This design comes from an exercise in tuning for small area on the open sky130 flow, not from production work. At most, simulation tests tie the RTL to the original design; equivalence was not proved. Not every run is shown, and edits may drop behaviour that the tests do not exercise. The RTL of runs 2 to 6, 9 and 10 was laid out without a check of its function. Power figures rest on the tool's default switching activity, not on a simulated workload.

==> design.v <==
module apb_slave (
	input wire CLK,
	input wire RST_N,
	input wire PSEL,
	input wire PENABLE,
	input wire PWRITE,
	input wire PSLVERR,
	output wire PREADY,
	output wire WRITE_EN,
	output wire READ_EN
);
reg ready;
always @(posedge CLK or negedge RST_N) begin
	if(!RST_N) begin
		ready <= 1'b0;
	end
	else begin
		ready <= PSEL & PENABLE & !ready;
	end
end
assign PREADY   = ready;
assign WRITE_EN = ready & (PWRITE & ~PSLVERR);
assign READ_EN  = ready & !PWRITE;
endmodule
module counter(
	input wire CLK,
	input wire RST_N,
	input wire sel_wTDR0,
	input wire sel_wTDR1,
	input wire timer_en,
	input wire cnt_en,
	input wire [31:0]DATA_TDR0,
	input wire [31:0]DATA_TDR1,
	output reg [63:0]COUNTER_VALUE
);
reg pre_timer_en;
wire [1:0]timer_ctrl;
reg [63:0]cnt;
assign timer_ctrl = {pre_timer_en, timer_en};
always @* begin
	case (timer_ctrl)
		2'b00  : cnt = COUNTER_VALUE;
		2'b01  : cnt = cnt_en ? (COUNTER_VALUE + 1) : COUNTER_VALUE;
		2'b10  : cnt = 64'h0;
		default: cnt = cnt_en ? (COUNTER_VALUE + 1) : COUNTER_VALUE;	
	endcase
end
always @(posedge CLK or negedge RST_N) begin
	if(!RST_N) begin
		pre_timer_en <= 1'b0;
	end
	else begin
		pre_timer_en <= timer_en;
	end
end
always @(posedge CLK or negedge RST_N) begin
	if(!RST_N) begin
		COUNTER_VALUE <= 64'h0;
	end
	else begin
		if(sel_wTDR0) begin
			COUNTER_VALUE[31:0] <= DATA_TDR0; 
		end
		else begin
			COUNTER_VALUE[31:0] <= cnt[31:0];
		end
		if(sel_wTDR1) begin
			COUNTER_VALUE[63:32] <= DATA_TDR1; 
		end
		else begin
			COUNTER_VALUE[63:32] <= cnt[63:32];
		end
	end
end
endmodule
module counter_control(
	input wire CLK,
	input wire RST_N,
	input wire [3:0]div_val,
	input wire div_en,
	input wire timer_en,
	input wire halt_ack,
	output reg cnt_en
);
reg  [7:0]int_cnt;
always @(posedge CLK or negedge RST_N) begin
	if(!RST_N) begin
		int_cnt <= 8'b0;
	end
	else begin
		if(halt_ack) begin
			int_cnt <= int_cnt;
		end
		else begin
			if((int_cnt == 2**(div_val)-1) || !div_en || !timer_en) begin
				int_cnt <= 8'b0;
			end
			else begin
				int_cnt <= int_cnt + 1;
			end
		end
	end
end
always @* begin
	if(!timer_en) begin
		cnt_en = 1'b0;
	end
	else begin
		if(!div_en) begin
			cnt_en = ~halt_ack;
		end
		else begin
			cnt_en = (int_cnt == 2**(div_val)-1) & ~halt_ack;
		end
	end
end
endmodule
module register (
	input wire CLK,
	input wire RST_N,
	input wire WRITE_EN,
	input wire READ_EN,
	input wire PWRITE,
	input wire [11:0] PADDR,
	input wire [31:0] PWDATA,
	input wire [3:0]  PSTRB,
	input wire [63:0] COUNTER_VALUE,
	input wire dbg_mode,
	input wire PREADY,
	output wire halt_ack,
	output wire div_en,
	output wire [3:0] div_val,
	output wire timer_en,
	output wire sel_wTDR0,
	output wire sel_wTDR1,
	output reg [31:0] PRDATA, 
	output wire PSLVERR, 
	output wire tim_int,
	output wire err_div_val_timer,
        output wire err_div_en,
	output wire [31:0] DATA_TDR0,
	output wire [31:0] DATA_TDR1
);
wire sel_wTCR;
wire ewrite_div_val;
wire ewrite_div_timer_en;
reg  [3:0] div_val_t;
reg  div_en_t;
reg  timer_en_t;
assign sel_wTCR            = (PADDR == 12'h000) & WRITE_EN;
assign ewrite_div_val      = (PWDATA[11:8] < 4'b1001) & PSTRB[1] & sel_wTCR;
assign ewrite_div_timer_en = PSTRB[0] & sel_wTCR;
assign div_val             = div_val_t;
assign div_en              = div_en_t;
assign timer_en            = timer_en_t;
always @(posedge CLK or negedge RST_N) begin
	if(!RST_N) begin
		div_val_t <= 4'b0001;
		div_en_t <= 1'b0;
		timer_en_t <= 1'b0;
	end 
	else begin
		if(ewrite_div_val) begin
			div_val_t <= PWDATA[11:8];
		end
		else begin
			div_val_t <= div_val_t;
		end
		if(ewrite_div_timer_en) begin
			div_en_t <= PWDATA[1];
			timer_en_t <= PWDATA[0];
		end
		else begin
			div_en_t <= div_en_t;
			timer_en_t <= timer_en_t;
		end
	end
end
wire [31:0] TDR0;
assign sel_wTDR0   = WRITE_EN & (PADDR == 12'h004);
assign TDR0[31:24] = (PSTRB[3] & sel_wTDR0) ? PWDATA[31:24] : COUNTER_VALUE[31:24];
assign TDR0[23:16] = (PSTRB[2] & sel_wTDR0) ? PWDATA[23:16] : COUNTER_VALUE[23:16];
assign TDR0[15:8]  = (PSTRB[1] & sel_wTDR0) ? PWDATA[15:8]  : COUNTER_VALUE[15:8] ;
assign TDR0[7:0]   = (PSTRB[0] & sel_wTDR0) ? PWDATA[7:0]   : COUNTER_VALUE[7:0]  ;
assign DATA_TDR0   = TDR0;
wire [31:0] TDR1;
assign sel_wTDR1   = WRITE_EN & (PADDR == 12'h008);
assign TDR1[31:24] = (PSTRB[3] & sel_wTDR1) ? PWDATA[31:24] : COUNTER_VALUE[63:56];
assign TDR1[23:16] = (PSTRB[2] & sel_wTDR1) ? PWDATA[23:16] : COUNTER_VALUE[55:48];
assign TDR1[15:8]  = (PSTRB[1] & sel_wTDR1) ? PWDATA[15:8]  : COUNTER_VALUE[47:40];
assign TDR1[7:0]   = (PSTRB[0] & sel_wTDR1) ? PWDATA[7:0]   : COUNTER_VALUE[39:32];
assign DATA_TDR1   = TDR1;
reg [31:0] TCMP0;
wire sel_wTCMP0;
assign sel_wTCMP0 = WRITE_EN & (PADDR == 12'h00C);
always @(posedge CLK or negedge RST_N) begin
	if(!RST_N) begin
		TCMP0 <= 32'hffff_ffff;
	end
	else begin
		if(sel_wTCMP0 && PSTRB[3]) begin
			TCMP0[31:24] <= PWDATA[31:24];
		end
		else begin
			TCMP0[31:24] <= TCMP0[31:24];
		end
		if(sel_wTCMP0 && PSTRB[2]) begin
			TCMP0[23:16] <= PWDATA[23:16];
		end
		else begin
			TCMP0[23:16] <= TCMP0[23:16];
		end
		if(sel_wTCMP0 && PSTRB[1]) begin
			TCMP0[15:8] <= PWDATA[15:8];
		end
		else begin
			TCMP0[15:8] <= TCMP0[15:8];
		end
		if(sel_wTCMP0 && PSTRB[0]) begin
			TCMP0[7:0] <= PWDATA[7:0];
		end
		else begin
			TCMP0[7:0] <= TCMP0[7:0];
		end
	end
end
reg [31:0] TCMP1;
wire sel_wTCMP1;
assign sel_wTCMP1 = WRITE_EN & (PADDR == 12'h010);
always @(posedge CLK or negedge RST_N) begin
	if(!RST_N) begin
		TCMP1 <= 32'hffff_ffff;
	end
	else begin
		if(sel_wTCMP1 && PSTRB[3]) begin
			TCMP1[31:24] <= PWDATA[31:24];
		end
		else begin
			TCMP1[31:24] <= TCMP1[31:24];
		end
		if(sel_wTCMP1 && PSTRB[2]) begin
			TCMP1[23:16] <= PWDATA[23:16];
		end
		else begin
			TCMP1[23:16] <= TCMP1[23:16];
		end
		if(sel_wTCMP1 && PSTRB[1]) begin
			TCMP1[15:8] <= PWDATA[15:8];
		end
		else begin
			TCMP1[15:8] <= TCMP1[15:8];
		end
		if(sel_wTCMP1 && PSTRB[0]) begin
			TCMP1[7:0] <= PWDATA[7:0];
		end
		else begin
			TCMP1[7:0] <= TCMP1[7:0];
		end
	end
end
wire sel_wTIER;
reg INT_EN;
assign sel_wTIER = WRITE_EN & (PADDR == 12'h014);
always @(posedge CLK or negedge RST_N) begin
	if(!RST_N) begin
		INT_EN = 1'b0;
	end
	else begin
		if(sel_wTIER && PSTRB[0]) begin
			INT_EN <= PWDATA[0];
		end
		else begin
			INT_EN <= INT_EN;
		end
	end
end
wire [63:0] TCMP;
wire sel_wTISR;
reg INT_ST;
wire clr_int;
assign TCMP      = {TCMP1, TCMP0};
assign sel_wTISR = WRITE_EN & (PADDR == 12'h018);
assign clr_int   = (sel_wTISR & PSTRB[0]) & PWDATA[0];
always @(posedge CLK or negedge RST_N) begin
	if(!RST_N) begin
		INT_ST <= 1'b0;
	end
	else begin
		if(clr_int) begin
			INT_ST <= 1'b0;
		end
		else begin
			if(COUNTER_VALUE == TCMP) begin
				INT_ST <= 1'b1;
			end
			else begin
				INT_ST <= INT_ST;
			end
		end 
	end
end
assign tim_int = INT_EN & INT_ST;
wire sel_wTHCSR;
reg halt_req;
assign sel_wTHCSR = WRITE_EN & (PADDR == 12'h01C);
always @(posedge CLK or negedge RST_N) begin
	if(!RST_N) begin
		halt_req <= 1'b0;
	end
	else begin	
		if(sel_wTHCSR && PSTRB[0]) begin
			halt_req <= PWDATA[0];	
		end
		else begin
			halt_req <= halt_req;
		end
	end
end
assign halt_ack = halt_req & dbg_mode;
always @* begin
	if(!READ_EN) begin
		PRDATA = 32'h0;
	end
	else begin
		case(PADDR)
			12'h000: PRDATA = {20'h0, div_val_t, 6'h0, div_en_t, timer_en_t};
			12'h004: PRDATA = COUNTER_VALUE[31:0];
			12'h008: PRDATA = COUNTER_VALUE[63:32];
			12'h00C: PRDATA = TCMP0;
			12'h010: PRDATA = TCMP1;
			12'h014: PRDATA = {31'h0, INT_EN};
			12'h018: PRDATA = {31'h0, INT_ST};
			12'h01C: PRDATA = {30'h0, halt_ack, halt_req};
			default: PRDATA = 32'h0;
		endcase
	end
end
wire err_div_val_mode;
assign err_div_val_mode  = !(PWDATA[11:8] < 4'b1001) & PSTRB[1];
assign err_div_val_timer = (PWDATA[11:8] != div_val) & timer_en & PSTRB[1];
assign err_div_en        = (PWDATA[1] != div_en) & timer_en & PSTRB[0];
assign PSLVERR           = (err_div_val_mode | err_div_val_timer | err_div_en) & PREADY & (PADDR == 12'h000) & PWRITE;
endmodule
module top(
	input wire sys_clk,
	input wire sys_rst_n,
	input wire tim_psel,
	input wire tim_pwrite,
	input wire tim_penable,
	input wire [11:0]tim_paddr,
	input wire [31:0]tim_pwdata,
	input wire dbg_mode,
	input wire [3:0] tim_pstrb,
	output wire [31:0]tim_prdata,
	output wire tim_pready,
	output wire tim_pslverr,
	output wire tim_int
);
wire WRITE_EN;
wire READ_EN;
wire div_en;
wire [3:0]div_val;
wire timer_en;
wire halt_ack;
wire err_div_val;
wire err_div_en;
wire cnt_en;
wire sel_wTDR0;
wire sel_wTDR1;
wire [31:0]DATA_TDR0;
wire [31:0]DATA_TDR1;
wire [63:0]COUNTER_VALUE;
register re(.CLK(sys_clk),
            .RST_N(sys_rst_n),
            .WRITE_EN(WRITE_EN),
            .READ_EN(READ_EN),
            .PADDR(tim_paddr),
            .PWDATA(tim_pwdata),
            .PSTRB(tim_pstrb),
            .COUNTER_VALUE(COUNTER_VALUE),
            .dbg_mode(dbg_mode),
            .halt_ack(halt_ack),
            .div_en(div_en),
            .div_val(div_val),
            .timer_en(timer_en),
            .sel_wTDR0(sel_wTDR0),
            .sel_wTDR1(sel_wTDR1),
            .PRDATA(tim_prdata),
            .PSLVERR(tim_pslverr),
            .tim_int(tim_int),
            .err_div_val_timer(err_div_val),
            .err_div_en(err_div_en),
            .DATA_TDR0(DATA_TDR0),	    
            .DATA_TDR1(DATA_TDR1),
	    .PREADY(tim_pready),
	    .PWRITE(tim_pwrite)	    
);
apb_slave as(.CLK(sys_clk),
	     .RST_N(sys_rst_n),
	     .PSEL(tim_psel),
	     .PENABLE(tim_penable),
	     .PWRITE(tim_pwrite),
	     .PREADY(tim_pready),
	     .WRITE_EN(WRITE_EN),
	     .READ_EN(READ_EN),
	     .PSLVERR(tim_pslverr)
);
counter_control cc(.CLK(sys_clk),
	           .RST_N(sys_rst_n),
		   .div_en(div_en),
		   .div_val(div_val),
		   .timer_en(timer_en),
		   .halt_ack(halt_ack),
		   .cnt_en(cnt_en)
);
counter co(.CLK(sys_clk),
	   .RST_N(sys_rst_n),
	   .sel_wTDR0(sel_wTDR0),
	   .sel_wTDR1(sel_wTDR1),
	   .timer_en(timer_en),
	   .cnt_en(cnt_en),
	   .DATA_TDR0(DATA_TDR0),
	   .DATA_TDR1(DATA_TDR1),
	   .COUNTER_VALUE(COUNTER_VALUE)
);
endmodule
==> run.sh <==
#!/bin/bash
# synth_recipe.tcl (not shown) runs the flow's synth.tcl, then flattens the netlist and writes it again
# the make line also repeats each setting of config.mk as NAME=value (left out here)
make -C /OpenROAD-flow-scripts/flow DESIGN_CONFIG=/design/flow/config.mk WORK_HOME=/design/flow/orfs CLKGATE_MAP_FILE= SYNTH_SCRIPT=/design/flow/synth_recipe.tcl finish
==> constraint.sdc <==
create_clock -name core_clock -period 5.0 [get_ports {sys_clk}]
set_input_delay 1.0000 -clock core_clock [delete_from_list [all_inputs] [get_ports {sys_clk}]]
set_output_delay 1.0000 -clock core_clock [all_outputs]
set_load 0.01 [all_outputs]
==> config.mk <==
export PLATFORM = sky130hd
export DESIGN_NAME = top
export DESIGN_NICKNAME = top
export VERILOG_FILES = /design/flow/design.v
export SDC_FILE = /design/flow/constraint.sdc
export NUM_CORES = 4
export LEC_CHECK = 0
export CAP_MARGIN = 20
export CORE_MARGIN = 2
export CORE_UTILIZATION = 40
export SLEW_MARGIN = 20
==> impl_results.md, run 1 <==
* Outcome: complete, no violations
* R2R Path Start: re.div_val_t[2]$_DFFE_PN0P_
* Power per cell area at 217 mW/mm2
* DRC viols at 0
* Ant. Diodes at 0
* Multi-input gates at 873
* Startpoint types: input pin
* Arrival time worst endpoint at 3.57 ns
* Fillers at 2456
* DR iter-0 viols at 818
* Tightest Hold Check Type: reg2reg
* Compound-Gate Fraction of Synth Area at 23.0%
* Max Cap Viol at 0
* Syn avg cell area at 8.95 um2
* Worst hold start: re.INT_ST$_DFFE_PN0P_
* Tap cells at 330
* Buf/Inv on CP at 3
* Area delta synth->final at 17.0%
* Commonest non-fill, non-tap cell in the layout: a21oi_1
* Vias at 9578
* Highest Signal Layer: met4
* Inverters excl. clock at 22
* Register area share after synthesis at 37.1%
* Die Ht at 163 um
* Overflow after GRT at 0
* Non-clock buffer count at 121
* Layout cells sized above 1 at 20.0%
* Initial core utilization at 40.5%
* Drt first pass iters at 5
* Hold-fix buffers, CTS at 0
* Synth Area in XOR/XNOR at 6.22%
* Initial antenna violation count at 0
* Crit Path Class: in2out
* Average wire per standard cell at 23.2 um
* Netlist cell types at 73
* Slew Viols, Final at 0
* Vias in the first global route at 9172
* Worst slew pin tran at 0.938 ns
* CTS buffer count at 17
* Max FO, Critical Path at 32
* DR vias/cell at 6.28
* Clock-cell share of area at 4.58%
* Largest family of logic cells by synthesized area: compound AO/OA/AOI/OAI gates
* Synth Area in Adders at 0.494%
-- run 1: state kept, by name (all words and copies together), names as in the netlist --
| name | cells |
|---|---|
| cc.int_cnt | 8 |
| re.div_val_t | 4 |
| as.ready | 1 |
| re.TCMP1 | 32 |
| re.timer_en_t | 1 |
| re.halt_req | 1 |
| re.INT_EN | 1 |
| re.TCMP0 | 32 |
| re.INT_ST | 1 |
| re.div_en_t | 1 |
| co.pre_timer_en | 1 |
| co.COUNTER_VALUE | 64 |
-- run 1: Yosys cell counts, types with 20 or more instances --
library cell	count	area share, %
a21oi_1	96	4.7
a22oi_1	73	5.4
a31oi_1	20	1.2
buf_2	25	1.2
clkbuf_1	50	1.9
dfrtp_1	82	20
dfstp_2	65	17
inv_1	22	0.81
mux2_2	76	8.4
nand2_1	68	2.5
nand3_1	35	1.7
nor2_1	68	2.5
nor3_1	44	2.2
nor4_1	36	2.2
o21ai_0	44	2.2
o21ai_1	40	2.0
xor2_1	71	6.1
-- run 1: metrics by stage --
stage	setup slack [ns]	utilization [%]	instances	instance area, um2	total power [W]
after detailed placement	0.399	45.2	1493	11300	0.00135
after floorplan	1.37	-	1133	10100	0.00124
after global routing	0.270	47.4	1525	11900	0.00265
final	0.427	47.4	1525	11900	0.00257
after global placement	0.456	45.2	1493	11300	0.00135
after CTS	0.406	47.4	1525	11900	0.00258
-- run 1: logic make-up (layout without fill, tap and decap cells) --
| kind of cell | Yosys count | after routing |
|---|---|---|
| adders and majority gates | 4 | 4 |
| muxes | 80 | 80 |
| DFF | 147 | 147 |
| and+or+nand+nor | 356 | 356 |
| buffers and inverters | 113 | 175 |
| xor gates and xnor gates | 72 | 72 |
| AOI/OAI and AO/OA | 361 | 361 |
-- run 1: worst max path at each step --
stage,from,to,slack (ns),cells past startpoint
after floorplan,tim_paddr[4],tim_prdata[10],1.37,7
after global placement,tim_paddr[9],tim_prdata[1],0.46,8
after detailed placement,tim_paddr[9],tim_prdata[1],0.40,8
after CTS,tim_paddr[9],tim_prdata[1],0.41,8
after global routing,tim_paddr[9],tim_prdata[18],0.27,8
final,tim_paddr[9],tim_prdata[1],0.43,8
-- run 1: power breakdown --
part | switching [W] | leakage [nW] | internal, W
Clock | 0.000561 | 0.265 | 0.000680
Combinational | 0.0000801 | 2.40 | 0.0000533
Sequential | 0.00000442 | 1.67 | 0.00119
Total | 0.000645 | 4.33 | 0.00193
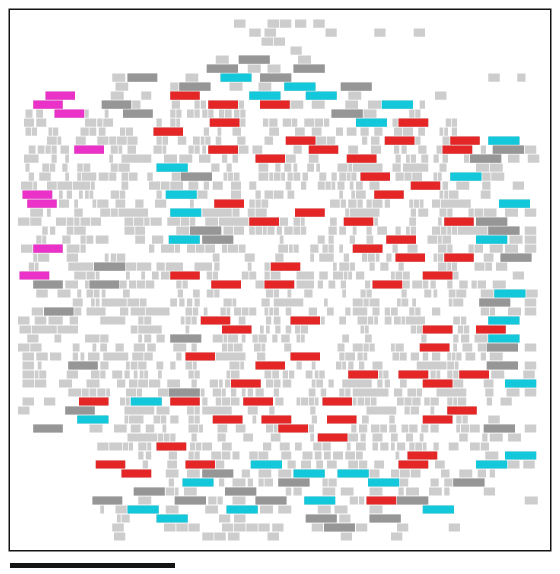
Fig. 1. Where the registers sit (run 1).
The bar under the picture is 50 um long. Other sequential cells in the stronger grey, the rest of the logic in the fainter grey.
[magenta] cc.int_cnt | sequential cells: 8
[cyan] re.TCMP0 | sequential cells: 32 | where: all over the die
[red] co.COUNTER_VALUE | sequential cells: 64
not coloured: 43
sequential cell area share: 31.7%
flip-flop and latch area: 0.00376 mm2
Seq. pwr: 0.00120 W
post-layout util: 47.4%

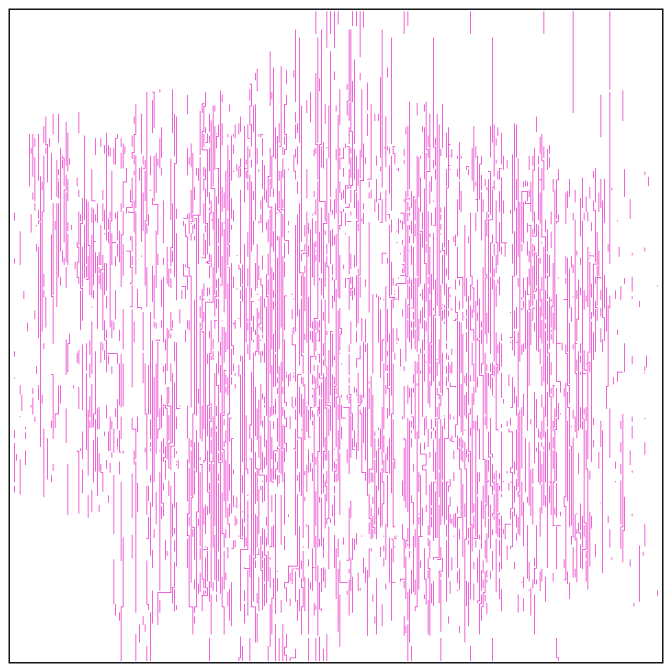
Fig. 2. Metal 2 (run 1).
wire length on this layer: 16300 um
longest straight run: 69.7 um

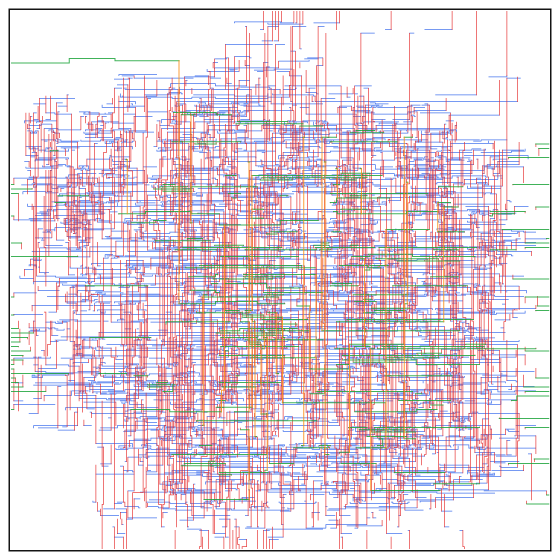
Fig. 3. Signal wires by layer (run 1).
[green] met3 | wire length: 2730 um
[blue] met1 | wire length: 15200 um
[orange] met4 | wire length: 1180 um
[red] met2 | wire length: 16300 um

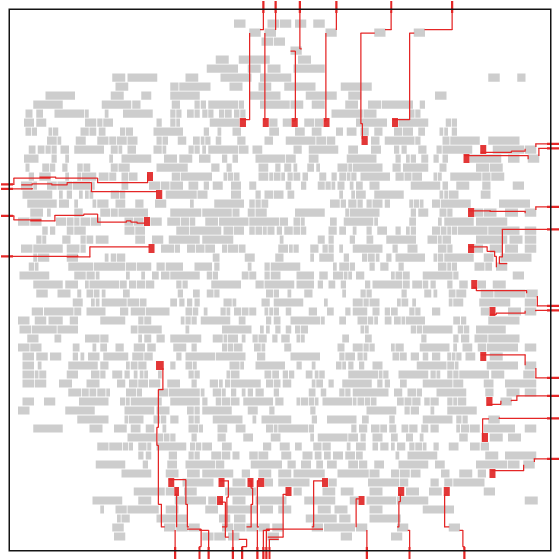
Fig. 4. Wires at chosen ports, followed through buffers (run 1).
[red] tim_prdata | bits: 32 | direction: output | edge: 12 bottom, 10 right, 6 top, 4 left | end cells: 32 | wire: 967 um
# IOs: 89
IO buf count: 88

--- run 2 (changed files replaced; the others as in run 1) ---
==> design.v <==
module top(
	input wire sys_clk,
	input wire sys_rst_n,
	input wire tim_psel,
	input wire tim_pwrite,
	input wire tim_penable,
	input wire [11:0]tim_paddr,
	input wire [31:0]tim_pwdata,
	input wire dbg_mode,
	input wire [3:0] tim_pstrb,
	output reg [31:0]tim_prdata,
	output wire tim_pready,
	output wire tim_pslverr,
	output wire tim_int
);
reg        ready;
reg        timer_en;
reg        div_en;
reg  [3:0] div_val;
reg        pre_en;
reg  [63:0] cnt;
reg  [63:0] ncmp;       
reg        int_en;
reg        int_st;
reg        halt_req;
reg  [7:0] pcnt;
wire base = (tim_paddr[11:5] == 7'd0) & (tim_paddr[1:0] == 2'd0);
wire [2:0] a = tim_paddr[4:2];
wire s_tcr   = base & (a == 3'd0);
wire s_tdr0  = base & (a == 3'd1);
wire s_tdr1  = base & (a == 3'd2);
wire s_tcmp0 = base & (a == 3'd3);
wire s_tcmp1 = base & (a == 3'd4);
wire s_tier  = base & (a == 3'd5);
wire s_tisr  = base & (a == 3'd6);
wire s_thcsr = base & (a == 3'd7);
wire [3:0] dv = tim_pwdata[11:8];
wire err = (tim_pstrb[1] & ((dv > 4'd8) | (timer_en & (dv != div_val)))) |
           (tim_pstrb[0] & timer_en & (tim_pwdata[1] != div_en));
assign tim_pslverr = tim_pwrite & s_tcr & err;
assign tim_pready  = ready;
wire wr = ready & tim_pwrite;
wire halt_ack = halt_req & dbg_mode;
always @(posedge sys_clk or negedge sys_rst_n)
	if (!sys_rst_n) ready <= 1'b0;
	else ready <= tim_psel & tim_penable & ~ready;
always @(posedge sys_clk or negedge sys_rst_n)
	if (!sys_rst_n) begin
		timer_en <= 1'b0;
		div_en   <= 1'b0;
		div_val  <= 4'd1;
	end else if (wr & s_tcr & ~err) begin
		if (tim_pstrb[0]) begin
			timer_en <= tim_pwdata[0];
			div_en   <= tim_pwdata[1];
		end
		if (tim_pstrb[1]) div_val <= dv;
	end
wire [7:0] limit = {div_val > 4'd7, div_val > 4'd6, div_val > 4'd5, div_val > 4'd4,
                    div_val > 4'd3, div_val > 4'd2, div_val > 4'd1, div_val > 4'd0};
wire match = (pcnt == limit);
wire cnt_en = timer_en & ~halt_ack & (~div_en | match);
always @(posedge sys_clk or negedge sys_rst_n)
	if (!sys_rst_n) pcnt <= 8'd0;
	else if (!halt_ack) begin
		if (match | ~div_en | ~timer_en) pcnt <= 8'd0;
		else pcnt <= pcnt + 8'd1;
	end
wire clr = pre_en & ~timer_en;
wire w0 = wr & s_tdr0;
wire w1 = wr & s_tdr1;
always @(posedge sys_clk or negedge sys_rst_n)
	if (!sys_rst_n) pre_en <= 1'b0;
	else pre_en <= timer_en;
wire [7:0] ball;
genvar g;
generate for (g = 0; g < 8; g = g + 1) begin : gb
	assign ball[g] = &cnt[8*g+7:8*g];
end endgenerate
wire [7:0] bcin;
assign bcin[0] = cnt_en & ~w0;
assign bcin[1] = bcin[0] & ball[0];
assign bcin[2] = bcin[1] & ball[1];
assign bcin[3] = bcin[2] & ball[2];
assign bcin[4] = cnt_en & ~w1 & ball[0] & ball[1] & ball[2] & ball[3];
assign bcin[5] = bcin[4] & ball[4];
assign bcin[6] = bcin[5] & ball[5];
assign bcin[7] = bcin[6] & ball[6];
wire [63:0] tg;
generate for (g = 0; g < 8; g = g + 1) begin : gt
	wire [8:0] c;
	assign c[0] = bcin[g];
	genvar i;
	for (i = 0; i < 8; i = i + 1) begin : gi
		assign c[i+1] = c[i] & cnt[8*g+i];
		assign tg[8*g+i] = c[i];
	end
end endgenerate
wire [63:0] inc = (cnt ^ tg) & {64{~clr}};
wire [7:0] bsel = {{4{w1}} & tim_pstrb, {4{w0}} & tim_pstrb};
wire [63:0] nxt;
generate for (g = 0; g < 8; g = g + 1) begin : gn
	assign nxt[8*g+7:8*g] = bsel[g] ? tim_pwdata[8*(g%4)+7:8*(g%4)] : inc[8*g+7:8*g];
end endgenerate
always @(posedge sys_clk or negedge sys_rst_n)
	if (!sys_rst_n) cnt <= 64'd0;
	else cnt <= nxt;
wire [7:0] csel = {{4{wr & s_tcmp1}} & tim_pstrb, {4{wr & s_tcmp0}} & tim_pstrb};
generate for (g = 0; g < 8; g = g + 1) begin : gc
	always @(posedge sys_clk or negedge sys_rst_n)
		if (!sys_rst_n) ncmp[8*g+7:8*g] <= 8'd0;
		else if (csel[g]) ncmp[8*g+7:8*g] <= ~tim_pwdata[8*(g%4)+7:8*(g%4)];
end endgenerate
wire eq = &(cnt ^ ncmp);
wire clr_int = wr & s_tisr & tim_pstrb[0] & tim_pwdata[0];
always @(posedge sys_clk or negedge sys_rst_n)
	if (!sys_rst_n) begin
		int_en   <= 1'b0;
		int_st   <= 1'b0;
		halt_req <= 1'b0;
	end else begin
		if (wr & s_tier & tim_pstrb[0]) int_en <= tim_pwdata[0];
		if (clr_int) int_st <= 1'b0;
		else if (eq) int_st <= 1'b1;
		if (wr & s_thcsr & tim_pstrb[0]) halt_req <= tim_pwdata[0];
	end
assign tim_int = int_en & int_st;
always @* begin
	tim_prdata = 32'h0;
	if (base) case (a)
		3'd0: tim_prdata = {20'h0, div_val, 6'h0, div_en, timer_en};
		3'd1: tim_prdata = cnt[31:0];
		3'd2: tim_prdata = cnt[63:32];
		3'd3: tim_prdata = ~ncmp[31:0];
		3'd4: tim_prdata = ~ncmp[63:32];
		3'd5: tim_prdata = {31'h0, int_en};
		3'd6: tim_prdata = {31'h0, int_st};
		3'd7: tim_prdata = {30'h0, halt_ack, halt_req};
	endcase
end
endmodule
==> config.mk <==
export PLATFORM = sky130hd
export DESIGN_NAME = top
export DESIGN_NICKNAME = top
export VERILOG_FILES = /design/flow/design.v
export SDC_FILE = /design/flow/constraint.sdc
export NUM_CORES = 4
export LEC_CHECK = 0
export CAP_MARGIN = 20
export CORE_MARGIN = 2
export CORE_UTILIZATION = 60
export CTS_BUF_LIST = sky130_fd_sc_hd__clkbuf_4 sky130_fd_sc_hd__clkbuf_8
export SLEW_MARGIN = 20
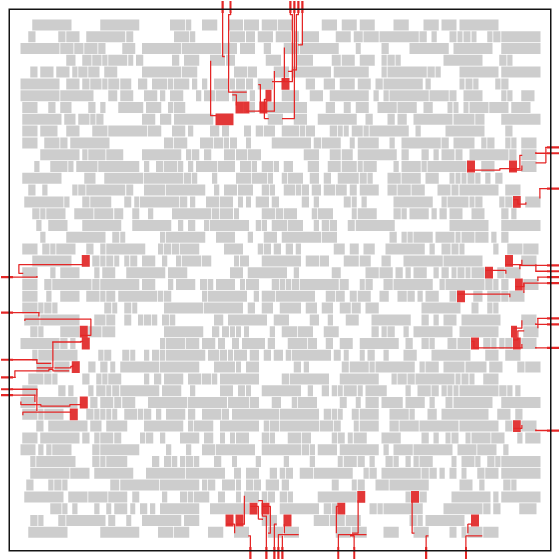
Fig. 5. Wires at chosen ports, followed through buffers (run 2).
[red] tim_prdata | bits: 32 | direction: output | edge: 11 right, 9 bottom, 6 top, 6 left | end cells: 32 | wire: 535 um

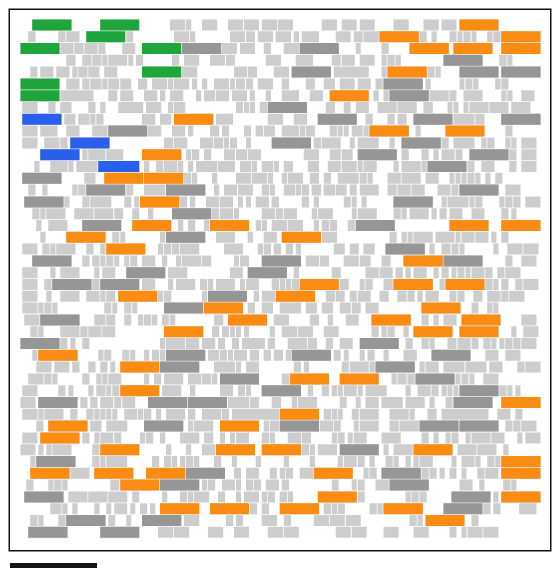
Fig. 6. Where the registers sit (run 2).
The bar under the picture is 20 um long. Other sequential cells in the stronger grey, the rest of the logic in the fainter grey.
[orange] ncmp | sequential cells: 64 | where: all over the die
[blue] div_val | sequential cells: 4 | where: top left
[green] pcnt | sequential cells: 8 | where: top left
not coloured: 71

==> impl_results.md, run 2 <==
* Initial core utilization at 60.6%
* Initial antenna violation count at 0
* DRC viols at 0
* Die Ht at 124 um
* CTS buffer count at 17
* Drt first pass iters at 5
* Max FO, Critical Path at 18
* Largest registers: cnt: 64 flops, ncmp: 64 flops, pcnt: 8 flops
* Area leader, netlist: dfrtp_1
* Placement Rows at 44
* Tightest Hold Check Type: reg2reg
* Register area share after synthesis at 42.3%
* Cells resized by post-CTS repair at 0
* Area delta synth->final at 16.2%
* Synth top area share at 42.0%
* Total chip power at 0.00230 W
* Main area contributors after synthesis: dfrtp_1 42%, nand2_1 9.1%, ha_1 8.2%
* Leak pwr at 4.40 nW
* Arrival time worst endpoint at 3.50 ns
* Overflow after GRT at 0
* Syn avg cell area at 8.69 um2
* R2R Path Start: cnt[9]$_DFF_PN0_
* DR iter-0 viols at 739
* Outcome: complete, no violations
* Worst hold start: ready$_DFF_PN0_
* Synth cell count leaders: 211 x nand2_1, 146 x dfrtp_1, 123 x o21ai_0
* Vias in the first global route at 7393
* Startpoint types: input pin
* Max Cap Viol at 0
* # IOs at 89
* Layout cells sized above 1 at 6.98%
* Final setup viols at 0
* Ant. Diodes at 0
* CTS tree: done
* Hold-fix buffers, CTS at 0
* Count leader, synth: nand2_1
* Met1 usage at 47.3%
* Crit Path Class: in2out
* DR vias/cell at 5.99
* R2r setup slk at 0.89 ns
* Worst slew pin tran at 0.953 ns
* Vias at 7625
* Worst Setup SP: tim_paddr[2]
* Power per cell area at 227 mW/mm2
* Average wire per standard cell at 19.4 um
* Number of synthesized flops with an enable pin at 0
* Commonest non-fill, non-tap cell in the layout: nand2_1
* Max-Slew Margin vs Limit at 36.1%
* Final wirelength at 24700 um
* IO buf count at 88
* Slew Viols, Final at 0
* Worst-path clk slew at 0.08 ns
* Netlist cell types at 62
* GRT Util Overall at 32.9%
-- run 2: where the power goes --
group / switching (W) / internal [W]
Sequential: 0.00000127 / 0.00119
Combinational: 0.0000937 / 0.0000617
Clock: 0.000487 / 0.000469
-- run 2: stage by stage --
| stage | cells | worst slack [ns] | utilization (%) | area [um2] |
|---|---|---|---|---|
| 2_1_floorplan | 1002 | 1.26 | - | 8710 |
| 3_3_place_gp | 1241 | 0.358 | 67.6 | 9720 |
| 3_5_place_dp | 1241 | 0.337 | 67.6 | 9720 |
| 4_1_cts | 1273 | 0.552 | 70.4 | 10100 |
| 5_1_grt | 1273 | 0.371 | 70.4 | 10100 |
| 6_report | 1273 | 0.505 | 70.4 | 10100 |
-- run 2: path summary, 6_finish.rpt --
path,endpoint,depth (start not counted)
worst max register to register,cnt[63]$_DFF_PN0_,15
max in group asynchronous,ncmp[48]$_DFFE_PN0P_,2
worst min-delay path,ready$_DFF_PN0_,1
worst max-delay path,tim_prdata[24],9
min in group asynchronous,ncmp[61]$_DFFE_PN0P_,1
worst min register to register,ready$_DFF_PN0_,1
-- run 2: area by class of cell --
cell class / instances / area, um2
clock buffer: 19 / 255
clock inverter: 13 / 149
fill: 1202 / 4250
inverter: 11 / 41.3
multi-input combinational: 793 / 4750
sequential: 147 / 3680
tap: 184 / 230
timing repair buffer: 106 / 1020
-- run 2: cell families after synthesis --
group,synth area share [%]
muxes,2.10
adders and majority gates,8.19
and+or+nand+nor,20.3
buffers and inverters,3.30
DFF,42.3
xor gates and xnor gates,8.45
AOI/OAI and AO/OA,15.4
-- run 2: layer usage --
| layer | vias to the layer above | part of all wire [%] |
|---|---|---|
| met5 | - | 0 |
| met4 | 0 | 3.3 |
| li1 | 3642 | - |
| met2 | 304 | 44 |
| met1 | 3619 | 45 |
| met3 | 60 | 7.6 |
-- run 2: worst max-delay path, stage by stage --
cell             delay (ns)
clkdlybuf4s50_1        0.65
buf_4                  0.29
nor2_1                 0.25
nand2_1                0.12
buf_4                  0.24
nor2_1                 0.11
a21oi_1                0.07
a21oi_1                0.19
clkdlybuf4s50_1        0.56
## Run 3: what changed since run 2
--- a/config.mk
+++ b/config.mk
@@ -8,5 +8,4 @@
 export CAP_MARGIN = 20
 export CORE_MARGIN = 2
-export CORE_UTILIZATION = 60
-export CTS_BUF_LIST = sky130_fd_sc_hd__clkbuf_4 sky130_fd_sc_hd__clkbuf_8
+export CORE_UTILIZATION = 40
 export SLEW_MARGIN = 20
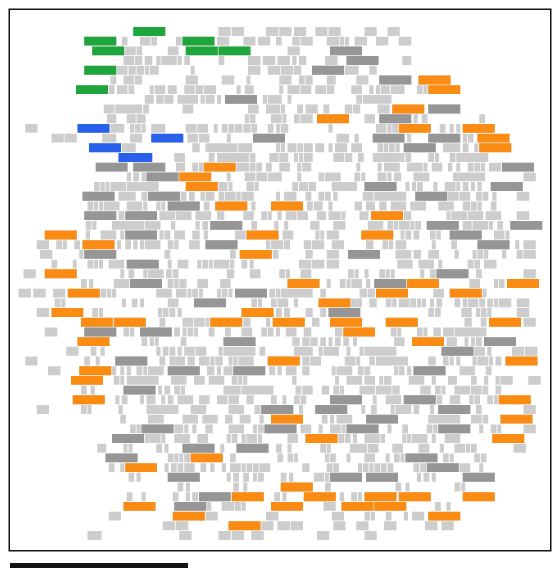
Fig. 7. Where the registers sit (run 3).
The bar under the picture is 50 um long. Other sequential cells in the stronger grey, the rest of the logic in the fainter grey.
[blue] div_val | sequential cells: 4 | where: top left
[green] pcnt | sequential cells: 8 | where: top left
[orange] ncmp | sequential cells: 64 | where: all over the die
not coloured: 71
Seq. pwr: 0.00119 W
sequential cell area share: 35.4%
post-layout util: 49.0%

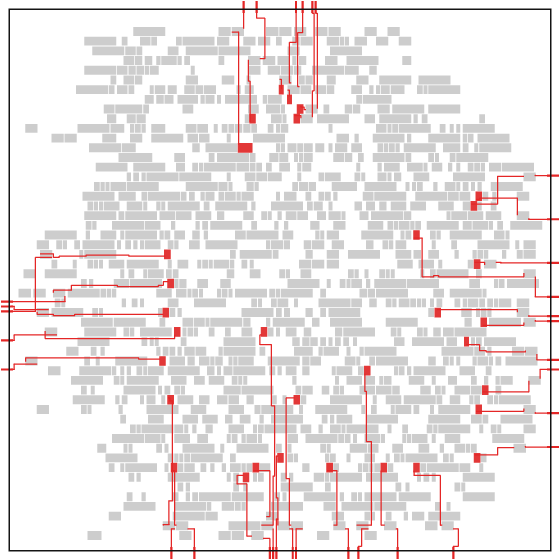
Fig. 8. Wires at chosen ports, followed through buffers (run 3).
[red] tim_prdata | bits: 32 | direction: output | edge: 11 bottom, 10 right, 6 top, 5 left | end cells: 32 | wire: 1100 um

==> impl_results.md, run 3 <==
* Worst slew pin tran at 1.04 ns
* Placement Rows at 53
* Cell chain of the critical path: clkdlybuf4s50_1 -> nor2_1 -> nand2_1 -> nand2_1 -> buf_4 -> a21oi_1 -> clkdlybuf4s50_1
* Vias in the first global route at 7386
* R2R Path Start: cnt[8]$_DFF_PN0_
* Critical Path Max Stage Delay at 0.86 ns
* Final cell count without fillers at 1362
* Worst Setup SP: tim_paddr[3]
* Area leader, netlist: dfrtp_1
* # IOs at 89
* Int Power at 0.00194 W
* Area delta synth->final at 19.3%
* Initial core utilization at 41.0%
* Count leader, synth: nand2_1
* Ant. Diodes at 0
* Outcome: complete, no violations
* Tightest Hold Check Type: reg2reg
* GRT Util Overall at 24.2%
* Worst-path clk slew at 0.06 ns
* Clk pwr share at 47.4%
* Max Cap Viol at 0
* Netlist cell types at 62
* Placement-stage worst setup slack at 0.289 ns
* Number of synthesized flops with an enable pin at 0
* Leak pwr at 4.45 nW
* Die Ht at 152 um
* Hold Path Stages at 1
* Arrival time worst endpoint at 3.56 ns
* CTS tree: done
* Drt first pass iters at 5
* Average wire per standard cell at 19.7 um
* IO buf count at 88
* Slew Viols, Final at 0
* Reg power frac at 46.5%
* Final setup viols at 0
* DR iter-0 viols at 605
* Synth top area share at 42.0%
* Max-Slew Margin vs Limit at 30.0%
* Power per cell area at 247 mW/mm2
* Overflow after GRT at 0
* DRC viols at 0
* Switch Pwr at 0.000621 W
* Register area share after synthesis at 42.3%
* Main area contributors after synthesis: dfrtp_1 42%, nand2_1 9.1%, ha_1 8.2%
* R2r worst-path depth at 15
run 3: cell counts after synthesis:
Identical to the previous run, type by type.
run 3: final cells by class:
class                   instances  area [um2]
repair buffers                104        1010
inverters                      11        41.3
flip-flops and latches        147        3680
clock inverters                10        75.1
multi-input cells             793        4750
clock buffers                  22         484
fillers                      2070       10800
well taps                     275         344
run 3: final timing paths:
kind                                     endpoint
max                                tim_prdata[15]
min                               ready$_DFF_PN0_
max reg2reg                     cnt[55]$_DFF_PN0_
min reg2reg                       ready$_DFF_PN0_
max in group asynchronous  div_val[0]$_DFFE_PN1P_
min in group asynchronous    ncmp[51]$_DFFE_PN0P_
run 3: cells by family (layout without fill, tap and decap cells):
| kind of cell | count (synthesis) | count (layout) | share of synthesized area [%] |
|---|---|---|---|
| DFF | 147 | 147 | 42.3 |
| and+or+nand+nor | 390 | 390 | 20.3 |
| xor gates and xnor gates | 84 | 84 | 8.45 |
| adders and majority gates | 57 | 57 | 8.19 |
| AOI/OAI and AO/OA | 246 | 246 | 15.4 |
| buffers and inverters | 62 | 147 | 3.30 |
| muxes | 16 | 16 | 2.10 |
run 3: worst max-delay path: cells and delay by family:
| family | cells | cell delay [ns] |
|---|---|---|
| and+or+nand+nor | 3 | 0.55 |
| AOI/OAI and AO/OA | 1 | 0.29 |
| buffers and inverters | 3 | 1.71 |
run 3: routing by layer:
| layer | track usage [%] | part of all wire, % | up-vias |
|---|---|---|---|
| met4 | 8.01 | 2.1 | 0 |
| met1 | 34.0 | 45 | 3608 |
| li1 | - | - | 3639 |
| met3 | 5.42 | 6.7 | 42 |
| met2 | 37.2 | 46 | 254 |
| met5 | 0 | 0 | - |
run 3: power groups by stage:
stage	clock, W	sequential (W)	combinational [W]
detailed placement	0	0.00121	0.000156
global route	0.00129	0.00119	0.000171
CTS	0.00123	0.00119	0.000157
finish	0.00121	0.00119	0.000156
floorplan	0	0.00121	0.0000488
global placement	0	0.00121	0.000155
run 3: stage by stage:
| step | hold WS (ns) | cell area, um2 |
|---|---|---|
| after detailed placement | 0.447 | 9830 |
| after floorplan | 0.472 | 8710 |
| after global routing | 0.488 | 10400 |
| after CTS | 0.468 | 10400 |
| after global placement | 0.450 | 9830 |
| final | 0.463 | 10400 |
## Run 4: what changed since run 3
==> flow/run.sh (new file) <==
#!/bin/bash
# Own layout flow: the standard flow (standard.sh), with three changes:
#  - synthesis maps logic with an area-oriented ABC script (flow/area.abc);
#    every other synthesis step is the standard synthesis, unchanged;
#  - input/output ports are buffered with sky130_fd_sc_hd__buf_1;
#  - CTS does not insert dummy loads and uses the buffer list below.
set -euo pipefail
W=$(pwd)
# standard synthesis script with only the abc script swapped
sed "s#log_cmd abc {\*}\$abc_args#log_cmd abc -script $W/flow/area.abc {*}[lrange \$abc_args 2 end]#" \
  "$FLOW_HOME/scripts/synth.tcl" > "$W/synth_core.tcl"
grep -q "flow/area.abc" "$W/synth_core.tcl"
sed "s#\$::env(SCRIPTS_DIR)/synth.tcl#$W/synth_core.tcl#" "$W/synth_recipe.tcl" > "$W/own_synth.tcl"
grep -q "synth_core.tcl" "$W/own_synth.tcl"
CTS="-sink_clustering_enable -repair_clock_nets -dont_use_dummy_load"
CTS="$CTS ${OWN_CTS_EXTRA:-}"
bash standard.sh "SYNTH_SCRIPT=$W/own_synth.tcl" \
  "BUFFER_PORTS_ARGS=-buffer_cell sky130_fd_sc_hd__buf_1" \
  "CTS_ARGS=$CTS" finish > "$W/standard_sh.log" 2>&1
==> flow/area.abc (new file) <==
&get -n
&st
&dch -f
&nf -R 1000
&put
==> standard.sh (new file) <==
#!/bin/bash
# synth_recipe.tcl (not shown) runs the flow's synth.tcl, then flattens the netlist and writes it again
# the make line also repeats each setting of config.mk as NAME=value (left out here)
make -C /OpenROAD-flow-scripts/flow DESIGN_CONFIG=/design/flow/config.mk WORK_HOME=/design/flow/orfs CLKGATE_MAP_FILE= SYNTH_SCRIPT=/design/flow/synth_recipe.tcl "${@:-finish}"
removed: run.sh
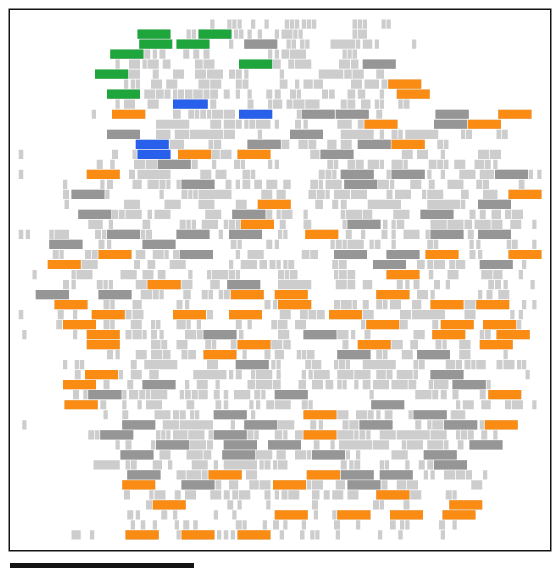
Fig. 9. Where the registers sit (run 4).
The bar under the picture is 50 um long. Other sequential cells in the stronger grey, the rest of the logic in the fainter grey.
[blue] div_val | sequential cells: 4
[orange] ncmp | sequential cells: 64 | where: all over the die
[green] pcnt | sequential cells: 8 | where: top left
not coloured: 71

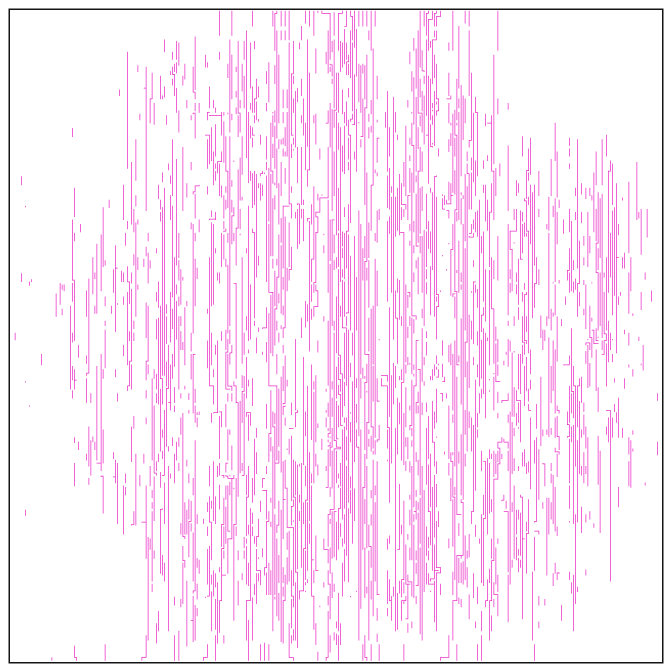
Fig. 10. Metal 2 (run 4).
longest straight run: 61.9 um
main direction: vertical
wire length on this layer: 11900 um
nets with wire on the layer: 868
share of all routed wire: 46%
met2 Track Usage GR: 38.2%
vias: 7223

==> impl_results.md, run 4 <==
* Outcome: complete, no violations
* Arrival time worst endpoint at 4.78 ns
* Cells resized by post-CTS repair at 0
* Synth top area share at 44.9%
* CTS tree: done
* Vias in the first global route at 7025
* Main area contributors after synthesis: dfrtp_1 45%, ha_1 8.8%, nand2_1 8.6%
* Critical path's most frequent cell: ha_1
* Final Hold Fails at 0
* Ant. Diodes at 0
* Number of synthesized flops with an enable pin at 0
* Max-Slew Margin vs Limit at 32.7%
* DR vias/cell at 5.70
* Register area share after synthesis at 45.2%
* Area delta synth->final at 15.2%
* DRC viols at 0
* Post-layout util at 46.6%
* Max Cap Viol at 0
* Final Skew at 0.0113 ns
* Power per cell area at 263 mW/mm2
* Layout cells sized above 1 at 3.61%
* Crit Path Class: reg2reg
* Max FO, Critical Path at 8
* Leak pwr at 4.26 nW
* Cell chain of the critical path: or2_0 -> nor3_1 -> xor2_1 -> nand4_1 -> o21ai_0 -> nand3_1 -> or3_1 -> or3_1 -> nor3_1 -> and2_0 -> ha_1 -> ha_1 -> ha_1 -> ha_1 -> ha_1 -> ha_1 -> ha_1 -> a21oi_1 -> mux2_1
* DR iter-0 viols at 563
* IO buf count at 88
* Initial antenna violation count at 0
* Largest registers: cnt: 64 flops, ncmp: 64 flops, pcnt: 8 flops
* Average wire per standard cell at 20.2 um
* HPWL after detailed placement at 18000 um
* Core area at 0.0201 mm2
* Drt first pass iters at 5
* Tightest Hold Check Type: reg2reg
* Netlist cell types at 37
* Die Ht at 147 um
* Final setup viols at 0
* Synth cell count leaders: 187 x nand2_1, 146 x dfrtp_1, 126 x o21ai_0
* Syn avg cell area at 9.25 um2
* Commonest non-fill, non-tap cell in the layout: nand2_1
* Area leader, netlist: dfrtp_1
* Hold-fix buffers, CTS at 0
* Worst slew pin tran at 1.01 ns
* Buf/Inv on CP at 0
* Worst-path clk slew at 0.06 ns
* Placed Cells at 1250
* Final wirelength at 25600 um
* Placement Rows at 52
* Slowest cell on the critical path: dfrtp_1
* Slew Viols, Final at 0
* # IOs at 89
* CTS buffer count at 17
* Count leader, synth: nand2_1
* Startpoint types: flop
* Initial core utilization at 40.5%
* GRT Util Overall at 24.4%
==> run 4: changes by cell type after synthesis, sizes merged, moves of 9 or more <==
cell,change
a21oi,-24
a22oi,+25
and3,+9
buf,-19
clkbuf,-32
inv,-11
nand2,-24
nor2,-19
nor3,-12
nor4,-12
o22a,+26
xnor2,-54
xor2,+29
==> run 4: per-stage QoR <==
step	hold slack [ns]	setup WS, ns	cell area [um2]	power, W
floorplan	0.396	0.439	8150	0.00135
global placement	0.443	0.524	8950	0.00146
detailed placement	0.445	0.411	8950	0.00146
CTS	0.451	0.508	9370	0.00248
global route	0.468	0.120	9370	0.00256
finish	0.446	0.531	9370	0.00247
==> run 4: kinds of logic (layout without fill, tap and decap cells) <==
| family | Yosys count | in the layout | synth area share, % |
|---|---|---|---|
| DFF | 147 | 147 | 45.2 |
| buffers and inverters | 4 | 121 | 0.184 |
| muxes | 15 | 15 | 2.08 |
| AOI/OAI and AO/OA | 275 | 275 | 20.0 |
| adders and majority gates | 57 | 57 | 8.77 |
| xor gates and xnor gates | 59 | 59 | 6.35 |
| and+or+nand+nor | 323 | 323 | 17.4 |
==> run 4: metal layers <==
layer	part of all wire [%]	track usage (%)
met5	0	0
met4	2.1	8.74
met3	5.6	4.28
met2	46	38.2
met1	46	34.0
==> run 4: path summary, 6_finish.rpt <==
path | startpoint | endpoint | slack (ns) | depth (start not counted)
max in group asynchronous | sys_rst_n | cnt[5]$_DFF_PN0_ | 3.36 | 2
hold reg to reg | ready$_DFF_PN0_ | ready$_DFF_PN0_ | 0.45 | 1
setup reg to reg | div_val[1]$_DFFE_PN0P_ | cnt[63]$_DFF_PN0_ | 0.53 | 19
hold / removal | ready$_DFF_PN0_ | ready$_DFF_PN0_ | 0.45 | 1
setup / recovery | div_val[1]$_DFFE_PN0P_ | cnt[63]$_DFF_PN0_ | 0.53 | 19
min in group asynchronous | sys_rst_n | ncmp[21]$_DFFE_PN0P_ | 0.54 | 1
==> run 4: final cells by class <==
type / instances / area [um2]
clock buffers: 17 / 425
fillers: 1972 / 10700
inverters: 4 / 15.0
multi-input cells: 729 / 4480
flip-flops and latches: 147 / 3680
well taps: 270 / 338
repair buffers: 100 / 437
==> run 4: power breakdown <==
part	switching [W]	total [W]	leakage (nW)	internal, W
logic	0.000123	0.000189	2.03	0.0000655
registers	0.0000357	0.00125	2.02	0.00122
clock network	0.000440	0.00103	0.209	0.000588
## Run 5: what changed since run 4
--- a/flow/run.sh
+++ b/flow/run.sh
@@ -14,5 +14,5 @@
 grep -q "synth_core.tcl" "$W/own_synth.tcl"
 CTS="-sink_clustering_enable -repair_clock_nets -dont_use_dummy_load"
-CTS="$CTS ${OWN_CTS_EXTRA:-}"
+CTS="$CTS -buf_list sky130_fd_sc_hd__clkbuf_8 -root_buf sky130_fd_sc_hd__clkbuf_8 -sink_clustering_size 30 -sink_clustering_max_diameter 80"
 bash standard.sh "SYNTH_SCRIPT=$W/own_synth.tcl" \
   "BUFFER_PORTS_ARGS=-buffer_cell sky130_fd_sc_hd__buf_1" \
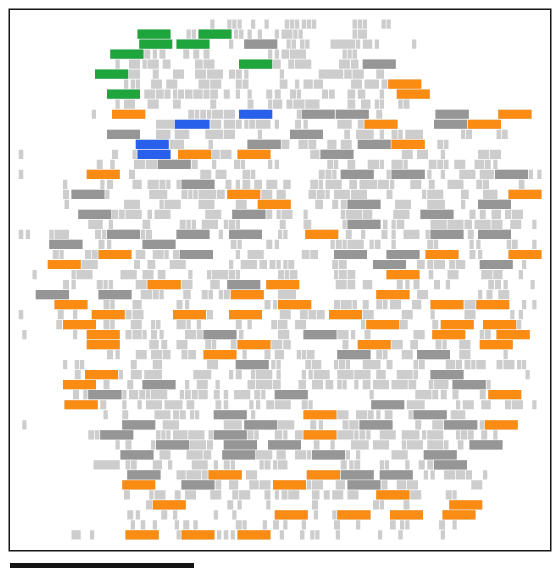
Fig. 11. Where the registers sit (run 5).
The bar under the picture is 50 um long. Other sequential cells in the stronger grey, the rest of the logic in the fainter grey.
[blue] div_val | sequential cells: 4
[orange] ncmp | sequential cells: 64 | where: all over the die
[green] pcnt | sequential cells: 8 | where: top left
not coloured: 71
post-layout util: 45.7%
Seq. pwr: 0.00125 W
flip-flop and latch area: 0.00368 mm2
sequential cell area share: 40.1%

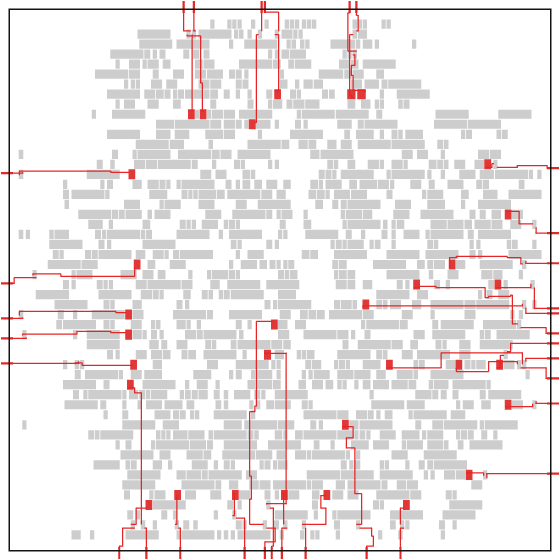
Fig. 12. Wires at chosen ports, followed through buffers (run 5).
[red] tim_prdata | bits: 32 | direction: output | edge: 11 right, 10 bottom, 6 top, 5 left | end cells: 32 | wire: 1010 um

==> impl_results.md, run 5 <==
* Outcome: complete, no violations
* DR vias/cell at 5.69
* Startpoint types: flop
* Leak pwr at 4.17 nW
* Final setup viols at 0
* Critical path's most frequent cell: ha_1
* Arrival time worst endpoint at 4.85 ns
* Synth cell count leaders: 187 x nand2_1, 146 x dfrtp_1, 126 x o21ai_0
* Worst slew pin tran at 0.988 ns
* Final wirelength at 25200 um
* Die Ht at 147 um
* Drt first pass iters at 5
* Delay-heaviest family, CP: simple AND/OR/NAND/NOR gates
* Power per cell area at 232 mW/mm2
* Final Skew at 0.0170 ns
* Worst-path clk slew at 0.07 ns
* Critical Path Max Stage Delay at 0.47 ns
* CTS tree: done
* Core area at 0.0201 mm2
* DRC viols at 0
* Syn avg cell area at 9.25 um2
* Area delta synth->final at 12.9%
* Vias at 7205
* Setup ws final at 0.484 ns
* Average wire per standard cell at 19.9 um
* Count leader, synth: nand2_1
* Synth top area share at 44.9%
* HPWL after detailed placement at 18000 um
* Max-Slew Margin vs Limit at 33.9%
* GRT Util Overall at 24.1%
* Initial antenna violation count at 0
* Largest registers: cnt: 64 flops, ncmp: 64 flops, pcnt: 8 flops
* Register area share after synthesis at 45.2%
* Hold-fix buffers, CTS at 0
* Cell chain of the critical path: or2_0 -> nor3_1 -> xor2_1 -> nand4_1 -> o21ai_0 -> nand3_1 -> or3_1 -> or3_1 -> nor3_1 -> and2_0 -> ha_1 -> ha_1 -> ha_1 -> ha_1 -> ha_1 -> ha_1 -> ha_1 -> a21oi_1 -> mux2_1
* Slew Viols, Final at 0
* Placement Rows at 52
* Commonest non-fill, non-tap cell in the layout: nand2_1
* Final Hold Fails at 0
* Netlist cell types at 37
* CTS buffer count at 17
* # IOs at 89
-- run 5: stage by stage --
stage / area [um2] / total power (W) / hold WS [ns] / cells
after floorplan: 8150 / 0.00135 / 0.396 / 880
after global placement: 8950 / 0.00146 / 0.443 / 1250
after detailed placement: 8950 / 0.00146 / 0.445 / 1250
after CTS: 9180 / 0.00215 / 0.453 / 1267
after global routing: 9180 / 0.00222 / 0.470 / 1267
final: 9180 / 0.00213 / 0.448 / 1267
-- run 5: cells by family (layout without fill, tap and decap cells) --
family	Yosys count	in the layout	share of synthesized area (%)
compound gates	275	275	20.0
xor+xnor	59	59	6.35
fa+ha+maj	57	57	8.77
buf+inv	4	121	0.184
flops	147	147	45.2
mux	15	15	2.08
simple gates	323	323	17.4
-- run 5: path summary, 6_finish.rpt --
kind / from / endpoint / slack, ns / cells after the start
min reg2reg: ready$_DFF_PN0_ / ready$_DFF_PN0_ / 0.45 / 1
min in group asynchronous: sys_rst_n / ncmp[21]$_DFFE_PN0P_ / 0.51 / 1
max in group asynchronous: sys_rst_n / cnt[5]$_DFF_PN0_ / 3.41 / 2
min: ready$_DFF_PN0_ / ready$_DFF_PN0_ / 0.45 / 1
max reg2reg: div_val[1]$_DFFE_PN0P_ / cnt[63]$_DFF_PN0_ / 0.48 / 19
max: div_val[1]$_DFFE_PN0P_ / cnt[63]$_DFF_PN0_ / 0.48 / 19
-- run 5: per-layer routing --
metal / routed length (um) / GRT usage (%) / up-vias / share of wire (%)
li1: - / - / 3459 / -
met1: 11500 / 34.0 / 3481 / 46
met2: 11700 / 37.8 / 230 / 46
met3: 1480 / 3.94 / 35 / 5.9
met4: 547 / 8.11 / 0 / 2.2
met5: 0 / 0 / - / 0
-- run 5: power by group --
part / leakage (nW) / internal (W) / switching (W)
sequential: 2.02 / 0.00121 / 0.0000352
combinational: 2.03 / 0.0000654 / 0.000122
clock: 0.122 / 0.000300 / 0.000395
total: 4.17 / 0.00158 / 0.000552
-- run 5: layout make-up --
class	count	area, um2	share of cell area (%)
Sequential cell	147	3680	40.1
Multi-Input combinational cell	729	4480	48.8
Tap cell	270	338	3.68
Clock buffer	17	234	2.55
Timing Repair Buffer	100	437	4.76
Inverter	4	15.0	0.164
## Run 6: what changed since run 5
--- a/flow/run.sh
+++ b/flow/run.sh
@@ -14,5 +14,5 @@
 grep -q "synth_core.tcl" "$W/own_synth.tcl"
 CTS="-sink_clustering_enable -repair_clock_nets -dont_use_dummy_load"
-CTS="$CTS -buf_list sky130_fd_sc_hd__clkbuf_8 -root_buf sky130_fd_sc_hd__clkbuf_8 -sink_clustering_size 30 -sink_clustering_max_diameter 80"
+CTS="$CTS -buf_list sky130_fd_sc_hd__clkbuf_4 -root_buf sky130_fd_sc_hd__clkbuf_8 -sink_clustering_size 20"
 bash standard.sh "SYNTH_SCRIPT=$W/own_synth.tcl" \
   "BUFFER_PORTS_ARGS=-buffer_cell sky130_fd_sc_hd__buf_1" \
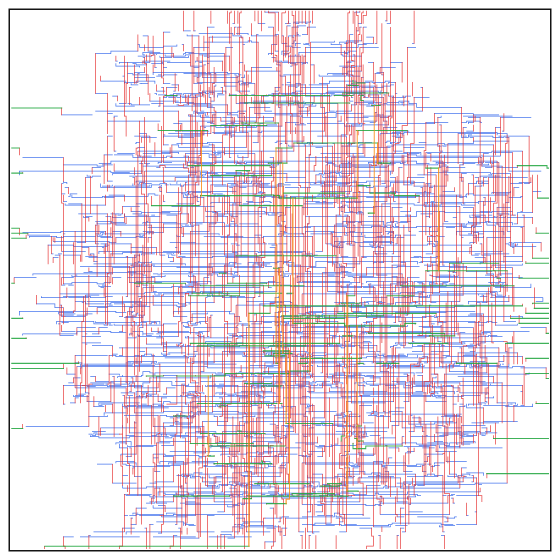
Fig. 13. Signal wires by layer (run 6).
[orange] met4 | wire length: 525 um
[blue] met1 | wire length: 11700 um
[red] met2 | wire length: 11600 um
[green] met3 | wire length: 1420 um

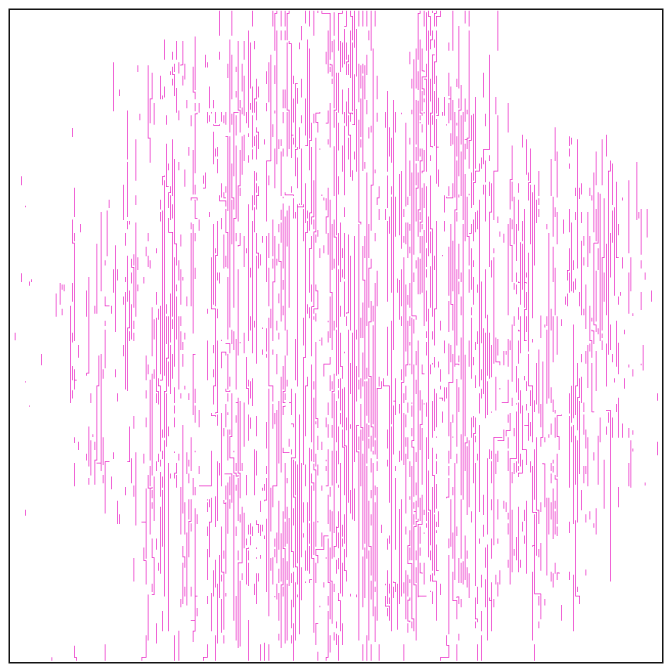
Fig. 14. Metal 2 (run 6).
nets with wire on the layer: 852
share of all routed wire: 46%
wire length on this layer: 11600 um
main direction: vertical
longest straight run: 61.9 um
final wirelength: 25300 um
met2 Track Usage GR: 37.7%
vias: 7206

==> impl_results.md, run 6 <==
* Hold Slack at 0.452 ns
* Startpoint types: flop
* WP depth at 19
* Max Cap Viol at 0
* Slew Viols, Final at 0
* DR vias/cell at 5.69
* Switching portion of total power at 27.0%
* Leak pwr at 4.13 nW
* Drt first pass iters at 5
* Syn avg cell area at 9.25 um2
* R2r worst-path depth at 19
* Total chip power at 0.00198 W
* Synth top area share at 44.9%
* Average wire per standard cell at 19.9 um
* Main area contributors after synthesis: dfrtp_1 45%, ha_1 8.8%, nand2_1 8.6%
* Hold-fix buffers, CTS at 0
* Critical Path Max Stage Delay at 0.47 ns
* Outcome: complete, no violations
* HPWL after detailed placement at 18000 um
* Critical path's most frequent cell: ha_1
* Final setup viols at 0
* Int Power at 0.00145 W
* Buf/Inv on CP at 0
* Max-Slew Margin vs Limit at 33.5%
* Max FO, Critical Path at 8
* Die Ht at 147 um
* Delay-heaviest family, CP: simple AND/OR/NAND/NOR gates
* Layout cells sized above 1 at 3.61%
* Comb pwr share at 9.5%
* Area delta synth->final at 11.6%
* Placement Rows at 52
* CTS buffer count at 17
* Flip-flop and latch area at 0.00368 mm2
* Overflow after GRT at 0
* Synth cell count leaders: 187 x nand2_1, 146 x dfrtp_1, 126 x o21ai_0
* Register area share after synthesis at 45.2%
* CTS tree: done
* Switch Pwr at 0.000536 W
* Tightest Hold Check Type: reg2reg
* Number of synthesized flops with an enable pin at 0
[run 6: cell counts after synthesis]
No cell type changed its count.
[run 6: cell type report]
class | count | share of cell area [%]
clock buffer | 17 | 1.47
inverter | 4 | 0.165
multi-input combinational | 729 | 49.3
sequential | 147 | 40.5
tap | 270 | 3.72
timing repair buffer | 100 | 4.81
[run 6: logic make-up (layout without fill, tap and decap cells)]
group	after synthesis	count (layout)	synth area share, %
xor+xnor	59	59	6.35
flops	147	147	45.2
mux	15	15	2.08
compound gates	275	275	20.0
buf+inv	4	121	0.184
fa+ha+maj	57	57	8.77
simple gates	323	323	17.4
[run 6: through the flow]
stage | std cells | worst slack, ns | util [%]
floorplan | 880 | 0.439 | -
global placement | 1250 | 0.524 | 44.5
detailed placement | 1250 | 0.411 | 44.5
CTS | 1267 | 0.525 | 45.2
global route | 1267 | 0.126 | 45.2
finish | 1267 | 0.516 | 45.2
[run 6: worst paths after layout]
path	start	end	slack (ns)
min in group asynchronous	sys_rst_n	ncmp[21]$_DFFE_PN0P_	0.50
max in group asynchronous	sys_rst_n	cnt[5]$_DFF_PN0_	3.39
hold / removal	ready$_DFF_PN0_	ready$_DFF_PN0_	0.45
hold reg to reg	ready$_DFF_PN0_	ready$_DFF_PN0_	0.45
setup / recovery	div_val[1]$_DFFE_PN0P_	cnt[63]$_DFF_PN0_	0.52
setup reg to reg	div_val[1]$_DFFE_PN0P_	cnt[63]$_DFF_PN0_	0.52
[run 6: layer usage]
| layer | global-route usage (%) | vias up | wire, um |
|---|---|---|---|
| li1 | - | 3465 | - |
| met1 | 34.3 | 3490 | 11700 |
| met2 | 37.7 | 216 | 11600 |
| met3 | 4.31 | 35 | 1420 |
| met4 | 7.62 | 0 | 524 |
| met5 | 0 | - | 0 |
[run 6: power by group through the flow]
stage          combinational, W  sequential (W)  clock, W
2_1_floorplan         0.0000870         0.00126         0
3_3_place_gp           0.000186         0.00127         0
3_5_place_dp           0.000189         0.00127         0
4_1_cts                0.000190         0.00125  0.000557
5_1_grt                0.000213         0.00125  0.000607
6_report               0.000188         0.00125  0.000545
[run 6: worst reg2reg max path: cells and delay by family, from the launching register on]
kind | cells | cell delay, ns
and+or+nand+nor | 8 | 2.18
AOI/OAI and AO/OA | 2 | 0.29
DFF | 1 | 0.47
muxes | 1 | 0.28
xor gates and xnor gates | 1 | 0.18
adders and majority gates | 7 | 1.01
--- run 7 (changed files replaced; the others as in run 6) ---
==> design.v <==
module top(
	input wire sys_clk,
	input wire sys_rst_n,
	input wire tim_psel,
	input wire tim_pwrite,
	input wire tim_penable,
	input wire [11:0]tim_paddr,
	input wire [31:0]tim_pwdata,
	input wire dbg_mode,
	input wire [3:0] tim_pstrb,
	output reg [31:0]tim_prdata,
	output wire tim_pready,
	output wire tim_pslverr,
	output wire tim_int
);
reg        ready;
reg        timer_en;
reg        div_en;
reg  [3:1] div_val_h;
reg        pre_en;
reg  [63:0] cnt;
reg  [63:0] ncmp;       
reg        int_en;
reg        int_st;
reg        halt_req;
reg  [7:0] pcnt;
wire base = (tim_paddr[11:5] == 7'd0) & (tim_paddr[1:0] == 2'd0);
wire [2:0] a = tim_paddr[4:2];
wire s_tcr   = base & (a == 3'd0);
wire s_tdr0  = base & (a == 3'd1);
wire s_tdr1  = base & (a == 3'd2);
wire s_tcmp0 = base & (a == 3'd3);
wire s_tcmp1 = base & (a == 3'd4);
wire s_tier  = base & (a == 3'd5);
wire s_tisr  = base & (a == 3'd6);
wire s_thcsr = base & (a == 3'd7);
wire [3:0] dv = tim_pwdata[11:8];
wire err = (tim_pstrb[1] & ((dv > 4'd8) | (timer_en & (dv != div_val)))) |
           (tim_pstrb[0] & timer_en & (tim_pwdata[1] != div_en));
assign tim_pslverr = tim_pwrite & s_tcr & err;
assign tim_pready  = ready;
wire wr = ready & tim_pwrite;
wire halt_ack = halt_req & dbg_mode;
always @(posedge sys_clk or negedge sys_rst_n)
	if (!sys_rst_n) ready <= 1'b0;
	else ready <= tim_psel & tim_penable & ~ready;
reg  div_val0_n;
wire [3:0] div_val = {div_val_h, ~div_val0_n};
wire tcr_ok = wr & s_tcr & ~err;
always @(posedge sys_clk or negedge sys_rst_n)
	if (!sys_rst_n) begin
		timer_en   <= 1'b0;
		div_en     <= 1'b0;
		div_val_h  <= 3'd0;
		div_val0_n <= 1'b0;
	end else if (tcr_ok) begin
		if (tim_pstrb[0]) begin
			timer_en <= tim_pwdata[0];
			div_en   <= tim_pwdata[1];
		end
		if (tim_pstrb[1]) begin
			div_val_h  <= dv[3:1];
			div_val0_n <= ~dv[0];
		end
	end
wire [2:0] dvl = div_val[2:0];
wire [7:0] limit = {8{div_val[3]}} | {1'b0, dvl > 3'd6, dvl > 3'd5, dvl > 3'd4,
                    dvl > 3'd3, dvl > 3'd2, dvl > 3'd1, dvl > 3'd0};
wire match = (pcnt == limit);
wire cnt_en = timer_en & ~halt_ack & (~div_en | match);
always @(posedge sys_clk or negedge sys_rst_n)
	if (!sys_rst_n) pcnt <= 8'd0;
	else if (!halt_ack) begin
		if (match | ~div_en | ~timer_en) pcnt <= 8'd0;
		else pcnt <= pcnt + 8'd1;
	end
wire clr = pre_en & ~timer_en;
wire w0 = wr & s_tdr0;
wire w1 = wr & s_tdr1;
always @(posedge sys_clk or negedge sys_rst_n)
	if (!sys_rst_n) pre_en <= 1'b0;
	else pre_en <= timer_en;
localparam CB = 16;
localparam NB = 64 / CB;
wire [NB-1:0] ball;
genvar g;
generate for (g = 0; g < NB; g = g + 1) begin : gb
	assign ball[g] = &cnt[CB*g+CB-1:CB*g];
end endgenerate
wire [NB-1:0] bcin;
generate for (g = 0; g < NB; g = g + 1) begin : gcin
	if (g == 0) assign bcin[g] = cnt_en & ~w0;
	else if (g == NB/2) assign bcin[g] = cnt_en & ~w1 & (&ball[NB/2-1:0]);
	else assign bcin[g] = bcin[g-1] & ball[g-1];
end endgenerate
wire [63:0] tg;
generate for (g = 0; g < NB; g = g + 1) begin : gt
	wire [CB:0] c;
	assign c[0] = bcin[g];
	genvar i;
	for (i = 0; i < CB; i = i + 1) begin : gi
		assign c[i+1] = c[i] & cnt[CB*g+i];
		assign tg[CB*g+i] = c[i];
	end
end endgenerate
wire [63:0] inc = (cnt ^ tg) & {64{~clr}};
wire [7:0] bsel = {{4{w1}} & tim_pstrb, {4{w0}} & tim_pstrb};
wire [63:0] nxt;
generate for (g = 0; g < 8; g = g + 1) begin : gn
	assign nxt[8*g+7:8*g] = bsel[g] ? tim_pwdata[8*(g%4)+7:8*(g%4)] : inc[8*g+7:8*g];
end endgenerate
always @(posedge sys_clk or negedge sys_rst_n)
	if (!sys_rst_n) cnt <= 64'd0;
	else cnt <= nxt;
wire [7:0] csel = {{4{wr & s_tcmp1}} & tim_pstrb, {4{wr & s_tcmp0}} & tim_pstrb};
generate for (g = 0; g < 8; g = g + 1) begin : gc
	always @(posedge sys_clk or negedge sys_rst_n)
		if (!sys_rst_n) ncmp[8*g+7:8*g] <= 8'd0;
		else if (csel[g]) ncmp[8*g+7:8*g] <= ~tim_pwdata[8*(g%4)+7:8*(g%4)];
end endgenerate
wire eq = &(cnt ^ ncmp);
wire clr_int = wr & s_tisr & tim_pstrb[0] & tim_pwdata[0];
always @(posedge sys_clk or negedge sys_rst_n)
	if (!sys_rst_n) begin
		int_en   <= 1'b0;
		int_st   <= 1'b0;
		halt_req <= 1'b0;
	end else begin
		if (wr & s_tier & tim_pstrb[0]) int_en <= tim_pwdata[0];
		if (clr_int) int_st <= 1'b0;
		else if (eq) int_st <= 1'b1;
		if (wr & s_thcsr & tim_pstrb[0]) halt_req <= tim_pwdata[0];
	end
assign tim_int = int_en & int_st;
wire r0 = base & (a == 3'd0);
wire r1 = base & (a == 3'd1);
wire r2 = base & (a == 3'd2);
wire r3 = base & (a == 3'd3);
wire r4 = base & (a == 3'd4);
wire r5 = base & (a == 3'd5);
wire r6 = base & (a == 3'd6);
wire r7 = base & (a == 3'd7);
always @* begin
	tim_prdata = ({32{r1}} & cnt[31:0]) | ({32{r2}} & cnt[63:32]) |
	             ({32{r3}} & ~ncmp[31:0]) | ({32{r4}} & ~ncmp[63:32]);
	tim_prdata[11:8] = tim_prdata[11:8] | ({4{r0}} & div_val);
	tim_prdata[1] = tim_prdata[1] | (r0 & div_en) | (r7 & halt_ack);
	tim_prdata[0] = tim_prdata[0] | (r0 & timer_en) | (r5 & int_en) | (r6 & int_st) | (r7 & halt_req);
end
endmodule
==> flow/run.sh <==
#!/bin/bash
# Own layout flow: the standard flow (standard.sh), with three changes:
#  - synthesis maps logic with an area-oriented ABC script (flow/area.abc);
#    every other synthesis step is the standard synthesis, unchanged;
#  - input/output ports are buffered with sky130_fd_sc_hd__buf_1;
#  - CTS does not insert dummy loads and uses the buffer list below.
set -euo pipefail
W=$(pwd)
# standard synthesis script with only the abc script swapped
sed "s#log_cmd abc {\*}\$abc_args#log_cmd abc -script $W/flow/area.abc {*}[lrange \$abc_args 2 end]#" \
  "$FLOW_HOME/scripts/synth.tcl" > "$W/synth_core.tcl"
grep -q "flow/area.abc" "$W/synth_core.tcl"
sed "s#\$::env(SCRIPTS_DIR)/synth.tcl#$W/synth_core.tcl#" "$W/synth_recipe.tcl" > "$W/own_synth.tcl"
grep -q "synth_core.tcl" "$W/own_synth.tcl"
CTS="-sink_clustering_enable -repair_clock_nets -dont_use_dummy_load"
CTS="$CTS -buf_list sky130_fd_sc_hd__clkbuf_4 -root_buf sky130_fd_sc_hd__clkbuf_8"
bash standard.sh "SYNTH_SCRIPT=$W/own_synth.tcl" \
  "BUFFER_PORTS_ARGS=-buffer_cell sky130_fd_sc_hd__buf_1" \
  "CTS_ARGS=$CTS" finish > "$W/standard_sh.log" 2>&1
==> flow/area.abc <==
&get -n
&st
&dch -f
&nf -R 1000
&put
strash
&get -n
&dch -f
&nf -R 1000
&put
==> config.mk <==
export PLATFORM = sky130hd
export DESIGN_NAME = top
export DESIGN_NICKNAME = top
export VERILOG_FILES = /design/flow/design.v
export SDC_FILE = /design/flow/constraint.sdc
export NUM_CORES = 4
export LEC_CHECK = 0
export CAP_MARGIN = 20
export CORE_MARGIN = 2
export CORE_UTILIZATION = 65
export SLEW_MARGIN = 20
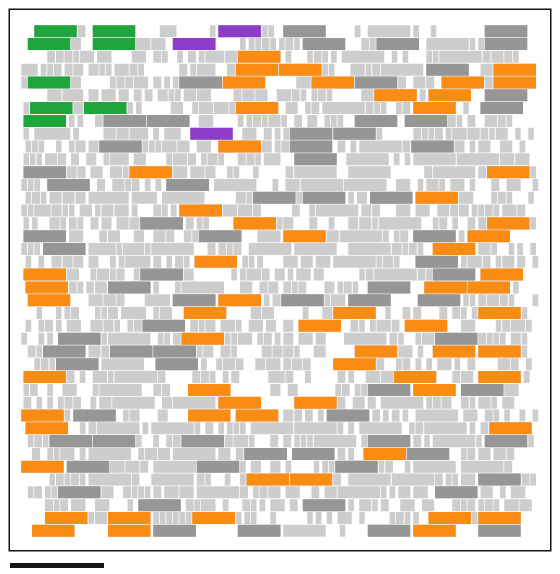
Fig. 15. Where the registers sit (run 7).
The bar under the picture is 20 um long. Other sequential cells in the stronger grey, the rest of the logic in the fainter grey.
[orange] ncmp | sequential cells: 64 | where: all over the die
[green] pcnt | sequential cells: 8 | where: top left
[purple] div_val_h | sequential cells: 3
not coloured: 72
flip-flop and latch area: 0.00368 mm2
Seq. pwr: 0.00119 W
sequential cell area share: 38.8%
post-layout util: 79.4%

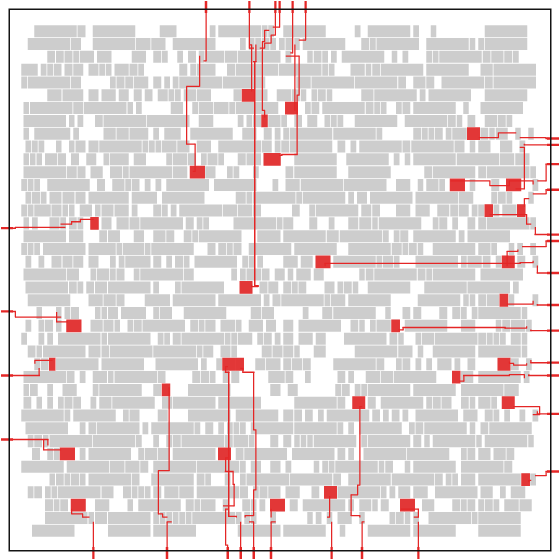
Fig. 16. Wires at chosen ports, followed through buffers (run 7).
[red] tim_prdata | bits: 32 | direction: output | edge: 13 right, 9 bottom, 6 top, 4 left | end cells: 32 | wire: 718 um

==> impl_results.md, run 7 <==
* Die Ht at 115 um
* Slowest cell on the critical path: dfrtp_1
* GRT Util Overall at 39.9%
* Critical path's most frequent cell: ha_4
* Leak pwr at 3.92 nW
* Multi-input gate area at 0.00503 mm2
* HPWL after detailed placement at 18200 um
* Number of synthesized flops with an enable pin at 0
* CTS tree: done
* CTS buffer count at 17
* # IOs at 89
* Clk pwr share at 29.4%
* WP depth at 26
* Drt first pass iters at 6
* Vias at 7829
* Slew Viols, Final at 0
* Buf/Inv on CP at 0
* Overflow after GRT at 0
* Max Cap Viol at 0
* Comb pwr share at 4.2%
* Initial antenna violation count at 0
* Setup ws final at 0.290 ns
* R2r worst-path depth at 26
* Synth cell count leaders: 176 x nand2_1, 147 x dfrtp_1, 102 x o21ai_0
* Cells resized by post-CTS repair at 0
* Outcome: complete, no violations
* Vias in the first global route at 7439
* Critical Path Max Stage Delay at 0.57 ns
* Final wirelength at 24900 um
* Synth top area share at 46.2%
* Area leader, netlist: dfrtp_1
* Count leader, synth: nand2_1
* Fillers at 823
* Average wire per standard cell at 21.7 um
* DR vias/cell at 6.84
* Placement Rows at 40
run 7: metal layers:
metal / share of wire (%) / global-route usage, %
met5: 0 / 0
met4: 3.8 / 15.7
met3: 11 / 7.31
met2: 46 / 61.3
met1: 39 / 56.5
run 7: worst paths after layout:
check | slack (ns) | from | end
setup / recovery | 0.29 | div_val_h[3]$_DFFE_PN0P_ | cnt[63]$_DFF_PN0_
hold / removal | 0.50 | ready$_DFF_PN0_ | ready$_DFF_PN0_
setup reg to reg | 0.29 | div_val_h[3]$_DFFE_PN0P_ | cnt[63]$_DFF_PN0_
hold reg to reg | 0.50 | ready$_DFF_PN0_ | ready$_DFF_PN0_
max in group asynchronous | 3.26 | sys_rst_n | cnt[19]$_DFF_PN0_
min in group asynchronous | 0.58 | sys_rst_n | ncmp[62]$_DFFE_PN0P_
run 7: stage by stage:
stage	instances	setup TNS, ns	power, W	instance area, um2
floorplan	878	-3.12	0.00122	8730
global placement	1127	-0.0198	0.00129	9350
detailed placement	1127	-0.171	0.00129	9350
CTS	1144	0	0.00180	9490
global route	1144	0	0.00186	9490
finish	1144	0	0.00179	9490
run 7: kinds of logic (layout without fill, tap and decap cells):
logic type | count (synthesis) | in the layout | synth area share [%]
compound gates | 271 | 271 | 20.4
xor+xnor | 39 | 39 | 4.29
fa+ha+maj | 61 | 61 | 9.59
buf+inv | 8 | 127 | 0.377
flops | 147 | 147 | 46.2
mux | 4 | 4 | 0.566
simple gates | 348 | 348 | 18.5
run 7: area by class of cell:
| cell class | count | area share [%] |
|---|---|---|
| Multi-Input combinational cell | 723 | 53.0 |
| Sequential cell | 147 | 38.8 |
| Timing Repair Buffer | 102 | 4.63 |
| Tap cell | 147 | 1.94 |
| Clock buffer | 17 | 1.41 |
| Inverter | 8 | 0.316 |
run 7: power by group through the flow:
| stage | Clock [W] | Sequential [W] | Combinational (W) |
|---|---|---|---|
| floorplan | 0 | 0.00121 | 0.0000100 |
| global placement | 0 | 0.00121 | 0.0000724 |
| detailed placement | 0 | 0.00121 | 0.0000750 |
| CTS | 0.000538 | 0.00119 | 0.0000752 |
| global route | 0.000582 | 0.00119 | 0.0000845 |
| finish | 0.000527 | 0.00119 | 0.0000755 |
## Run 8: what changed since run 7
--- a/flow/run.sh
+++ b/flow/run.sh
@@ -14,5 +14,5 @@
 grep -q "synth_core.tcl" "$W/own_synth.tcl"
 CTS="-sink_clustering_enable -repair_clock_nets -dont_use_dummy_load"
-CTS="$CTS -buf_list sky130_fd_sc_hd__clkbuf_4 -root_buf sky130_fd_sc_hd__clkbuf_8"
+CTS="$CTS -buf_list sky130_fd_sc_hd__clkbuf_8 -root_buf sky130_fd_sc_hd__clkbuf_8 -sink_clustering_size 30 -sink_clustering_max_diameter 80"
 bash standard.sh "SYNTH_SCRIPT=$W/own_synth.tcl" \
   "BUFFER_PORTS_ARGS=-buffer_cell sky130_fd_sc_hd__buf_1" \
--- a/config.mk
+++ b/config.mk
@@ -8,4 +8,4 @@
 export CAP_MARGIN = 20
 export CORE_MARGIN = 2
-export CORE_UTILIZATION = 65
+export CORE_UTILIZATION = 40
 export SLEW_MARGIN = 20
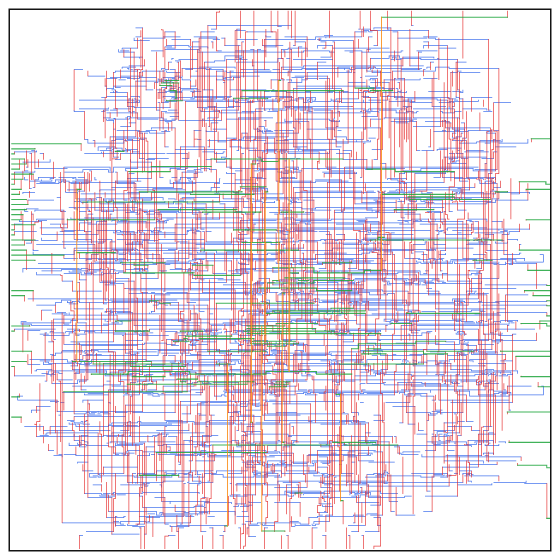
Fig. 17. Signal wires by layer (run 8).
[green] met3 | wire length: 1700 um
[blue] met1 | wire length: 12400 um
[red] met2 | wire length: 11700 um
[orange] met4 | wire length: 502 um
vias: 7313
average wire per standard cell: 20.8 um

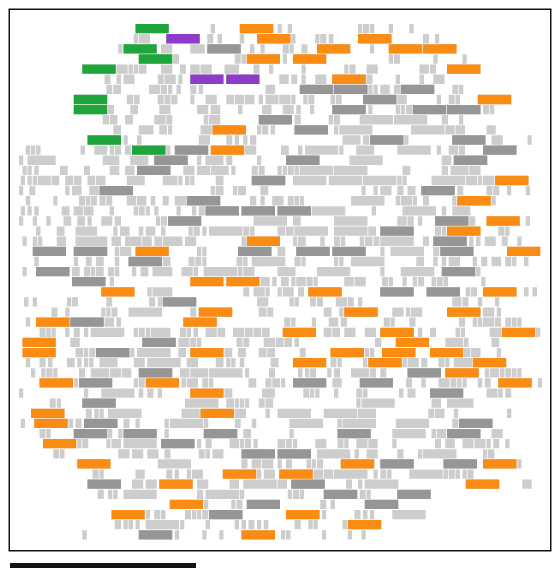
Fig. 18. Where the registers sit (run 8).
The bar under the picture is 50 um long. Other sequential cells in the stronger grey, the rest of the logic in the fainter grey.
[orange] ncmp | sequential cells: 64 | where: all over the die
[purple] div_val_h | sequential cells: 3
[green] pcnt | sequential cells: 8 | where: top left
post-layout util: 50.0%
sequential cell area share: 37.7%

==> impl_results.md, run 8 <==
* Dpl cell area at 0.00952 mm2
* DRC viols at 0
* Startpoint types: flop
* # IOs at 89
* Layout cells sized above 1 at 10.2%
* Final Hold Fails at 0
* Drt first pass iters at 7
* Tightest Hold Check Type: reg2reg
* Buf/Inv on CP at 0
* Area leader, netlist: dfrtp_1
* CTS tree: done
* IO buf count at 88
* Overflow after GRT at 0
* Crit Path Class: reg2reg
* Leak pwr at 3.98 nW
* Count leader, synth: nand2_1
* Max-Slew Margin vs Limit at 27.2%
* Largest registers: cnt: 64 flops, ncmp: 64 flops, pcnt: 8 flops
* Die Ht at 145 um
* Synth cell count leaders: 176 x nand2_1, 147 x dfrtp_1, 102 x o21ai_0
* Register area share after synthesis at 46.2%
* Critical path's most frequent cell: ha_4
* Hold-fix buffers, CTS at 0
* Power per cell area at 202 mW/mm2
* Vias in the first global route at 7064
* Design area at 0.00976 mm2
* Initial antenna violation count at 0
* Core area at 0.0195 mm2
* HPWL after detailed placement at 19000 um
* Ant. Diodes at 0
* Number of synthesized flops with an enable pin at 0
* Initial core utilization at 40.8%
* Max Cap Viol at 0
* Placement-stage worst setup slack at -0.109 ns
* DR iter-0 viols at 679
* GRT Util Overall at 25.4%
* Max FO, Critical Path at 6
* Commonest non-fill, non-tap cell in the layout: nand2_1
* Delay-heaviest family, CP: adder cells
* Worst slew pin tran at 1.06 ns
* Critical Path Max Stage Delay at 0.45 ns
* Outcome: complete, no violations
* Worst-path clk slew at 0.08 ns
* Final wirelength at 26200 um
* Final setup viols at 0
* Syn avg cell area at 9.07 um2
## run 8: cell counts after synthesis
Identical to the previous run, type by type.
## run 8: metal layers
metal | global-route usage (%) | vias up | part of all wire [%]
met5 | 0 | - | 0
met4 | 7.06 | 0 | 1.9
met3 | 4.53 | 22 | 6.5
met2 | 37.9 | 277 | 44
met1 | 37.9 | 3539 | 47
li1 | - | 3475 | -
## run 8: stage by stage
step	instances	setup TNS [ns]	power, W
floorplan	878	-3.12	0.00122
CTS	1263	0	0.00199
finish	1264	0	0.00198
global placement	1246	-0.0406	0.00129
detailed placement	1246	-0.169	0.00129
global route	1264	0	0.00205
## run 8: area by class of cell
cell class                      count  area, um2
Timing Repair Buffer              104        467
Sequential cell                   147       3680
Fill cell                        1886       9760
Clock buffer                       17        234
Tap cell                          265        332
Inverter                            8       30.0
Multi-Input combinational cell    723       5020
## run 8: final timing paths
path                                           from                    to  cells past startpoint  slack (ns)
hold reg to reg                     ready$_DFF_PN0_       ready$_DFF_PN0_                      1        0.47
setup reg to reg           div_val_h[1]$_DFFE_PN0P_     cnt[63]$_DFF_PN0_                     26        0.25
max in group asynchronous                 sys_rst_n  ncmp[51]$_DFFE_PN0P_                      2        3.33
hold / removal                      ready$_DFF_PN0_       ready$_DFF_PN0_                      1        0.47
min in group asynchronous                 sys_rst_n  ncmp[29]$_DFFE_PN0P_                      1        0.63
setup / recovery           div_val_h[1]$_DFFE_PN0P_     cnt[63]$_DFF_PN0_                     26        0.25
## run 8: cell families after synthesis
logic type | synth area share (%)
AO/OA/AOI/OAI | 20.4
adder cells (fa/ha/maj) | 9.59
flip-flops | 46.2
buffers and inverters | 0.377
multiplexers | 0.566
AND/OR/NAND/NOR | 18.5
XOR/XNOR | 4.29
## run 8: power breakdown
| part | switching [W] | internal [W] | leakage [nW] | total [W] |
|---|---|---|---|---|
| clock network | 0.000407 | 0.000300 | 0.122 | 0.000707 |
| registers | 0.00000177 | 0.00119 | 2.03 | 0.00119 |
| logic | 0.0000588 | 0.0000194 | 1.82 | 0.0000782 |
| total | 0.000467 | 0.00151 | 3.98 | 0.00198 |
## Run 9: what changed since run 8
--- a/design.v
+++ b/design.v
@@ -64,15 +64,20 @@
 		end
 	end
-wire [2:0] dvl = div_val[2:0];
-wire [7:0] limit = {8{div_val[3]}} | {1'b0, dvl > 3'd6, dvl > 3'd5, dvl > 3'd4,
-                    dvl > 3'd3, dvl > 3'd2, dvl > 3'd1, dvl > 3'd0};
-wire match = (pcnt == limit);
+wire [8:0] lo1, hi0;
+assign lo1[0] = 1'b1;
+assign hi0[8] = 1'b1;
+genvar k;
+generate for (k = 0; k < 8; k = k + 1) begin : gm
+	assign lo1[k+1] = lo1[k] & pcnt[k];
+	assign hi0[k] = hi0[k+1] & ~pcnt[k];
+end endgenerate
+wire [8:0] mk = lo1 & hi0;
+wire match = div_val[3] ? mk[8] : mk[div_val[2:0]];
 wire cnt_en = timer_en & ~halt_ack & (~div_en | match);
+wire pzero = ~halt_ack & (match | ~div_en | ~timer_en);
 always @(posedge sys_clk or negedge sys_rst_n)
 	if (!sys_rst_n) pcnt <= 8'd0;
-	else if (!halt_ack) begin
-		if (match | ~div_en | ~timer_en) pcnt <= 8'd0;
-		else pcnt <= pcnt + 8'd1;
-	end
+	else if (pzero) pcnt <= 8'd0;
+	else pcnt <= pcnt + {7'd0, ~halt_ack};
 wire clr = pre_en & ~timer_en;
 wire w0 = wr & s_tdr0;
@@ -81,5 +86,5 @@
 	if (!sys_rst_n) pre_en <= 1'b0;
 	else pre_en <= timer_en;
-localparam CB = 16;
+localparam CB = 8;
 localparam NB = 64 / CB;
 wire [NB-1:0] ball;
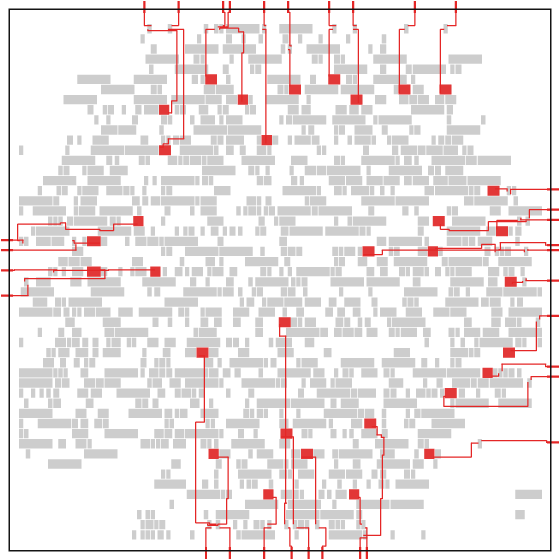
Fig. 19. Wires at chosen ports, followed through buffers (run 9).
[red] tim_prdata | bits: 32 | direction: output | edge: 10 top, 10 right, 8 bottom, 4 left | end cells: 32 | wire: 1010 um

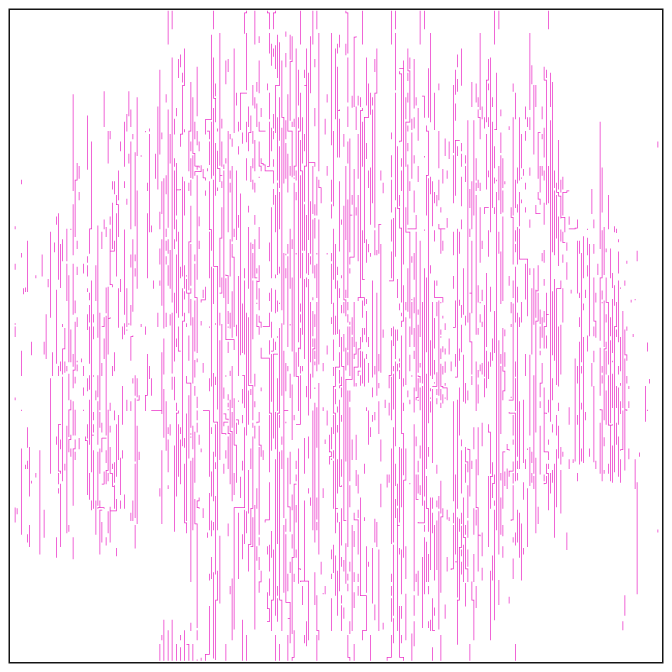
Fig. 20. Metal 2 (run 9).
longest straight run: 75.1 um
wire length on this layer: 11800 um
share of all routed wire: 47%

==> impl_results.md, run 9 <==
* Die Ht at 145 um
* Synth cell count leaders: 170 x nor2_1, 151 x a21oi_1, 147 x dfrtp_1
* CTS buffer count at 17
* Setup TNS at 0 ns
* Max FO, Critical Path at 8
* Worst-path clk slew at 0.07 ns
* Synth top area share at 46.2%
* Largest family of logic cells by synthesized area: compound AO/OA/AOI/OAI gates
* # IOs at 89
* Hold Path Stages at 1
* Design area at 0.00900 mm2
* Mux cell area share after synthesis at 1.96%
* R2R Path Start: pcnt[2]$_DFF_PN0_
* Hold-fix buffers, CTS at 0
* Placement Rows at 51
* Critical path's most frequent cell: ha_1
* Flip-flop and latch area at 0.00368 mm2
* Overflow after GRT at 0
* Outcome: complete, no violations
* R2r setup slk at 0.67 ns
* Main area contributors after synthesis: dfrtp_1 46%, a21oi_1 9.5%, ha_1 9.1%
* Tightest Hold Check Type: reg2reg
* Final Hold Fails at 0
* Worst slew pin tran at 1.06 ns
* Met3 Routed Length at 1840 um
* Drt first pass iters at 7
* DRC viols at 0
* DRT met1 WL at 11000 um
* Syn avg cell area at 9.16 um2
* Initial antenna violation count at 0
* Average wire per standard cell at 19.9 um
* HPWL after detailed placement at 17800 um
* Commonest non-fill, non-tap cell in the layout: nor2_1
* Initial core utilization at 40.8%
* Largest registers: cnt: 64 flops, ncmp: 64 flops, pcnt: 8 flops
* Final Skew at 0.0233 ns
* Count leader, synth: nor2_1
* Area delta synth->final at 13.0%
* Vias at 7126
* Leak pwr at 4.15 nW
* Worst hold start: ready$_DFF_PN0_
* Arrival time worst endpoint at 4.66 ns
* Buf/Inv on CP at 0
* Number of synthesized flops with an enable pin at 0
* Area leader, netlist: dfrtp_1
* Ant. Diodes at 0
* Max-Slew Margin vs Limit at 28.8%
* R2r worst-path depth at 18
* Core area at 0.0195 mm2
* Highest Signal Layer: met4
* Synth Area in Adders at 9.11%
-- run 9: cell count changes in the layout (fill, tap and decap cells not counted), sizes merged, moves of 5 or more --
cell,change
and3,-10
xor2,-10
mux2,+9
a21oi,+75
nor2,+71
o221ai,+9
a221oi,-10
nand4,+5
o21ai,-79
o22ai,-7
nand2,-73
xnor2,+15
-- run 9: layer usage --
| metal | track usage [%] | vias up |
|---|---|---|
| met3 | 5.44 | 29 |
| met4 | 6.47 | 0 |
| met2 | 39.0 | 249 |
| met5 | 0 | - |
| li1 | - | 3412 |
| met1 | 33.5 | 3436 |
-- run 9: worst max-delay path by stage --
stage / startpoint / endpoint / depth (start not counted)
2_1_floorplan: tim_paddr[8] / tim_prdata[10] / 5
3_3_place_gp: tim_paddr[8] / cnt[63]$_DFF_PN0_ / 21
3_5_place_dp: tim_paddr[8] / cnt[63]$_DFF_PN0_ / 21
4_1_cts: pcnt[2]$_DFF_PN0_ / cnt[63]$_DFF_PN0_ / 18
5_1_grt: pcnt[2]$_DFF_PN0_ / cnt[63]$_DFF_PN0_ / 19
6_report: pcnt[2]$_DFF_PN0_ / cnt[63]$_DFF_PN0_ / 18
-- run 9: power breakdown --
| group | switching, W | internal, W | total, W | leakage, nW |
|---|---|---|---|---|
| logic | 0.0000582 | 0.0000165 | 0.0000747 | 1.98 |
| registers | 0.00000203 | 0.00119 | 0.00119 | 2.04 |
| clock network | 0.000405 | 0.000299 | 0.000705 | 0.122 |
-- run 9: area by class of cell --
class                      instances  share of cell area [%]
multi-input combinational        718                    47.7
tap                              265                    3.68
inverter                           5                   0.208
sequential                       147                    40.9
timing repair buffer             101                    4.93
clock buffer                      17                    2.60
-- run 9: cells by family after synthesis --
kind of cell / Yosys count
XOR/XNOR: 44
buffers and inverters: 5
multiplexers: 14
adder cells (fa/ha/maj): 58
flip-flops: 147
AND/OR/NAND/NOR: 348
AO/OA/AOI/OAI: 254
-- run 9: metrics by stage --
step / std cells / setup slack, ns / hold WS, ns / power (W)
after floorplan: 870 / 0.354 / 0.453 / 0.00122
after CTS: 1253 / 0.680 / 0.487 / 0.00199
after global placement: 1236 / 0.442 / 0.461 / 0.00129
final: 1253 / 0.670 / 0.473 / 0.00197
after detailed placement: 1236 / 0.326 / 0.474 / 0.00129
after global routing: 1253 / 0.245 / 0.508 / 0.00205
## Run 10: what changed since run 9
--- a/design.v
+++ b/design.v
@@ -86,5 +86,5 @@
 	if (!sys_rst_n) pre_en <= 1'b0;
 	else pre_en <= timer_en;
-localparam CB = 8;
+localparam CB = 16;
 localparam NB = 64 / CB;
 wire [NB-1:0] ball;
@@ -93,9 +93,15 @@
 	assign ball[g] = &cnt[CB*g+CB-1:CB*g];
 end endgenerate
+wire [NB:0] bpre;
+assign bpre[0] = 1'b1;
+generate for (g = 0; g < NB; g = g + 1) begin : gp
+	assign bpre[g+1] = bpre[g] & ball[g];
+end endgenerate
+wire en_lo = cnt_en & ~w0;
+wire en_hi = cnt_en & ~w1;
 wire [NB-1:0] bcin;
 generate for (g = 0; g < NB; g = g + 1) begin : gcin
-	if (g == 0) assign bcin[g] = cnt_en & ~w0;
-	else if (g == NB/2) assign bcin[g] = cnt_en & ~w1 & (&ball[NB/2-1:0]);
-	else assign bcin[g] = bcin[g-1] & ball[g-1];
+	if (g < NB/2) assign bcin[g] = en_lo & bpre[g];
+	else assign bcin[g] = en_hi & bpre[g];
 end endgenerate
 wire [63:0] tg;
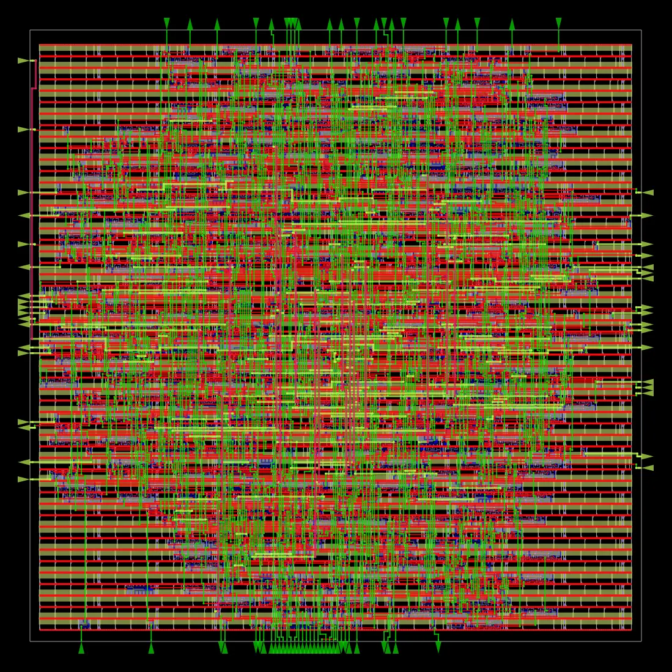
Fig. 21. Wires after detailed routing (run 10).
Met3 Routed Length: 1800 um
average wire per standard cell: 20.7 um
Highest Signal Layer: met4
vias: 7426
GRT Util Overall: 25.3%

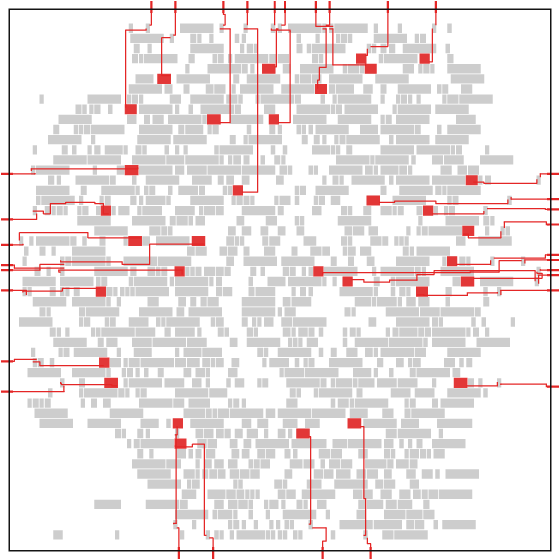
Fig. 22. Wires at chosen ports, followed through buffers (run 10).
[red] tim_prdata | bits: 32 | direction: output | edge: 10 right, 10 top, 8 left, 4 bottom | end cells: 32 | wire: 1080 um

==> impl_results.md, run 10 <==
* Number of synthesized flops with an enable pin at 0
* CTS tree: done
* Largest registers: cnt: 64 flops, ncmp: 64 flops, pcnt: 8 flops
* Area delta synth->final at 23.3%
* Max Cap Viol at 0
* Initial antenna violation count at 0
* Count leader, synth: nor2_1
* Worst hold start: ready$_DFF_PN0_
* R2R Path Start: div_val0_n$_DFFE_PN0P_
* Dpl cell area at 0.00900 mm2
* Layout cells sized above 1 at 14.2%
* Vias in the first global route at 7093
* # IOs at 89
* Core area at 0.0195 mm2
* R2r worst-path depth at 28
* Placement-stage worst setup slack at -0.363 ns
* DRC viols at 0
* Worst hold endpoint: ready$_DFF_PN0_
* Hold Slack at 0.497 ns
* Startpoint types: flop
* Area leader, netlist: dfrtp_1
* Worst slew pin tran at 1.06 ns
* Max-Slew Margin vs Limit at 28.9%
* RR Endpoint: cnt[63]$_DFF_PN0_
* Crit Path Class: reg2reg
* Outcome: complete, no violations
* DR iter-0 viols at 641
* DR vias/cell at 5.83
* CTS buffer count at 17
* WP depth at 28
* Die Ht at 145 um
* Final Hold Fails at 0
* Slowest cell on the critical path: dfrtp_2
* Critical path's most frequent cell: ha_4
* Initial core utilization at 40.8%
* Main area contributors after synthesis: dfrtp_1 46%, ha_1 9.8%, a21oi_1 9.5%
* Total chip power at 0.00199 W
* Drt first pass iters at 5
* Setup ws final at 0.141 ns
-- run 10: cell types whose count changed after synthesis, sizes merged, moves of 3 or more --
cell and delta:
a221o +11, a22oi -11, clkinv -5, ha +4, nand2 +7, nand4 -3
nor3 +3, o21ai -10, o221ai -11, o22ai +12, xor2 -5
-- run 10: worst register-to-register path, delay by kind of cell, from the launching register on --
kind,cells,cell delay (ns)
AND/OR/NAND/NOR,5,0.62
flip-flops,1,0.46
multiplexers,1,0.26
adder cells (fa/ha/maj),15,2.34
AO/OA/AOI/OAI,6,0.83
XOR/XNOR,1,0.23
-- run 10: repair_timing --
item / 4_1_cts / 5_1_grt
endpoints found under the setup margin: 4 / 10
pin swaps: 3 / 11
buffers inserted: 0 / 3
gates resized for setup: 12 / 88
-- run 10: per-layer routing --
metal,share of wire [%],GRT usage [%]
met4,2.8,9.21
met2,45,38.0
met1,45,35.8
met3,6.8,5.60
met5,0,0
-- run 10: cells by family after synthesis --
family,count (synthesis),synth area share [%]
adder cells (fa/ha/maj),62,9.76
flip-flops,147,46.3
multiplexers,11,1.56
AND/OR/NAND/NOR,357,19.1
XOR/XNOR,39,4.30
AO/OA/AOI/OAI,250,19.0
-- run 10: power by group --
group	total [W]	switching (W)	internal, W
Sequential	0.00119	0.00000246	0.00119
Clock	0.000711	0.000411	0.000300
Combinational	0.0000830	0.0000613	0.0000217
Total	0.00199	0.000475	0.00151
-- run 10: cell type report --
type	instances	area (um2)
clock buffers	17	234
multi-input cells	719	4920
fillers	1839	9660
well taps	265	332
flip-flops and latches	147	3680
repair buffers	126	632
-- run 10: worst max-delay path by stage --
stage                     slack, ns                 to
final                          0.14  cnt[63]$_DFF_PN0_
after global routing          -0.05  cnt[31]$_DFF_PN0_
after CTS                     -0.01  cnt[47]$_DFF_PN0_
after detailed placement      -0.36  cnt[63]$_DFF_PN0_
after global placement        -0.27  cnt[63]$_DFF_PN0_
after floorplan               0.004  cnt[63]$_DFF_PN0_
## Run 11: what changed since run 10
--- a/design.v
+++ b/design.v
@@ -86,5 +86,5 @@
 	if (!sys_rst_n) pre_en <= 1'b0;
 	else pre_en <= timer_en;
-localparam CB = 16;
+localparam CB = 8;
 localparam NB = 64 / CB;
 wire [NB-1:0] ball;
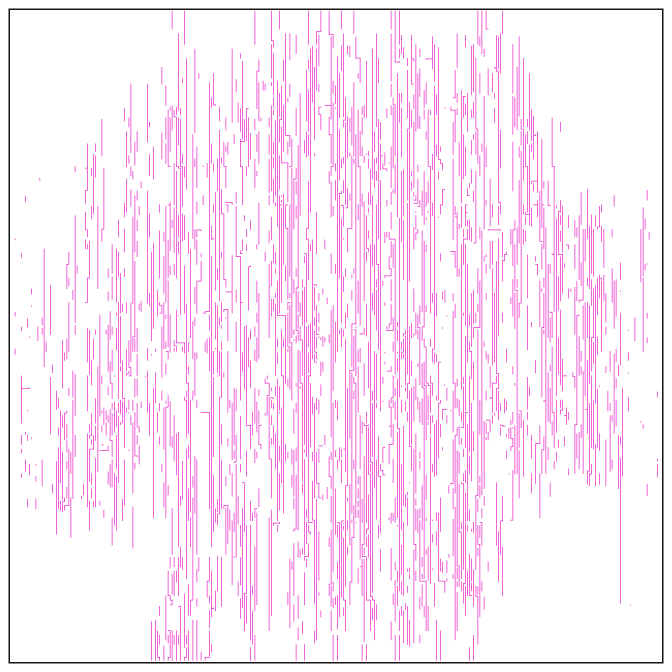
Fig. 23. Metal 2 (run 11).
nets with wire on the layer: 834
wire length on this layer: 11500 um
share of all routed wire: 46%
main direction: vertical
longest straight run: 65.6 um
final wirelength: 24900 um
met2 Track Usage GR: 37.2%

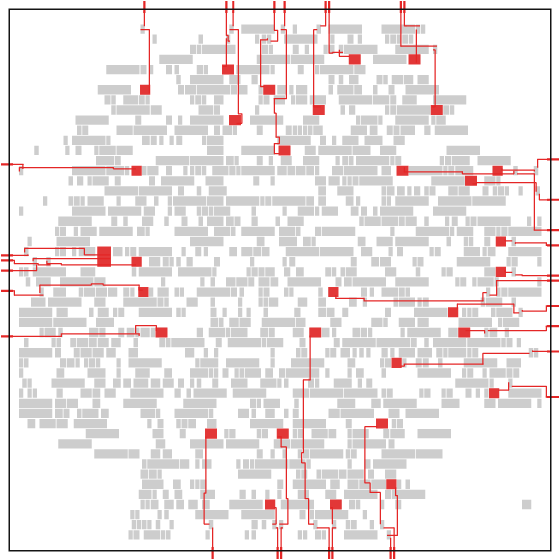
Fig. 24. Wires at chosen ports, followed through buffers (run 11).
[red] tim_prdata | bits: 32 | direction: output | edge: 10 right, 9 top, 7 bottom, 6 left | end cells: 32 | wire: 976 um

==> impl_results.md, run 11 <==
* Area leader, netlist: dfrtp_1
* GRT Util Overall at 23.9%
* Final setup viols at 0
* Max Cap Viol at 0
* Critical Path Max Stage Delay at 0.59 ns
* Initial antenna violation count at 0
* Cells resized by post-CTS repair at 0
* Dpl cell area at 0.00879 mm2
* Final cell count without fillers at 1249
* Delay-heaviest family, CP: simple AND/OR/NAND/NOR gates
* Die Ht at 145 um
* Count leader, synth: nor2_1
* Synth cell count leaders: 164 x nor2_1, 147 x dfrtp_1, 144 x a21oi_1
* Initial core utilization at 40.8%
* Vias in the first global route at 6881
* DR iter-0 viols at 540
* Layout cells sized above 1 at 3.96%
* DRC viols at 0
* DR vias/cell at 5.67
* Drt first pass iters at 6
* Area delta synth->final at 13.3%
* Buf/Inv on CP at 0
* Worst slew pin tran at 1.01 ns
* Placement-stage worst setup slack at 0.278 ns
* Max-Slew Margin vs Limit at 32.4%
* Main area contributors after synthesis: dfrtp_1 46%, ha_1 9.1%, a21oi_1 9.0%
* Core area at 0.0195 mm2
* Placement Rows at 51
* Slew Viols, Final at 0
* CTS tree: done
* Synth top area share at 46.1%
* Overflow after GRT at 0
* Power per cell area at 218 mW/mm2
* Largest registers: cnt: 64 flops, ncmp: 64 flops, pcnt: 8 flops
* Outcome: complete, no violations
* CTS buffer count at 17
* Cell chain of the critical path: nand4_1 -> nor2_1 -> nand4b_1 -> a21boi_0 -> a31oi_1 -> o21ai_0 -> a41oi_1 -> nand3b_1 -> or2_0 -> or4_1 -> nor3_1 -> and2_0 -> ha_1 -> ha_1 -> ha_1 -> ha_1 -> ha_1 -> ha_1 -> ha_1 -> a21oi_1 -> mux2_1
* Vias at 7085
* Startpoint types: flop
* Slowest cell on the critical path: or4_1
* Number of synthesized flops with an enable pin at 0
* Setup ws final at 0.467 ns
* Max FO, Critical Path at 8
* Final Skew at 0.0257 ns
* Hold-fix buffers, CTS at 0
* Arrival time worst endpoint at 4.86 ns
* Leak pwr at 4.19 nW
## run 11: cell count changes after synthesis, sizes merged, moves of 3 or more
cell    change
o22ai      -11
o21ai       +5
mux2        +4
nor2        -7
ha          -4
nand3       +3
a221o      -11
xor2       +10
and2        +3
o221ai      +8
a22oi      +10
a21oi       -7
## run 11: cells by family (layout without fill, tap and decap cells)
kind of cell	Yosys count	in the layout	synth area share (%)
xor+xnor	47	47	5.16
mux	16	16	2.24
buf+inv	2	120	0.0942
flops	147	147	46.1
compound gates	245	245	18.4
fa+ha+maj	58	58	9.10
simple gates	351	351	18.9
## run 11: path summary, 6_finish.rpt
kind / startpoint / endpoint / slack [ns] / cells past startpoint
min in group asynchronous: sys_rst_n / ncmp[7]$_DFFE_PN0P_ / 0.69 / 1
worst max-delay path: pcnt[2]$_DFF_PN0_ / cnt[63]$_DFF_PN0_ / 0.47 / 21
worst min register to register: ready$_DFF_PN0_ / ready$_DFF_PN0_ / 0.48 / 1
max in group asynchronous: sys_rst_n / ncmp[23]$_DFFE_PN0P_ / 3.31 / 2
worst min-delay path: ready$_DFF_PN0_ / ready$_DFF_PN0_ / 0.48 / 1
worst max register to register: pcnt[2]$_DFF_PN0_ / cnt[63]$_DFF_PN0_ / 0.47 / 21
## run 11: report_power, final
part	switching [W]	leakage, nW	internal (W)
Combinational	0.0000599	2.02	0.0000174
Sequential	0.00000203	2.04	0.00119
Clock	0.000398	0.122	0.000300
## run 11: metal layers
metal | global-route usage [%] | vias to the layer above | wire (um) | share of wire, %
met3 | 5.72 | 25 | 1420 | 5.7
met5 | 0 | - | 0 | 0
met1 | 33.1 | 3434 | 11500 | 46
li1 | - | 3411 | - | -
met2 | 37.2 | 215 | 11500 | 46
met4 | 7.21 | 0 | 487 | 2.0
## run 11: through the flow
step | hold WS [ns] | util [%] | total power, W
after global routing | 0.512 | 46.3 | 0.00204
final | 0.485 | 46.3 | 0.00197
after floorplan | 0.454 | - | 0.00122
after CTS | 0.491 | 46.2 | 0.00199
after global placement | 0.470 | 45.0 | 0.00129
after detailed placement | 0.479 | 45.0 | 0.00129
## run 11: final cells by class
cell class,instances,area [um2]
Clock buffer,17,234
Fill cell,1995,10500
Inverter,2,7.51
Multi-Input combinational cell,717,4340
Sequential cell,147,3680
Tap cell,265,332
Timing Repair Buffer,101,444
## Run 12: what changed since run 11
==> flow/area.abc (replaced) <==
&get -n
&st
&dc2
&dch -f
&nf -R 1000
&put
strash
&get -n
&dch -f
&nf -R 1000
&put
--- a/config.mk
+++ b/config.mk
@@ -6,6 +6,6 @@
 export NUM_CORES = 4
 export LEC_CHECK = 0
-export CAP_MARGIN = 20
+export CAP_MARGIN = 0
 export CORE_MARGIN = 2
 export CORE_UTILIZATION = 40
-export SLEW_MARGIN = 20
+export SLEW_MARGIN = 0
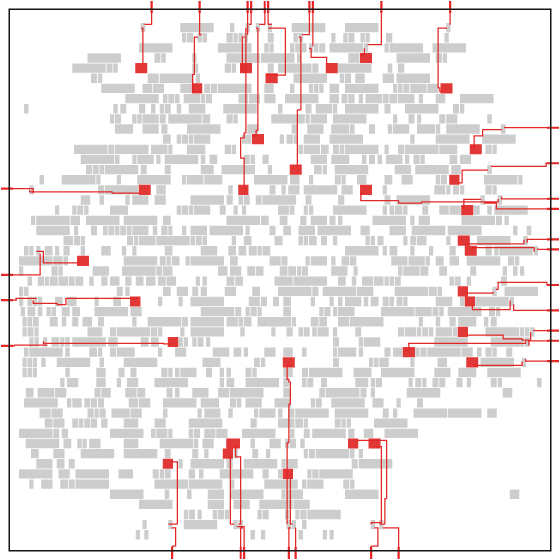
Fig. 25. Wires at chosen ports, followed through buffers (run 12).
[red] tim_prdata | bits: 32 | direction: output | edge: 11 right, 10 top, 7 bottom, 4 left | end cells: 32 | wire: 959 um

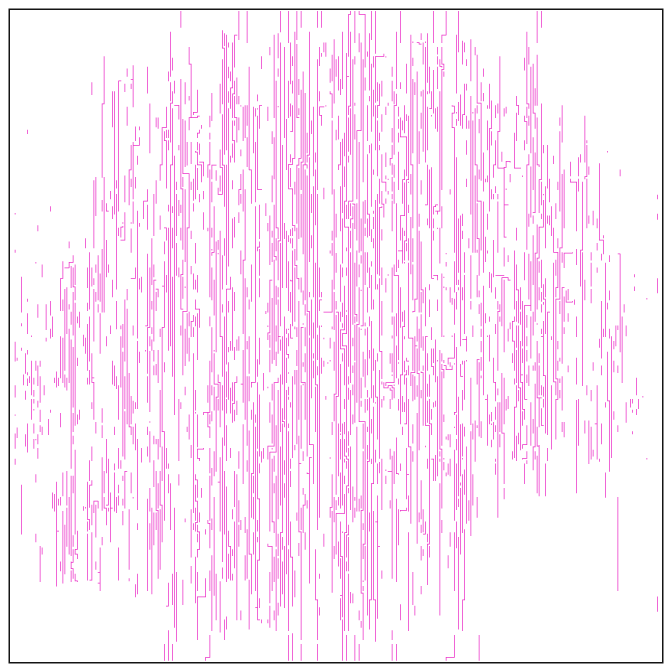
Fig. 26. Metal 2 (run 12).
nets with wire on the layer: 867
longest straight run: 57.5 um
wire length on this layer: 12000 um
main direction: vertical
met2 Track Usage GR: 40.2%
vias: 7359
final wirelength: 26000 um

==> impl_results.md, run 12 <==
* Ant. Diodes at 0
* Synth top area share at 46.4%
* Hold-fix buffers, CTS at 0
* Commonest non-fill, non-tap cell in the layout: dfrtp_1
* DRT met1 WL at 11900 um
* Flip-flop and latch area at 0.00368 mm2
* Crit Path Class: reg2reg
* Met3 Routed Length at 1700 um
* Startpoint types: flop
* Placement-stage worst setup slack at 0.542 ns
* Multi-input gate area at 0.00424 mm2
* Outcome: complete, no violations
* R2r setup slk at 0.68 ns
* Placement Rows at 51
* Area delta synth->final at 12.7%
* DR iter-0 viols at 747
* Initial antenna violation count at 0
* CTS buffer count at 17
* Worst slew pin tran at 1.16 ns
* Worst hold start: ready$_DFF_PN0_
* DR vias/cell at 5.85
* Average wire per standard cell at 20.7 um
* Cells resized by post-CTS repair at 0
* Buf/Inv on CP at 0
* Drt first pass iters at 5
* Die Ht at 145 um
* Critical Path Max Stage Delay at 0.49 ns
* GRT Util Overall at 25.5%
* R2r worst-path depth at 20
* Global routing met3 resource utilization at 4.34%
* Final setup viols at 0
* # IOs at 89
* Setup TNS at 0 ns
* HPWL after detailed placement at 18500 um
* Register area share after synthesis at 46.4%
* Max Cap Viol at 0
* Max-Slew Margin vs Limit at 22.4%
* RR Endpoint: cnt[63]$_DFF_PN0_
* Critical path's most frequent cell: ha_1
* Synth cell count leaders: 147 x dfrtp_1, 139 x nand2_1, 135 x nor2_1
* Cell chain of the critical path: xnor2_1 -> o41ai_1 -> nand3_1 -> a21o_1 -> o211ai_1 -> nand3_1 -> or3_1 -> or3_1 -> nor3_1 -> and2_0 -> ha_1 -> ha_1 -> ha_1 -> ha_1 -> ha_1 -> ha_1 -> ha_1 -> a21oi_1 -> o211ai_1 -> nand2_1
* Worst hold endpoint: ready$_DFF_PN0_
==> run 12: cell types whose count changed after synthesis, sizes merged, moves of 4 or more <==
| cell | previous run | this run |
|---|---|---|
| o21ai | 18 | 53 |
| nand2 | 109 | 139 |
| nor2 | 164 | 135 |
| a21oi | 144 | 122 |
| xnor2 | 26 | 13 |
| mux2 | 15 | 4 |
| clkinv | 2 | 7 |
| o22ai | 5 | 10 |
| a221oi | 8 | 12 |
| and3 | 3 | 7 |
| nor3 | 9 | 13 |
==> run 12: worst max path at each step <==
stage | start | to | slack, ns | depth (start not counted)
floorplan | tim_paddr[8] | cnt[62]$_DFF_PN0_ | 0.82 | 17
global placement | tim_paddr[7] | cnt[63]$_DFF_PN0_ | 0.69 | 19
global route | pcnt[2]$_DFF_PN0_ | cnt[63]$_DFF_PN0_ | 0.42 | 21
CTS | pcnt[2]$_DFF_PN0_ | cnt[63]$_DFF_PN0_ | 0.73 | 21
detailed placement | tim_paddr[10] | cnt[63]$_DFF_PN0_ | 0.54 | 19
finish | div_val0_n$_DFFE_PN0P_ | cnt[63]$_DFF_PN0_ | 0.68 | 20
==> run 12: cell type report <==
cell class | instances | share of cell area (%)
inverters | 7 | 0.294
multi-input cells | 723 | 47.4
clock buffers | 17 | 2.62
well taps | 265 | 3.71
flip-flops and latches | 147 | 41.2
repair buffers | 100 | 4.75
==> run 12: power breakdown <==
group	internal, W	switching, W	total, W	leakage [nW]
clock	0.000299	0.000400	0.000700	0.122
combinational	0.0000517	0.0000970	0.000149	1.96
sequential	0.00122	0.0000403	0.00126	2.02
total	0.00157	0.000538	0.00210	4.10
==> run 12: cell families (layout without fill, tap and decap cells) <==
kind of cell,after synthesis,in the layout,synth area share (%)
flops,147,147,46.4
mux,4,4,0.568
simple gates,356,356,19.2
xor+xnor,34,34,3.76
compound gates,271,271,20.6
buf+inv,7,124,0.331
fa+ha+maj,58,58,9.15
==> run 12: per-stage QoR <==
| stage | hold WS, ns | total power (W) | utilization, % | instances |
|---|---|---|---|---|
| final | 0.467 | 0.00210 | 45.9 | 1259 |
| after global routing | 0.516 | 0.00220 | 45.9 | 1259 |
| after CTS | 0.469 | 0.00211 | 45.9 | 1259 |
| after detailed placement | 0.459 | 0.00142 | 44.7 | 1242 |
| after global placement | 0.457 | 0.00143 | 44.7 | 1242 |
| after floorplan | 0.439 | 0.00133 | - | 877 |
## Run 13: what changed since run 12
--- a/config.mk
+++ b/config.mk
@@ -8,4 +8,4 @@
 export CAP_MARGIN = 0
 export CORE_MARGIN = 2
-export CORE_UTILIZATION = 40
+export CORE_UTILIZATION = 60
 export SLEW_MARGIN = 0
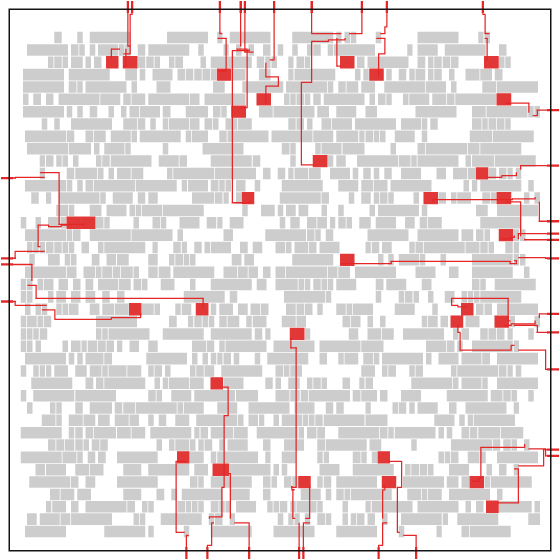
Fig. 27. Wires at chosen ports, followed through buffers (run 13).
[red] tim_prdata | bits: 32 | direction: output | edge: 11 right, 10 top, 7 bottom, 4 left | end cells: 32 | wire: 814 um

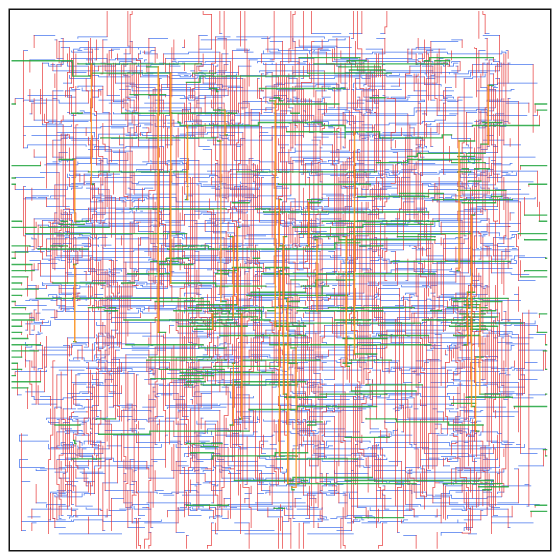
Fig. 28. Signal wires by layer (run 13).
[blue] met1 | wire length: 10100 um
[orange] met4 | wire length: 736 um
[green] met3 | wire length: 2360 um
[red] met2 | wire length: 11600 um

==> impl_results.md, run 13 <==
* Outcome: complete, no violations
* Worst hold start: ready$_DFF_PN0_
* IO buf count at 88
* Seq. pwr at 0.00126 W
* R2R Path Start: pcnt[2]$_DFF_PN0_
* Power per cell area at 237 mW/mm2
* Synth cell count leaders: 147 x dfrtp_1, 139 x nand2_1, 135 x nor2_1
* R2r worst-path depth at 21
* Clock network power at 0.000689 W
* Arrival time worst endpoint at 4.79 ns
* DR vias/cell at 6.54
* Drt first pass iters at 6
* Final Skew at 0.0199 ns
* Area delta synth->final at 11.3%
* Number of synthesized flops with an enable pin at 0
* Switch Pwr at 0.000524 W
* Vias at 7623
* RR Endpoint: cnt[63]$_DFF_PN0_
* Tightest Hold Check Type: reg2reg
* Comb pwr share at 7.0%
* HPWL after detailed placement at 17900 um
* Highest Signal Layer: met4
* Max FO, Critical Path at 8
* DR iter-0 viols at 1033
* Register area share after synthesis at 46.4%
* Setup ws final at 0.544 ns
* Setup TNS at 0 ns
* Fillers at 1090
* Max-Slew Margin vs Limit at 13.9%
* DRT met1 WL at 10100 um
* Slew Viols, Final at 0
* DRC viols at 0
* Count leader, synth: dfrtp_1
* Commonest non-fill, non-tap cell in the layout: dfrtp_1
==> run 13: cell counts after synthesis <==
Identical to the previous run, type by type.
==> run 13: through the flow <==
step                      hold slack, ns  cells
after floorplan                    0.439    877
after global placement             0.455   1148
after detailed placement           0.465   1148
after CTS                          0.474   1165
after global routing               0.517   1166
final                              0.473   1166
==> run 13: area by class of cell <==
| type | count | area [um2] | area share [%] |
|---|---|---|---|
| Tap cell | 172 | 215 | 2.44 |
| Inverter | 7 | 26.3 | 0.298 |
| Clock buffer | 17 | 234 | 2.65 |
| Multi-Input combinational cell | 723 | 4240 | 48.0 |
| Timing Repair Buffer | 100 | 437 | 4.95 |
| Sequential cell | 147 | 3680 | 41.7 |
==> run 13: how the worst max path moves through the flow <==
stage	start	endpoint	depth (start not counted)
after floorplan	tim_paddr[8]	cnt[62]$_DFF_PN0_	17
after global placement	tim_paddr[10]	cnt[63]$_DFF_PN0_	19
after detailed placement	tim_paddr[0]	cnt[63]$_DFF_PN0_	19
after CTS	pcnt[2]$_DFF_PN0_	cnt[63]$_DFF_PN0_	21
after global routing	pcnt[2]$_DFF_PN0_	cnt[63]$_DFF_PN0_	21
final	pcnt[2]$_DFF_PN0_	cnt[63]$_DFF_PN0_	21
==> run 13: logic make-up after synthesis <==
family / Yosys count / synth area share [%]
XOR/XNOR: 34 / 3.76
multiplexers: 4 / 0.568
buffers and inverters: 7 / 0.331
flip-flops: 147 / 46.4
AO/OA/AOI/OAI: 271 / 20.6
adder cells (fa/ha/maj): 58 / 9.15
AND/OR/NAND/NOR: 356 / 19.2
==> run 13: worst max-delay path, stage by stage, from the launching register on <==
cell and delay [ns]:
dfrtp_1 0.48, and4_1 0.24, nand3_1 0.11, nor3_1 0.22
o21ai_0 0.12, a21o_1 0.17, o211ai_1 0.15, nand3_1 0.17
or3_1 0.41, or3_1 0.43, nor3_1 0.32, and2_0 0.18
ha_1 0.14, ha_1 0.14, ha_1 0.15, ha_1 0.14
ha_1 0.14, ha_1 0.15, ha_1 0.16, a21oi_1 0.07
o211ai_1 0.15, nand2_1 0.06
==> run 13: layer usage <==
metal	track usage (%)	vias up
met5	0	-
met3	8.24	66
met2	57.3	454
met4	12.4	0
li1	-	3467
met1	49.8	3636

==> gallery <==
Wires after detailed routing.
panel A
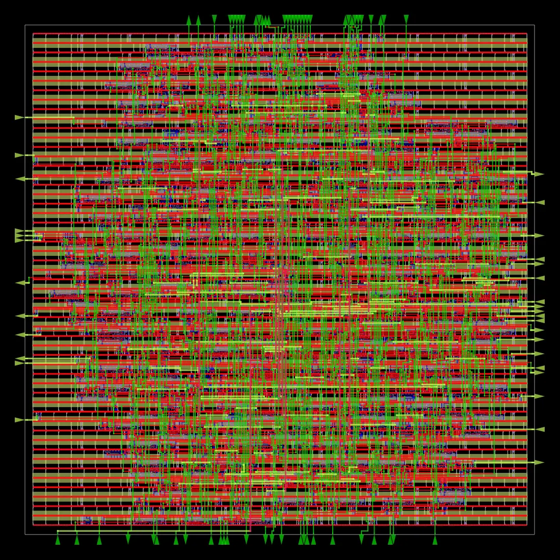
panel B
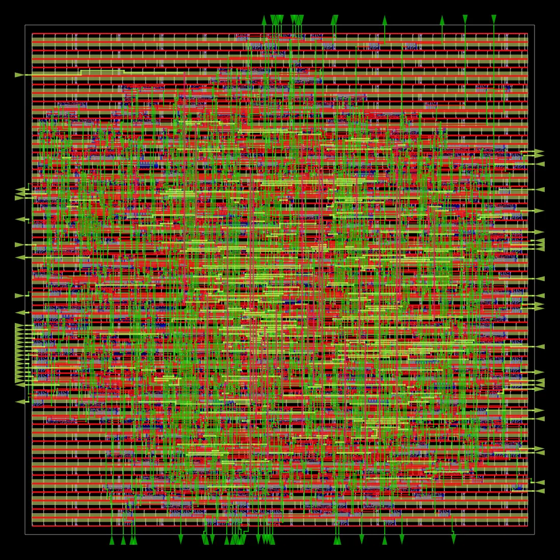
panel C
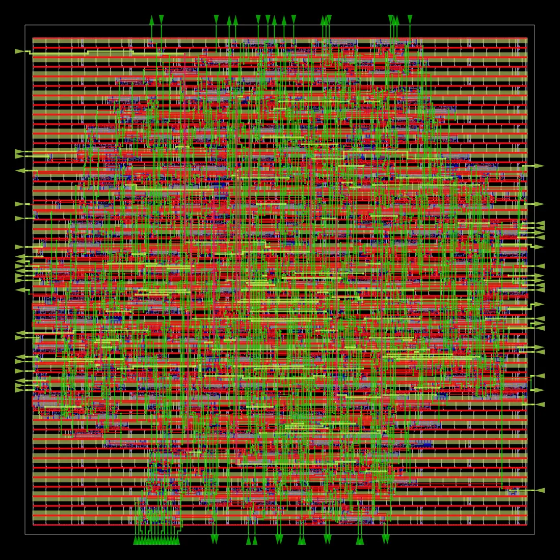
panel D
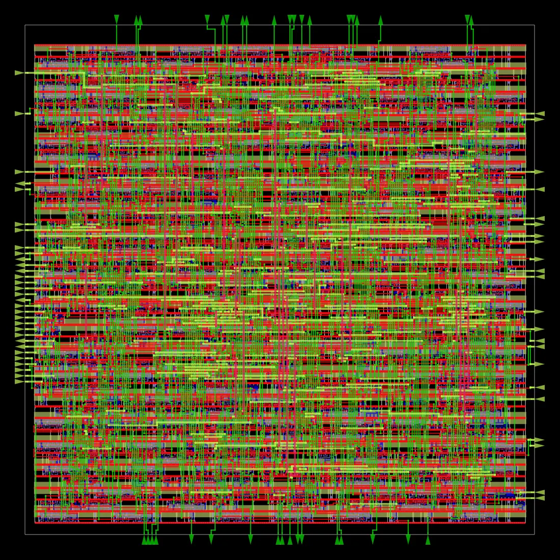
panel E
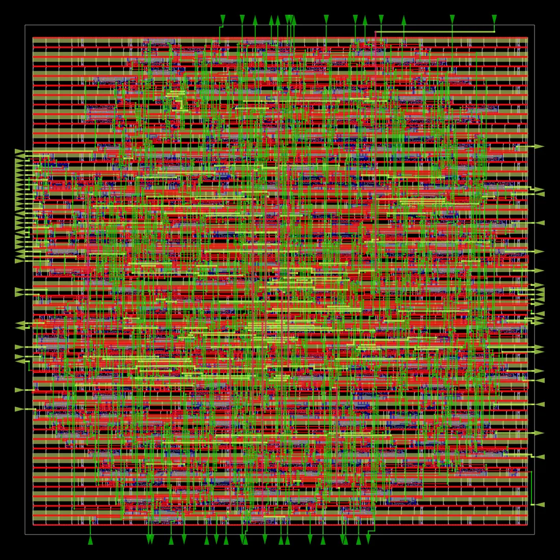
panel F
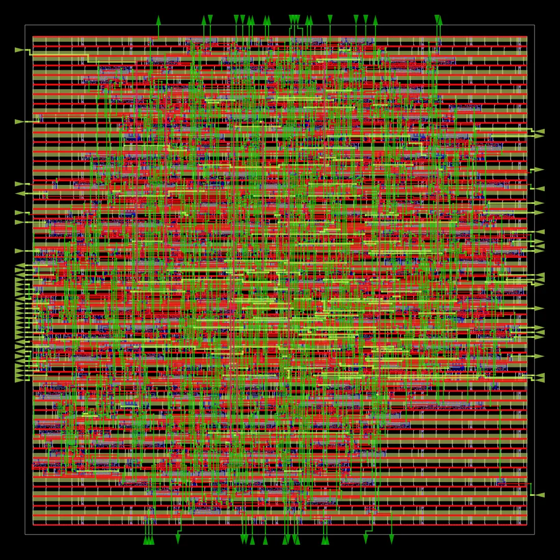
- highest track usage: panel D
- most wire: panel B
run 8: panel E
run 11: panel C
run 12: panel F
run 1: panel B
run 13: panel D
run 5: panel A


==> gallery <==
Signal wires by layer.
Plate I
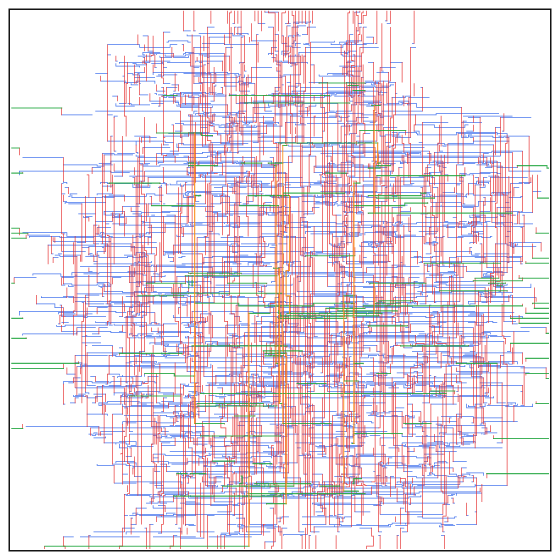
Plate II
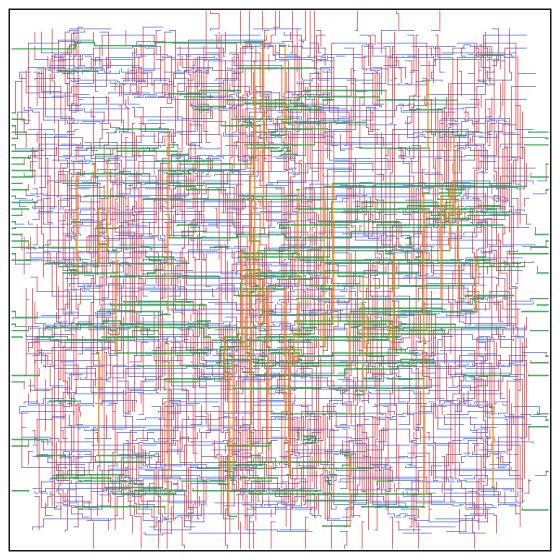
Plate III
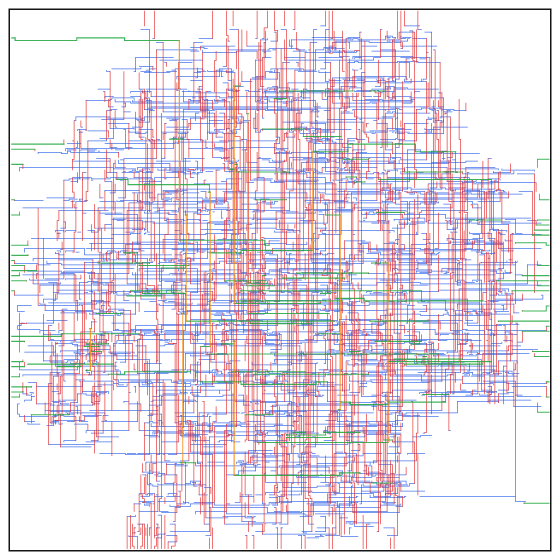
Plate IV
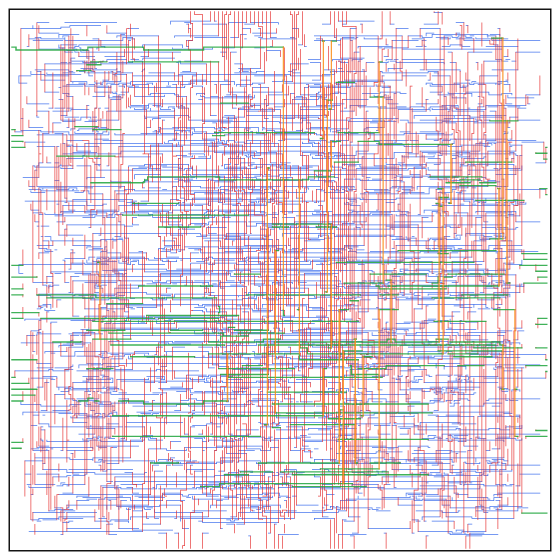
Plate V
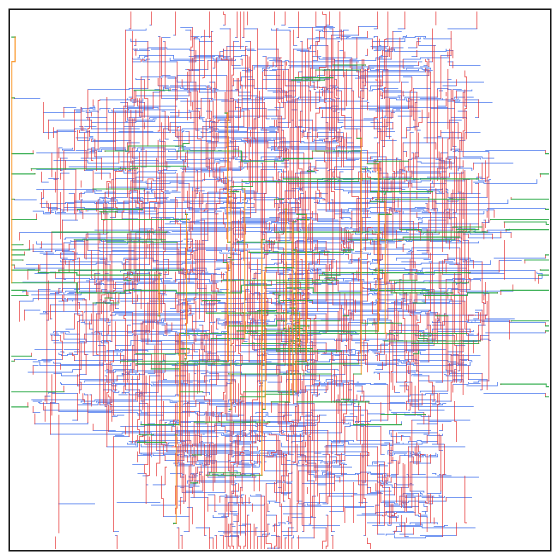
Plate VI
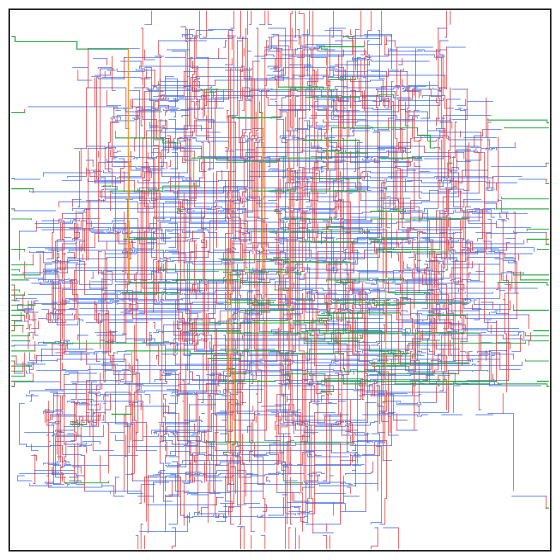
Plate II: run 7
Plate IV: run 2
Plate III: run 11
Plate V: run 10
Plate VI: run 12
Plate I: run 5

==> separate check: timing with driven ports <==
Ports are ideal in the flow. The routed layouts listed here were re-timed in OpenROAD. Step 1: set_driving_cell puts a clkbuf_16 on sys_clk and a buf_2 on each other input, an assumption about the parent block. Step 2 moves the port delays by t, midway between the first and last clock arrival at a register: inputs arrive t later, outputs are due t later. That takes back most of the time a late clock gives input paths. Slacks: ideal / step 1 / step 2; pairs: ideal / step 1.
| run | shift t [ns] | setup WS [ns] | hold slack, ns | worst setup path after step 2 | pins driven straight from the clock port |
|---|---|---|---|---|---|
| run 1 | 0.489 | 0.427 / 0.405 / 0.405 | 0.531 / 0.531 / 0.531 | input to output | 1 |
| run 2 | 0.488 | 0.505 / 0.481 / 0.258 | 0.458 / 0.458 / 0.458 | input to register | 1 |
| run 3 | 0.474 | 0.438 / 0.400 / 0.215 | 0.463 / 0.463 / 0.463 | input to register | 1 |
| run 4 | 0.465 | 0.531 / 0.531 / 0.389 | 0.446 / 0.446 / 0.446 | input to register | 1 |
| run 5 | 0.484 | 0.484 / 0.484 / 0.393 | 0.448 / 0.448 / 0.448 | input to register | 1 |
| run 6 | 0.477 | 0.516 / 0.516 / 0.392 | 0.452 / 0.452 / 0.452 | input to register | 1 |
| run 7 | 0.462 | 0.290 / 0.290 / -0.126 | 0.501 / 0.501 / 0.501 | input to register | 1 |
| run 8 | 0.485 | 0.249 / 0.249 / -0.109 | 0.471 / 0.471 / 0.471 | input to register | 1 |
| run 9 | 0.498 | 0.670 / 0.670 / 0.313 | 0.473 / 0.473 / 0.473 | input to register | 1 |
| run 10 | 0.493 | 0.141 / 0.141 / -0.020 | 0.497 / 0.497 / 0.497 | input to register | 1 |
| run 11 | 0.486 | 0.467 / 0.467 / 0.259 | 0.485 / 0.485 / 0.485 | input to register | 1 |
| run 12 | 0.499 | 0.685 / 0.685 / 0.510 | 0.467 / 0.467 / 0.467 | input to register | 1 |
| run 13 | 0.481 | 0.544 / 0.544 / 0.526 | 0.473 / 0.473 / 0.473 | input to register | 1 |
Met with ideal ports but missed after step 2: setup timing in run 7, run 8 and run 10. For run 7, which loses most, drivers alone change the setup slack by 0.000 ns; drivers and shift together by -0.416 ns.
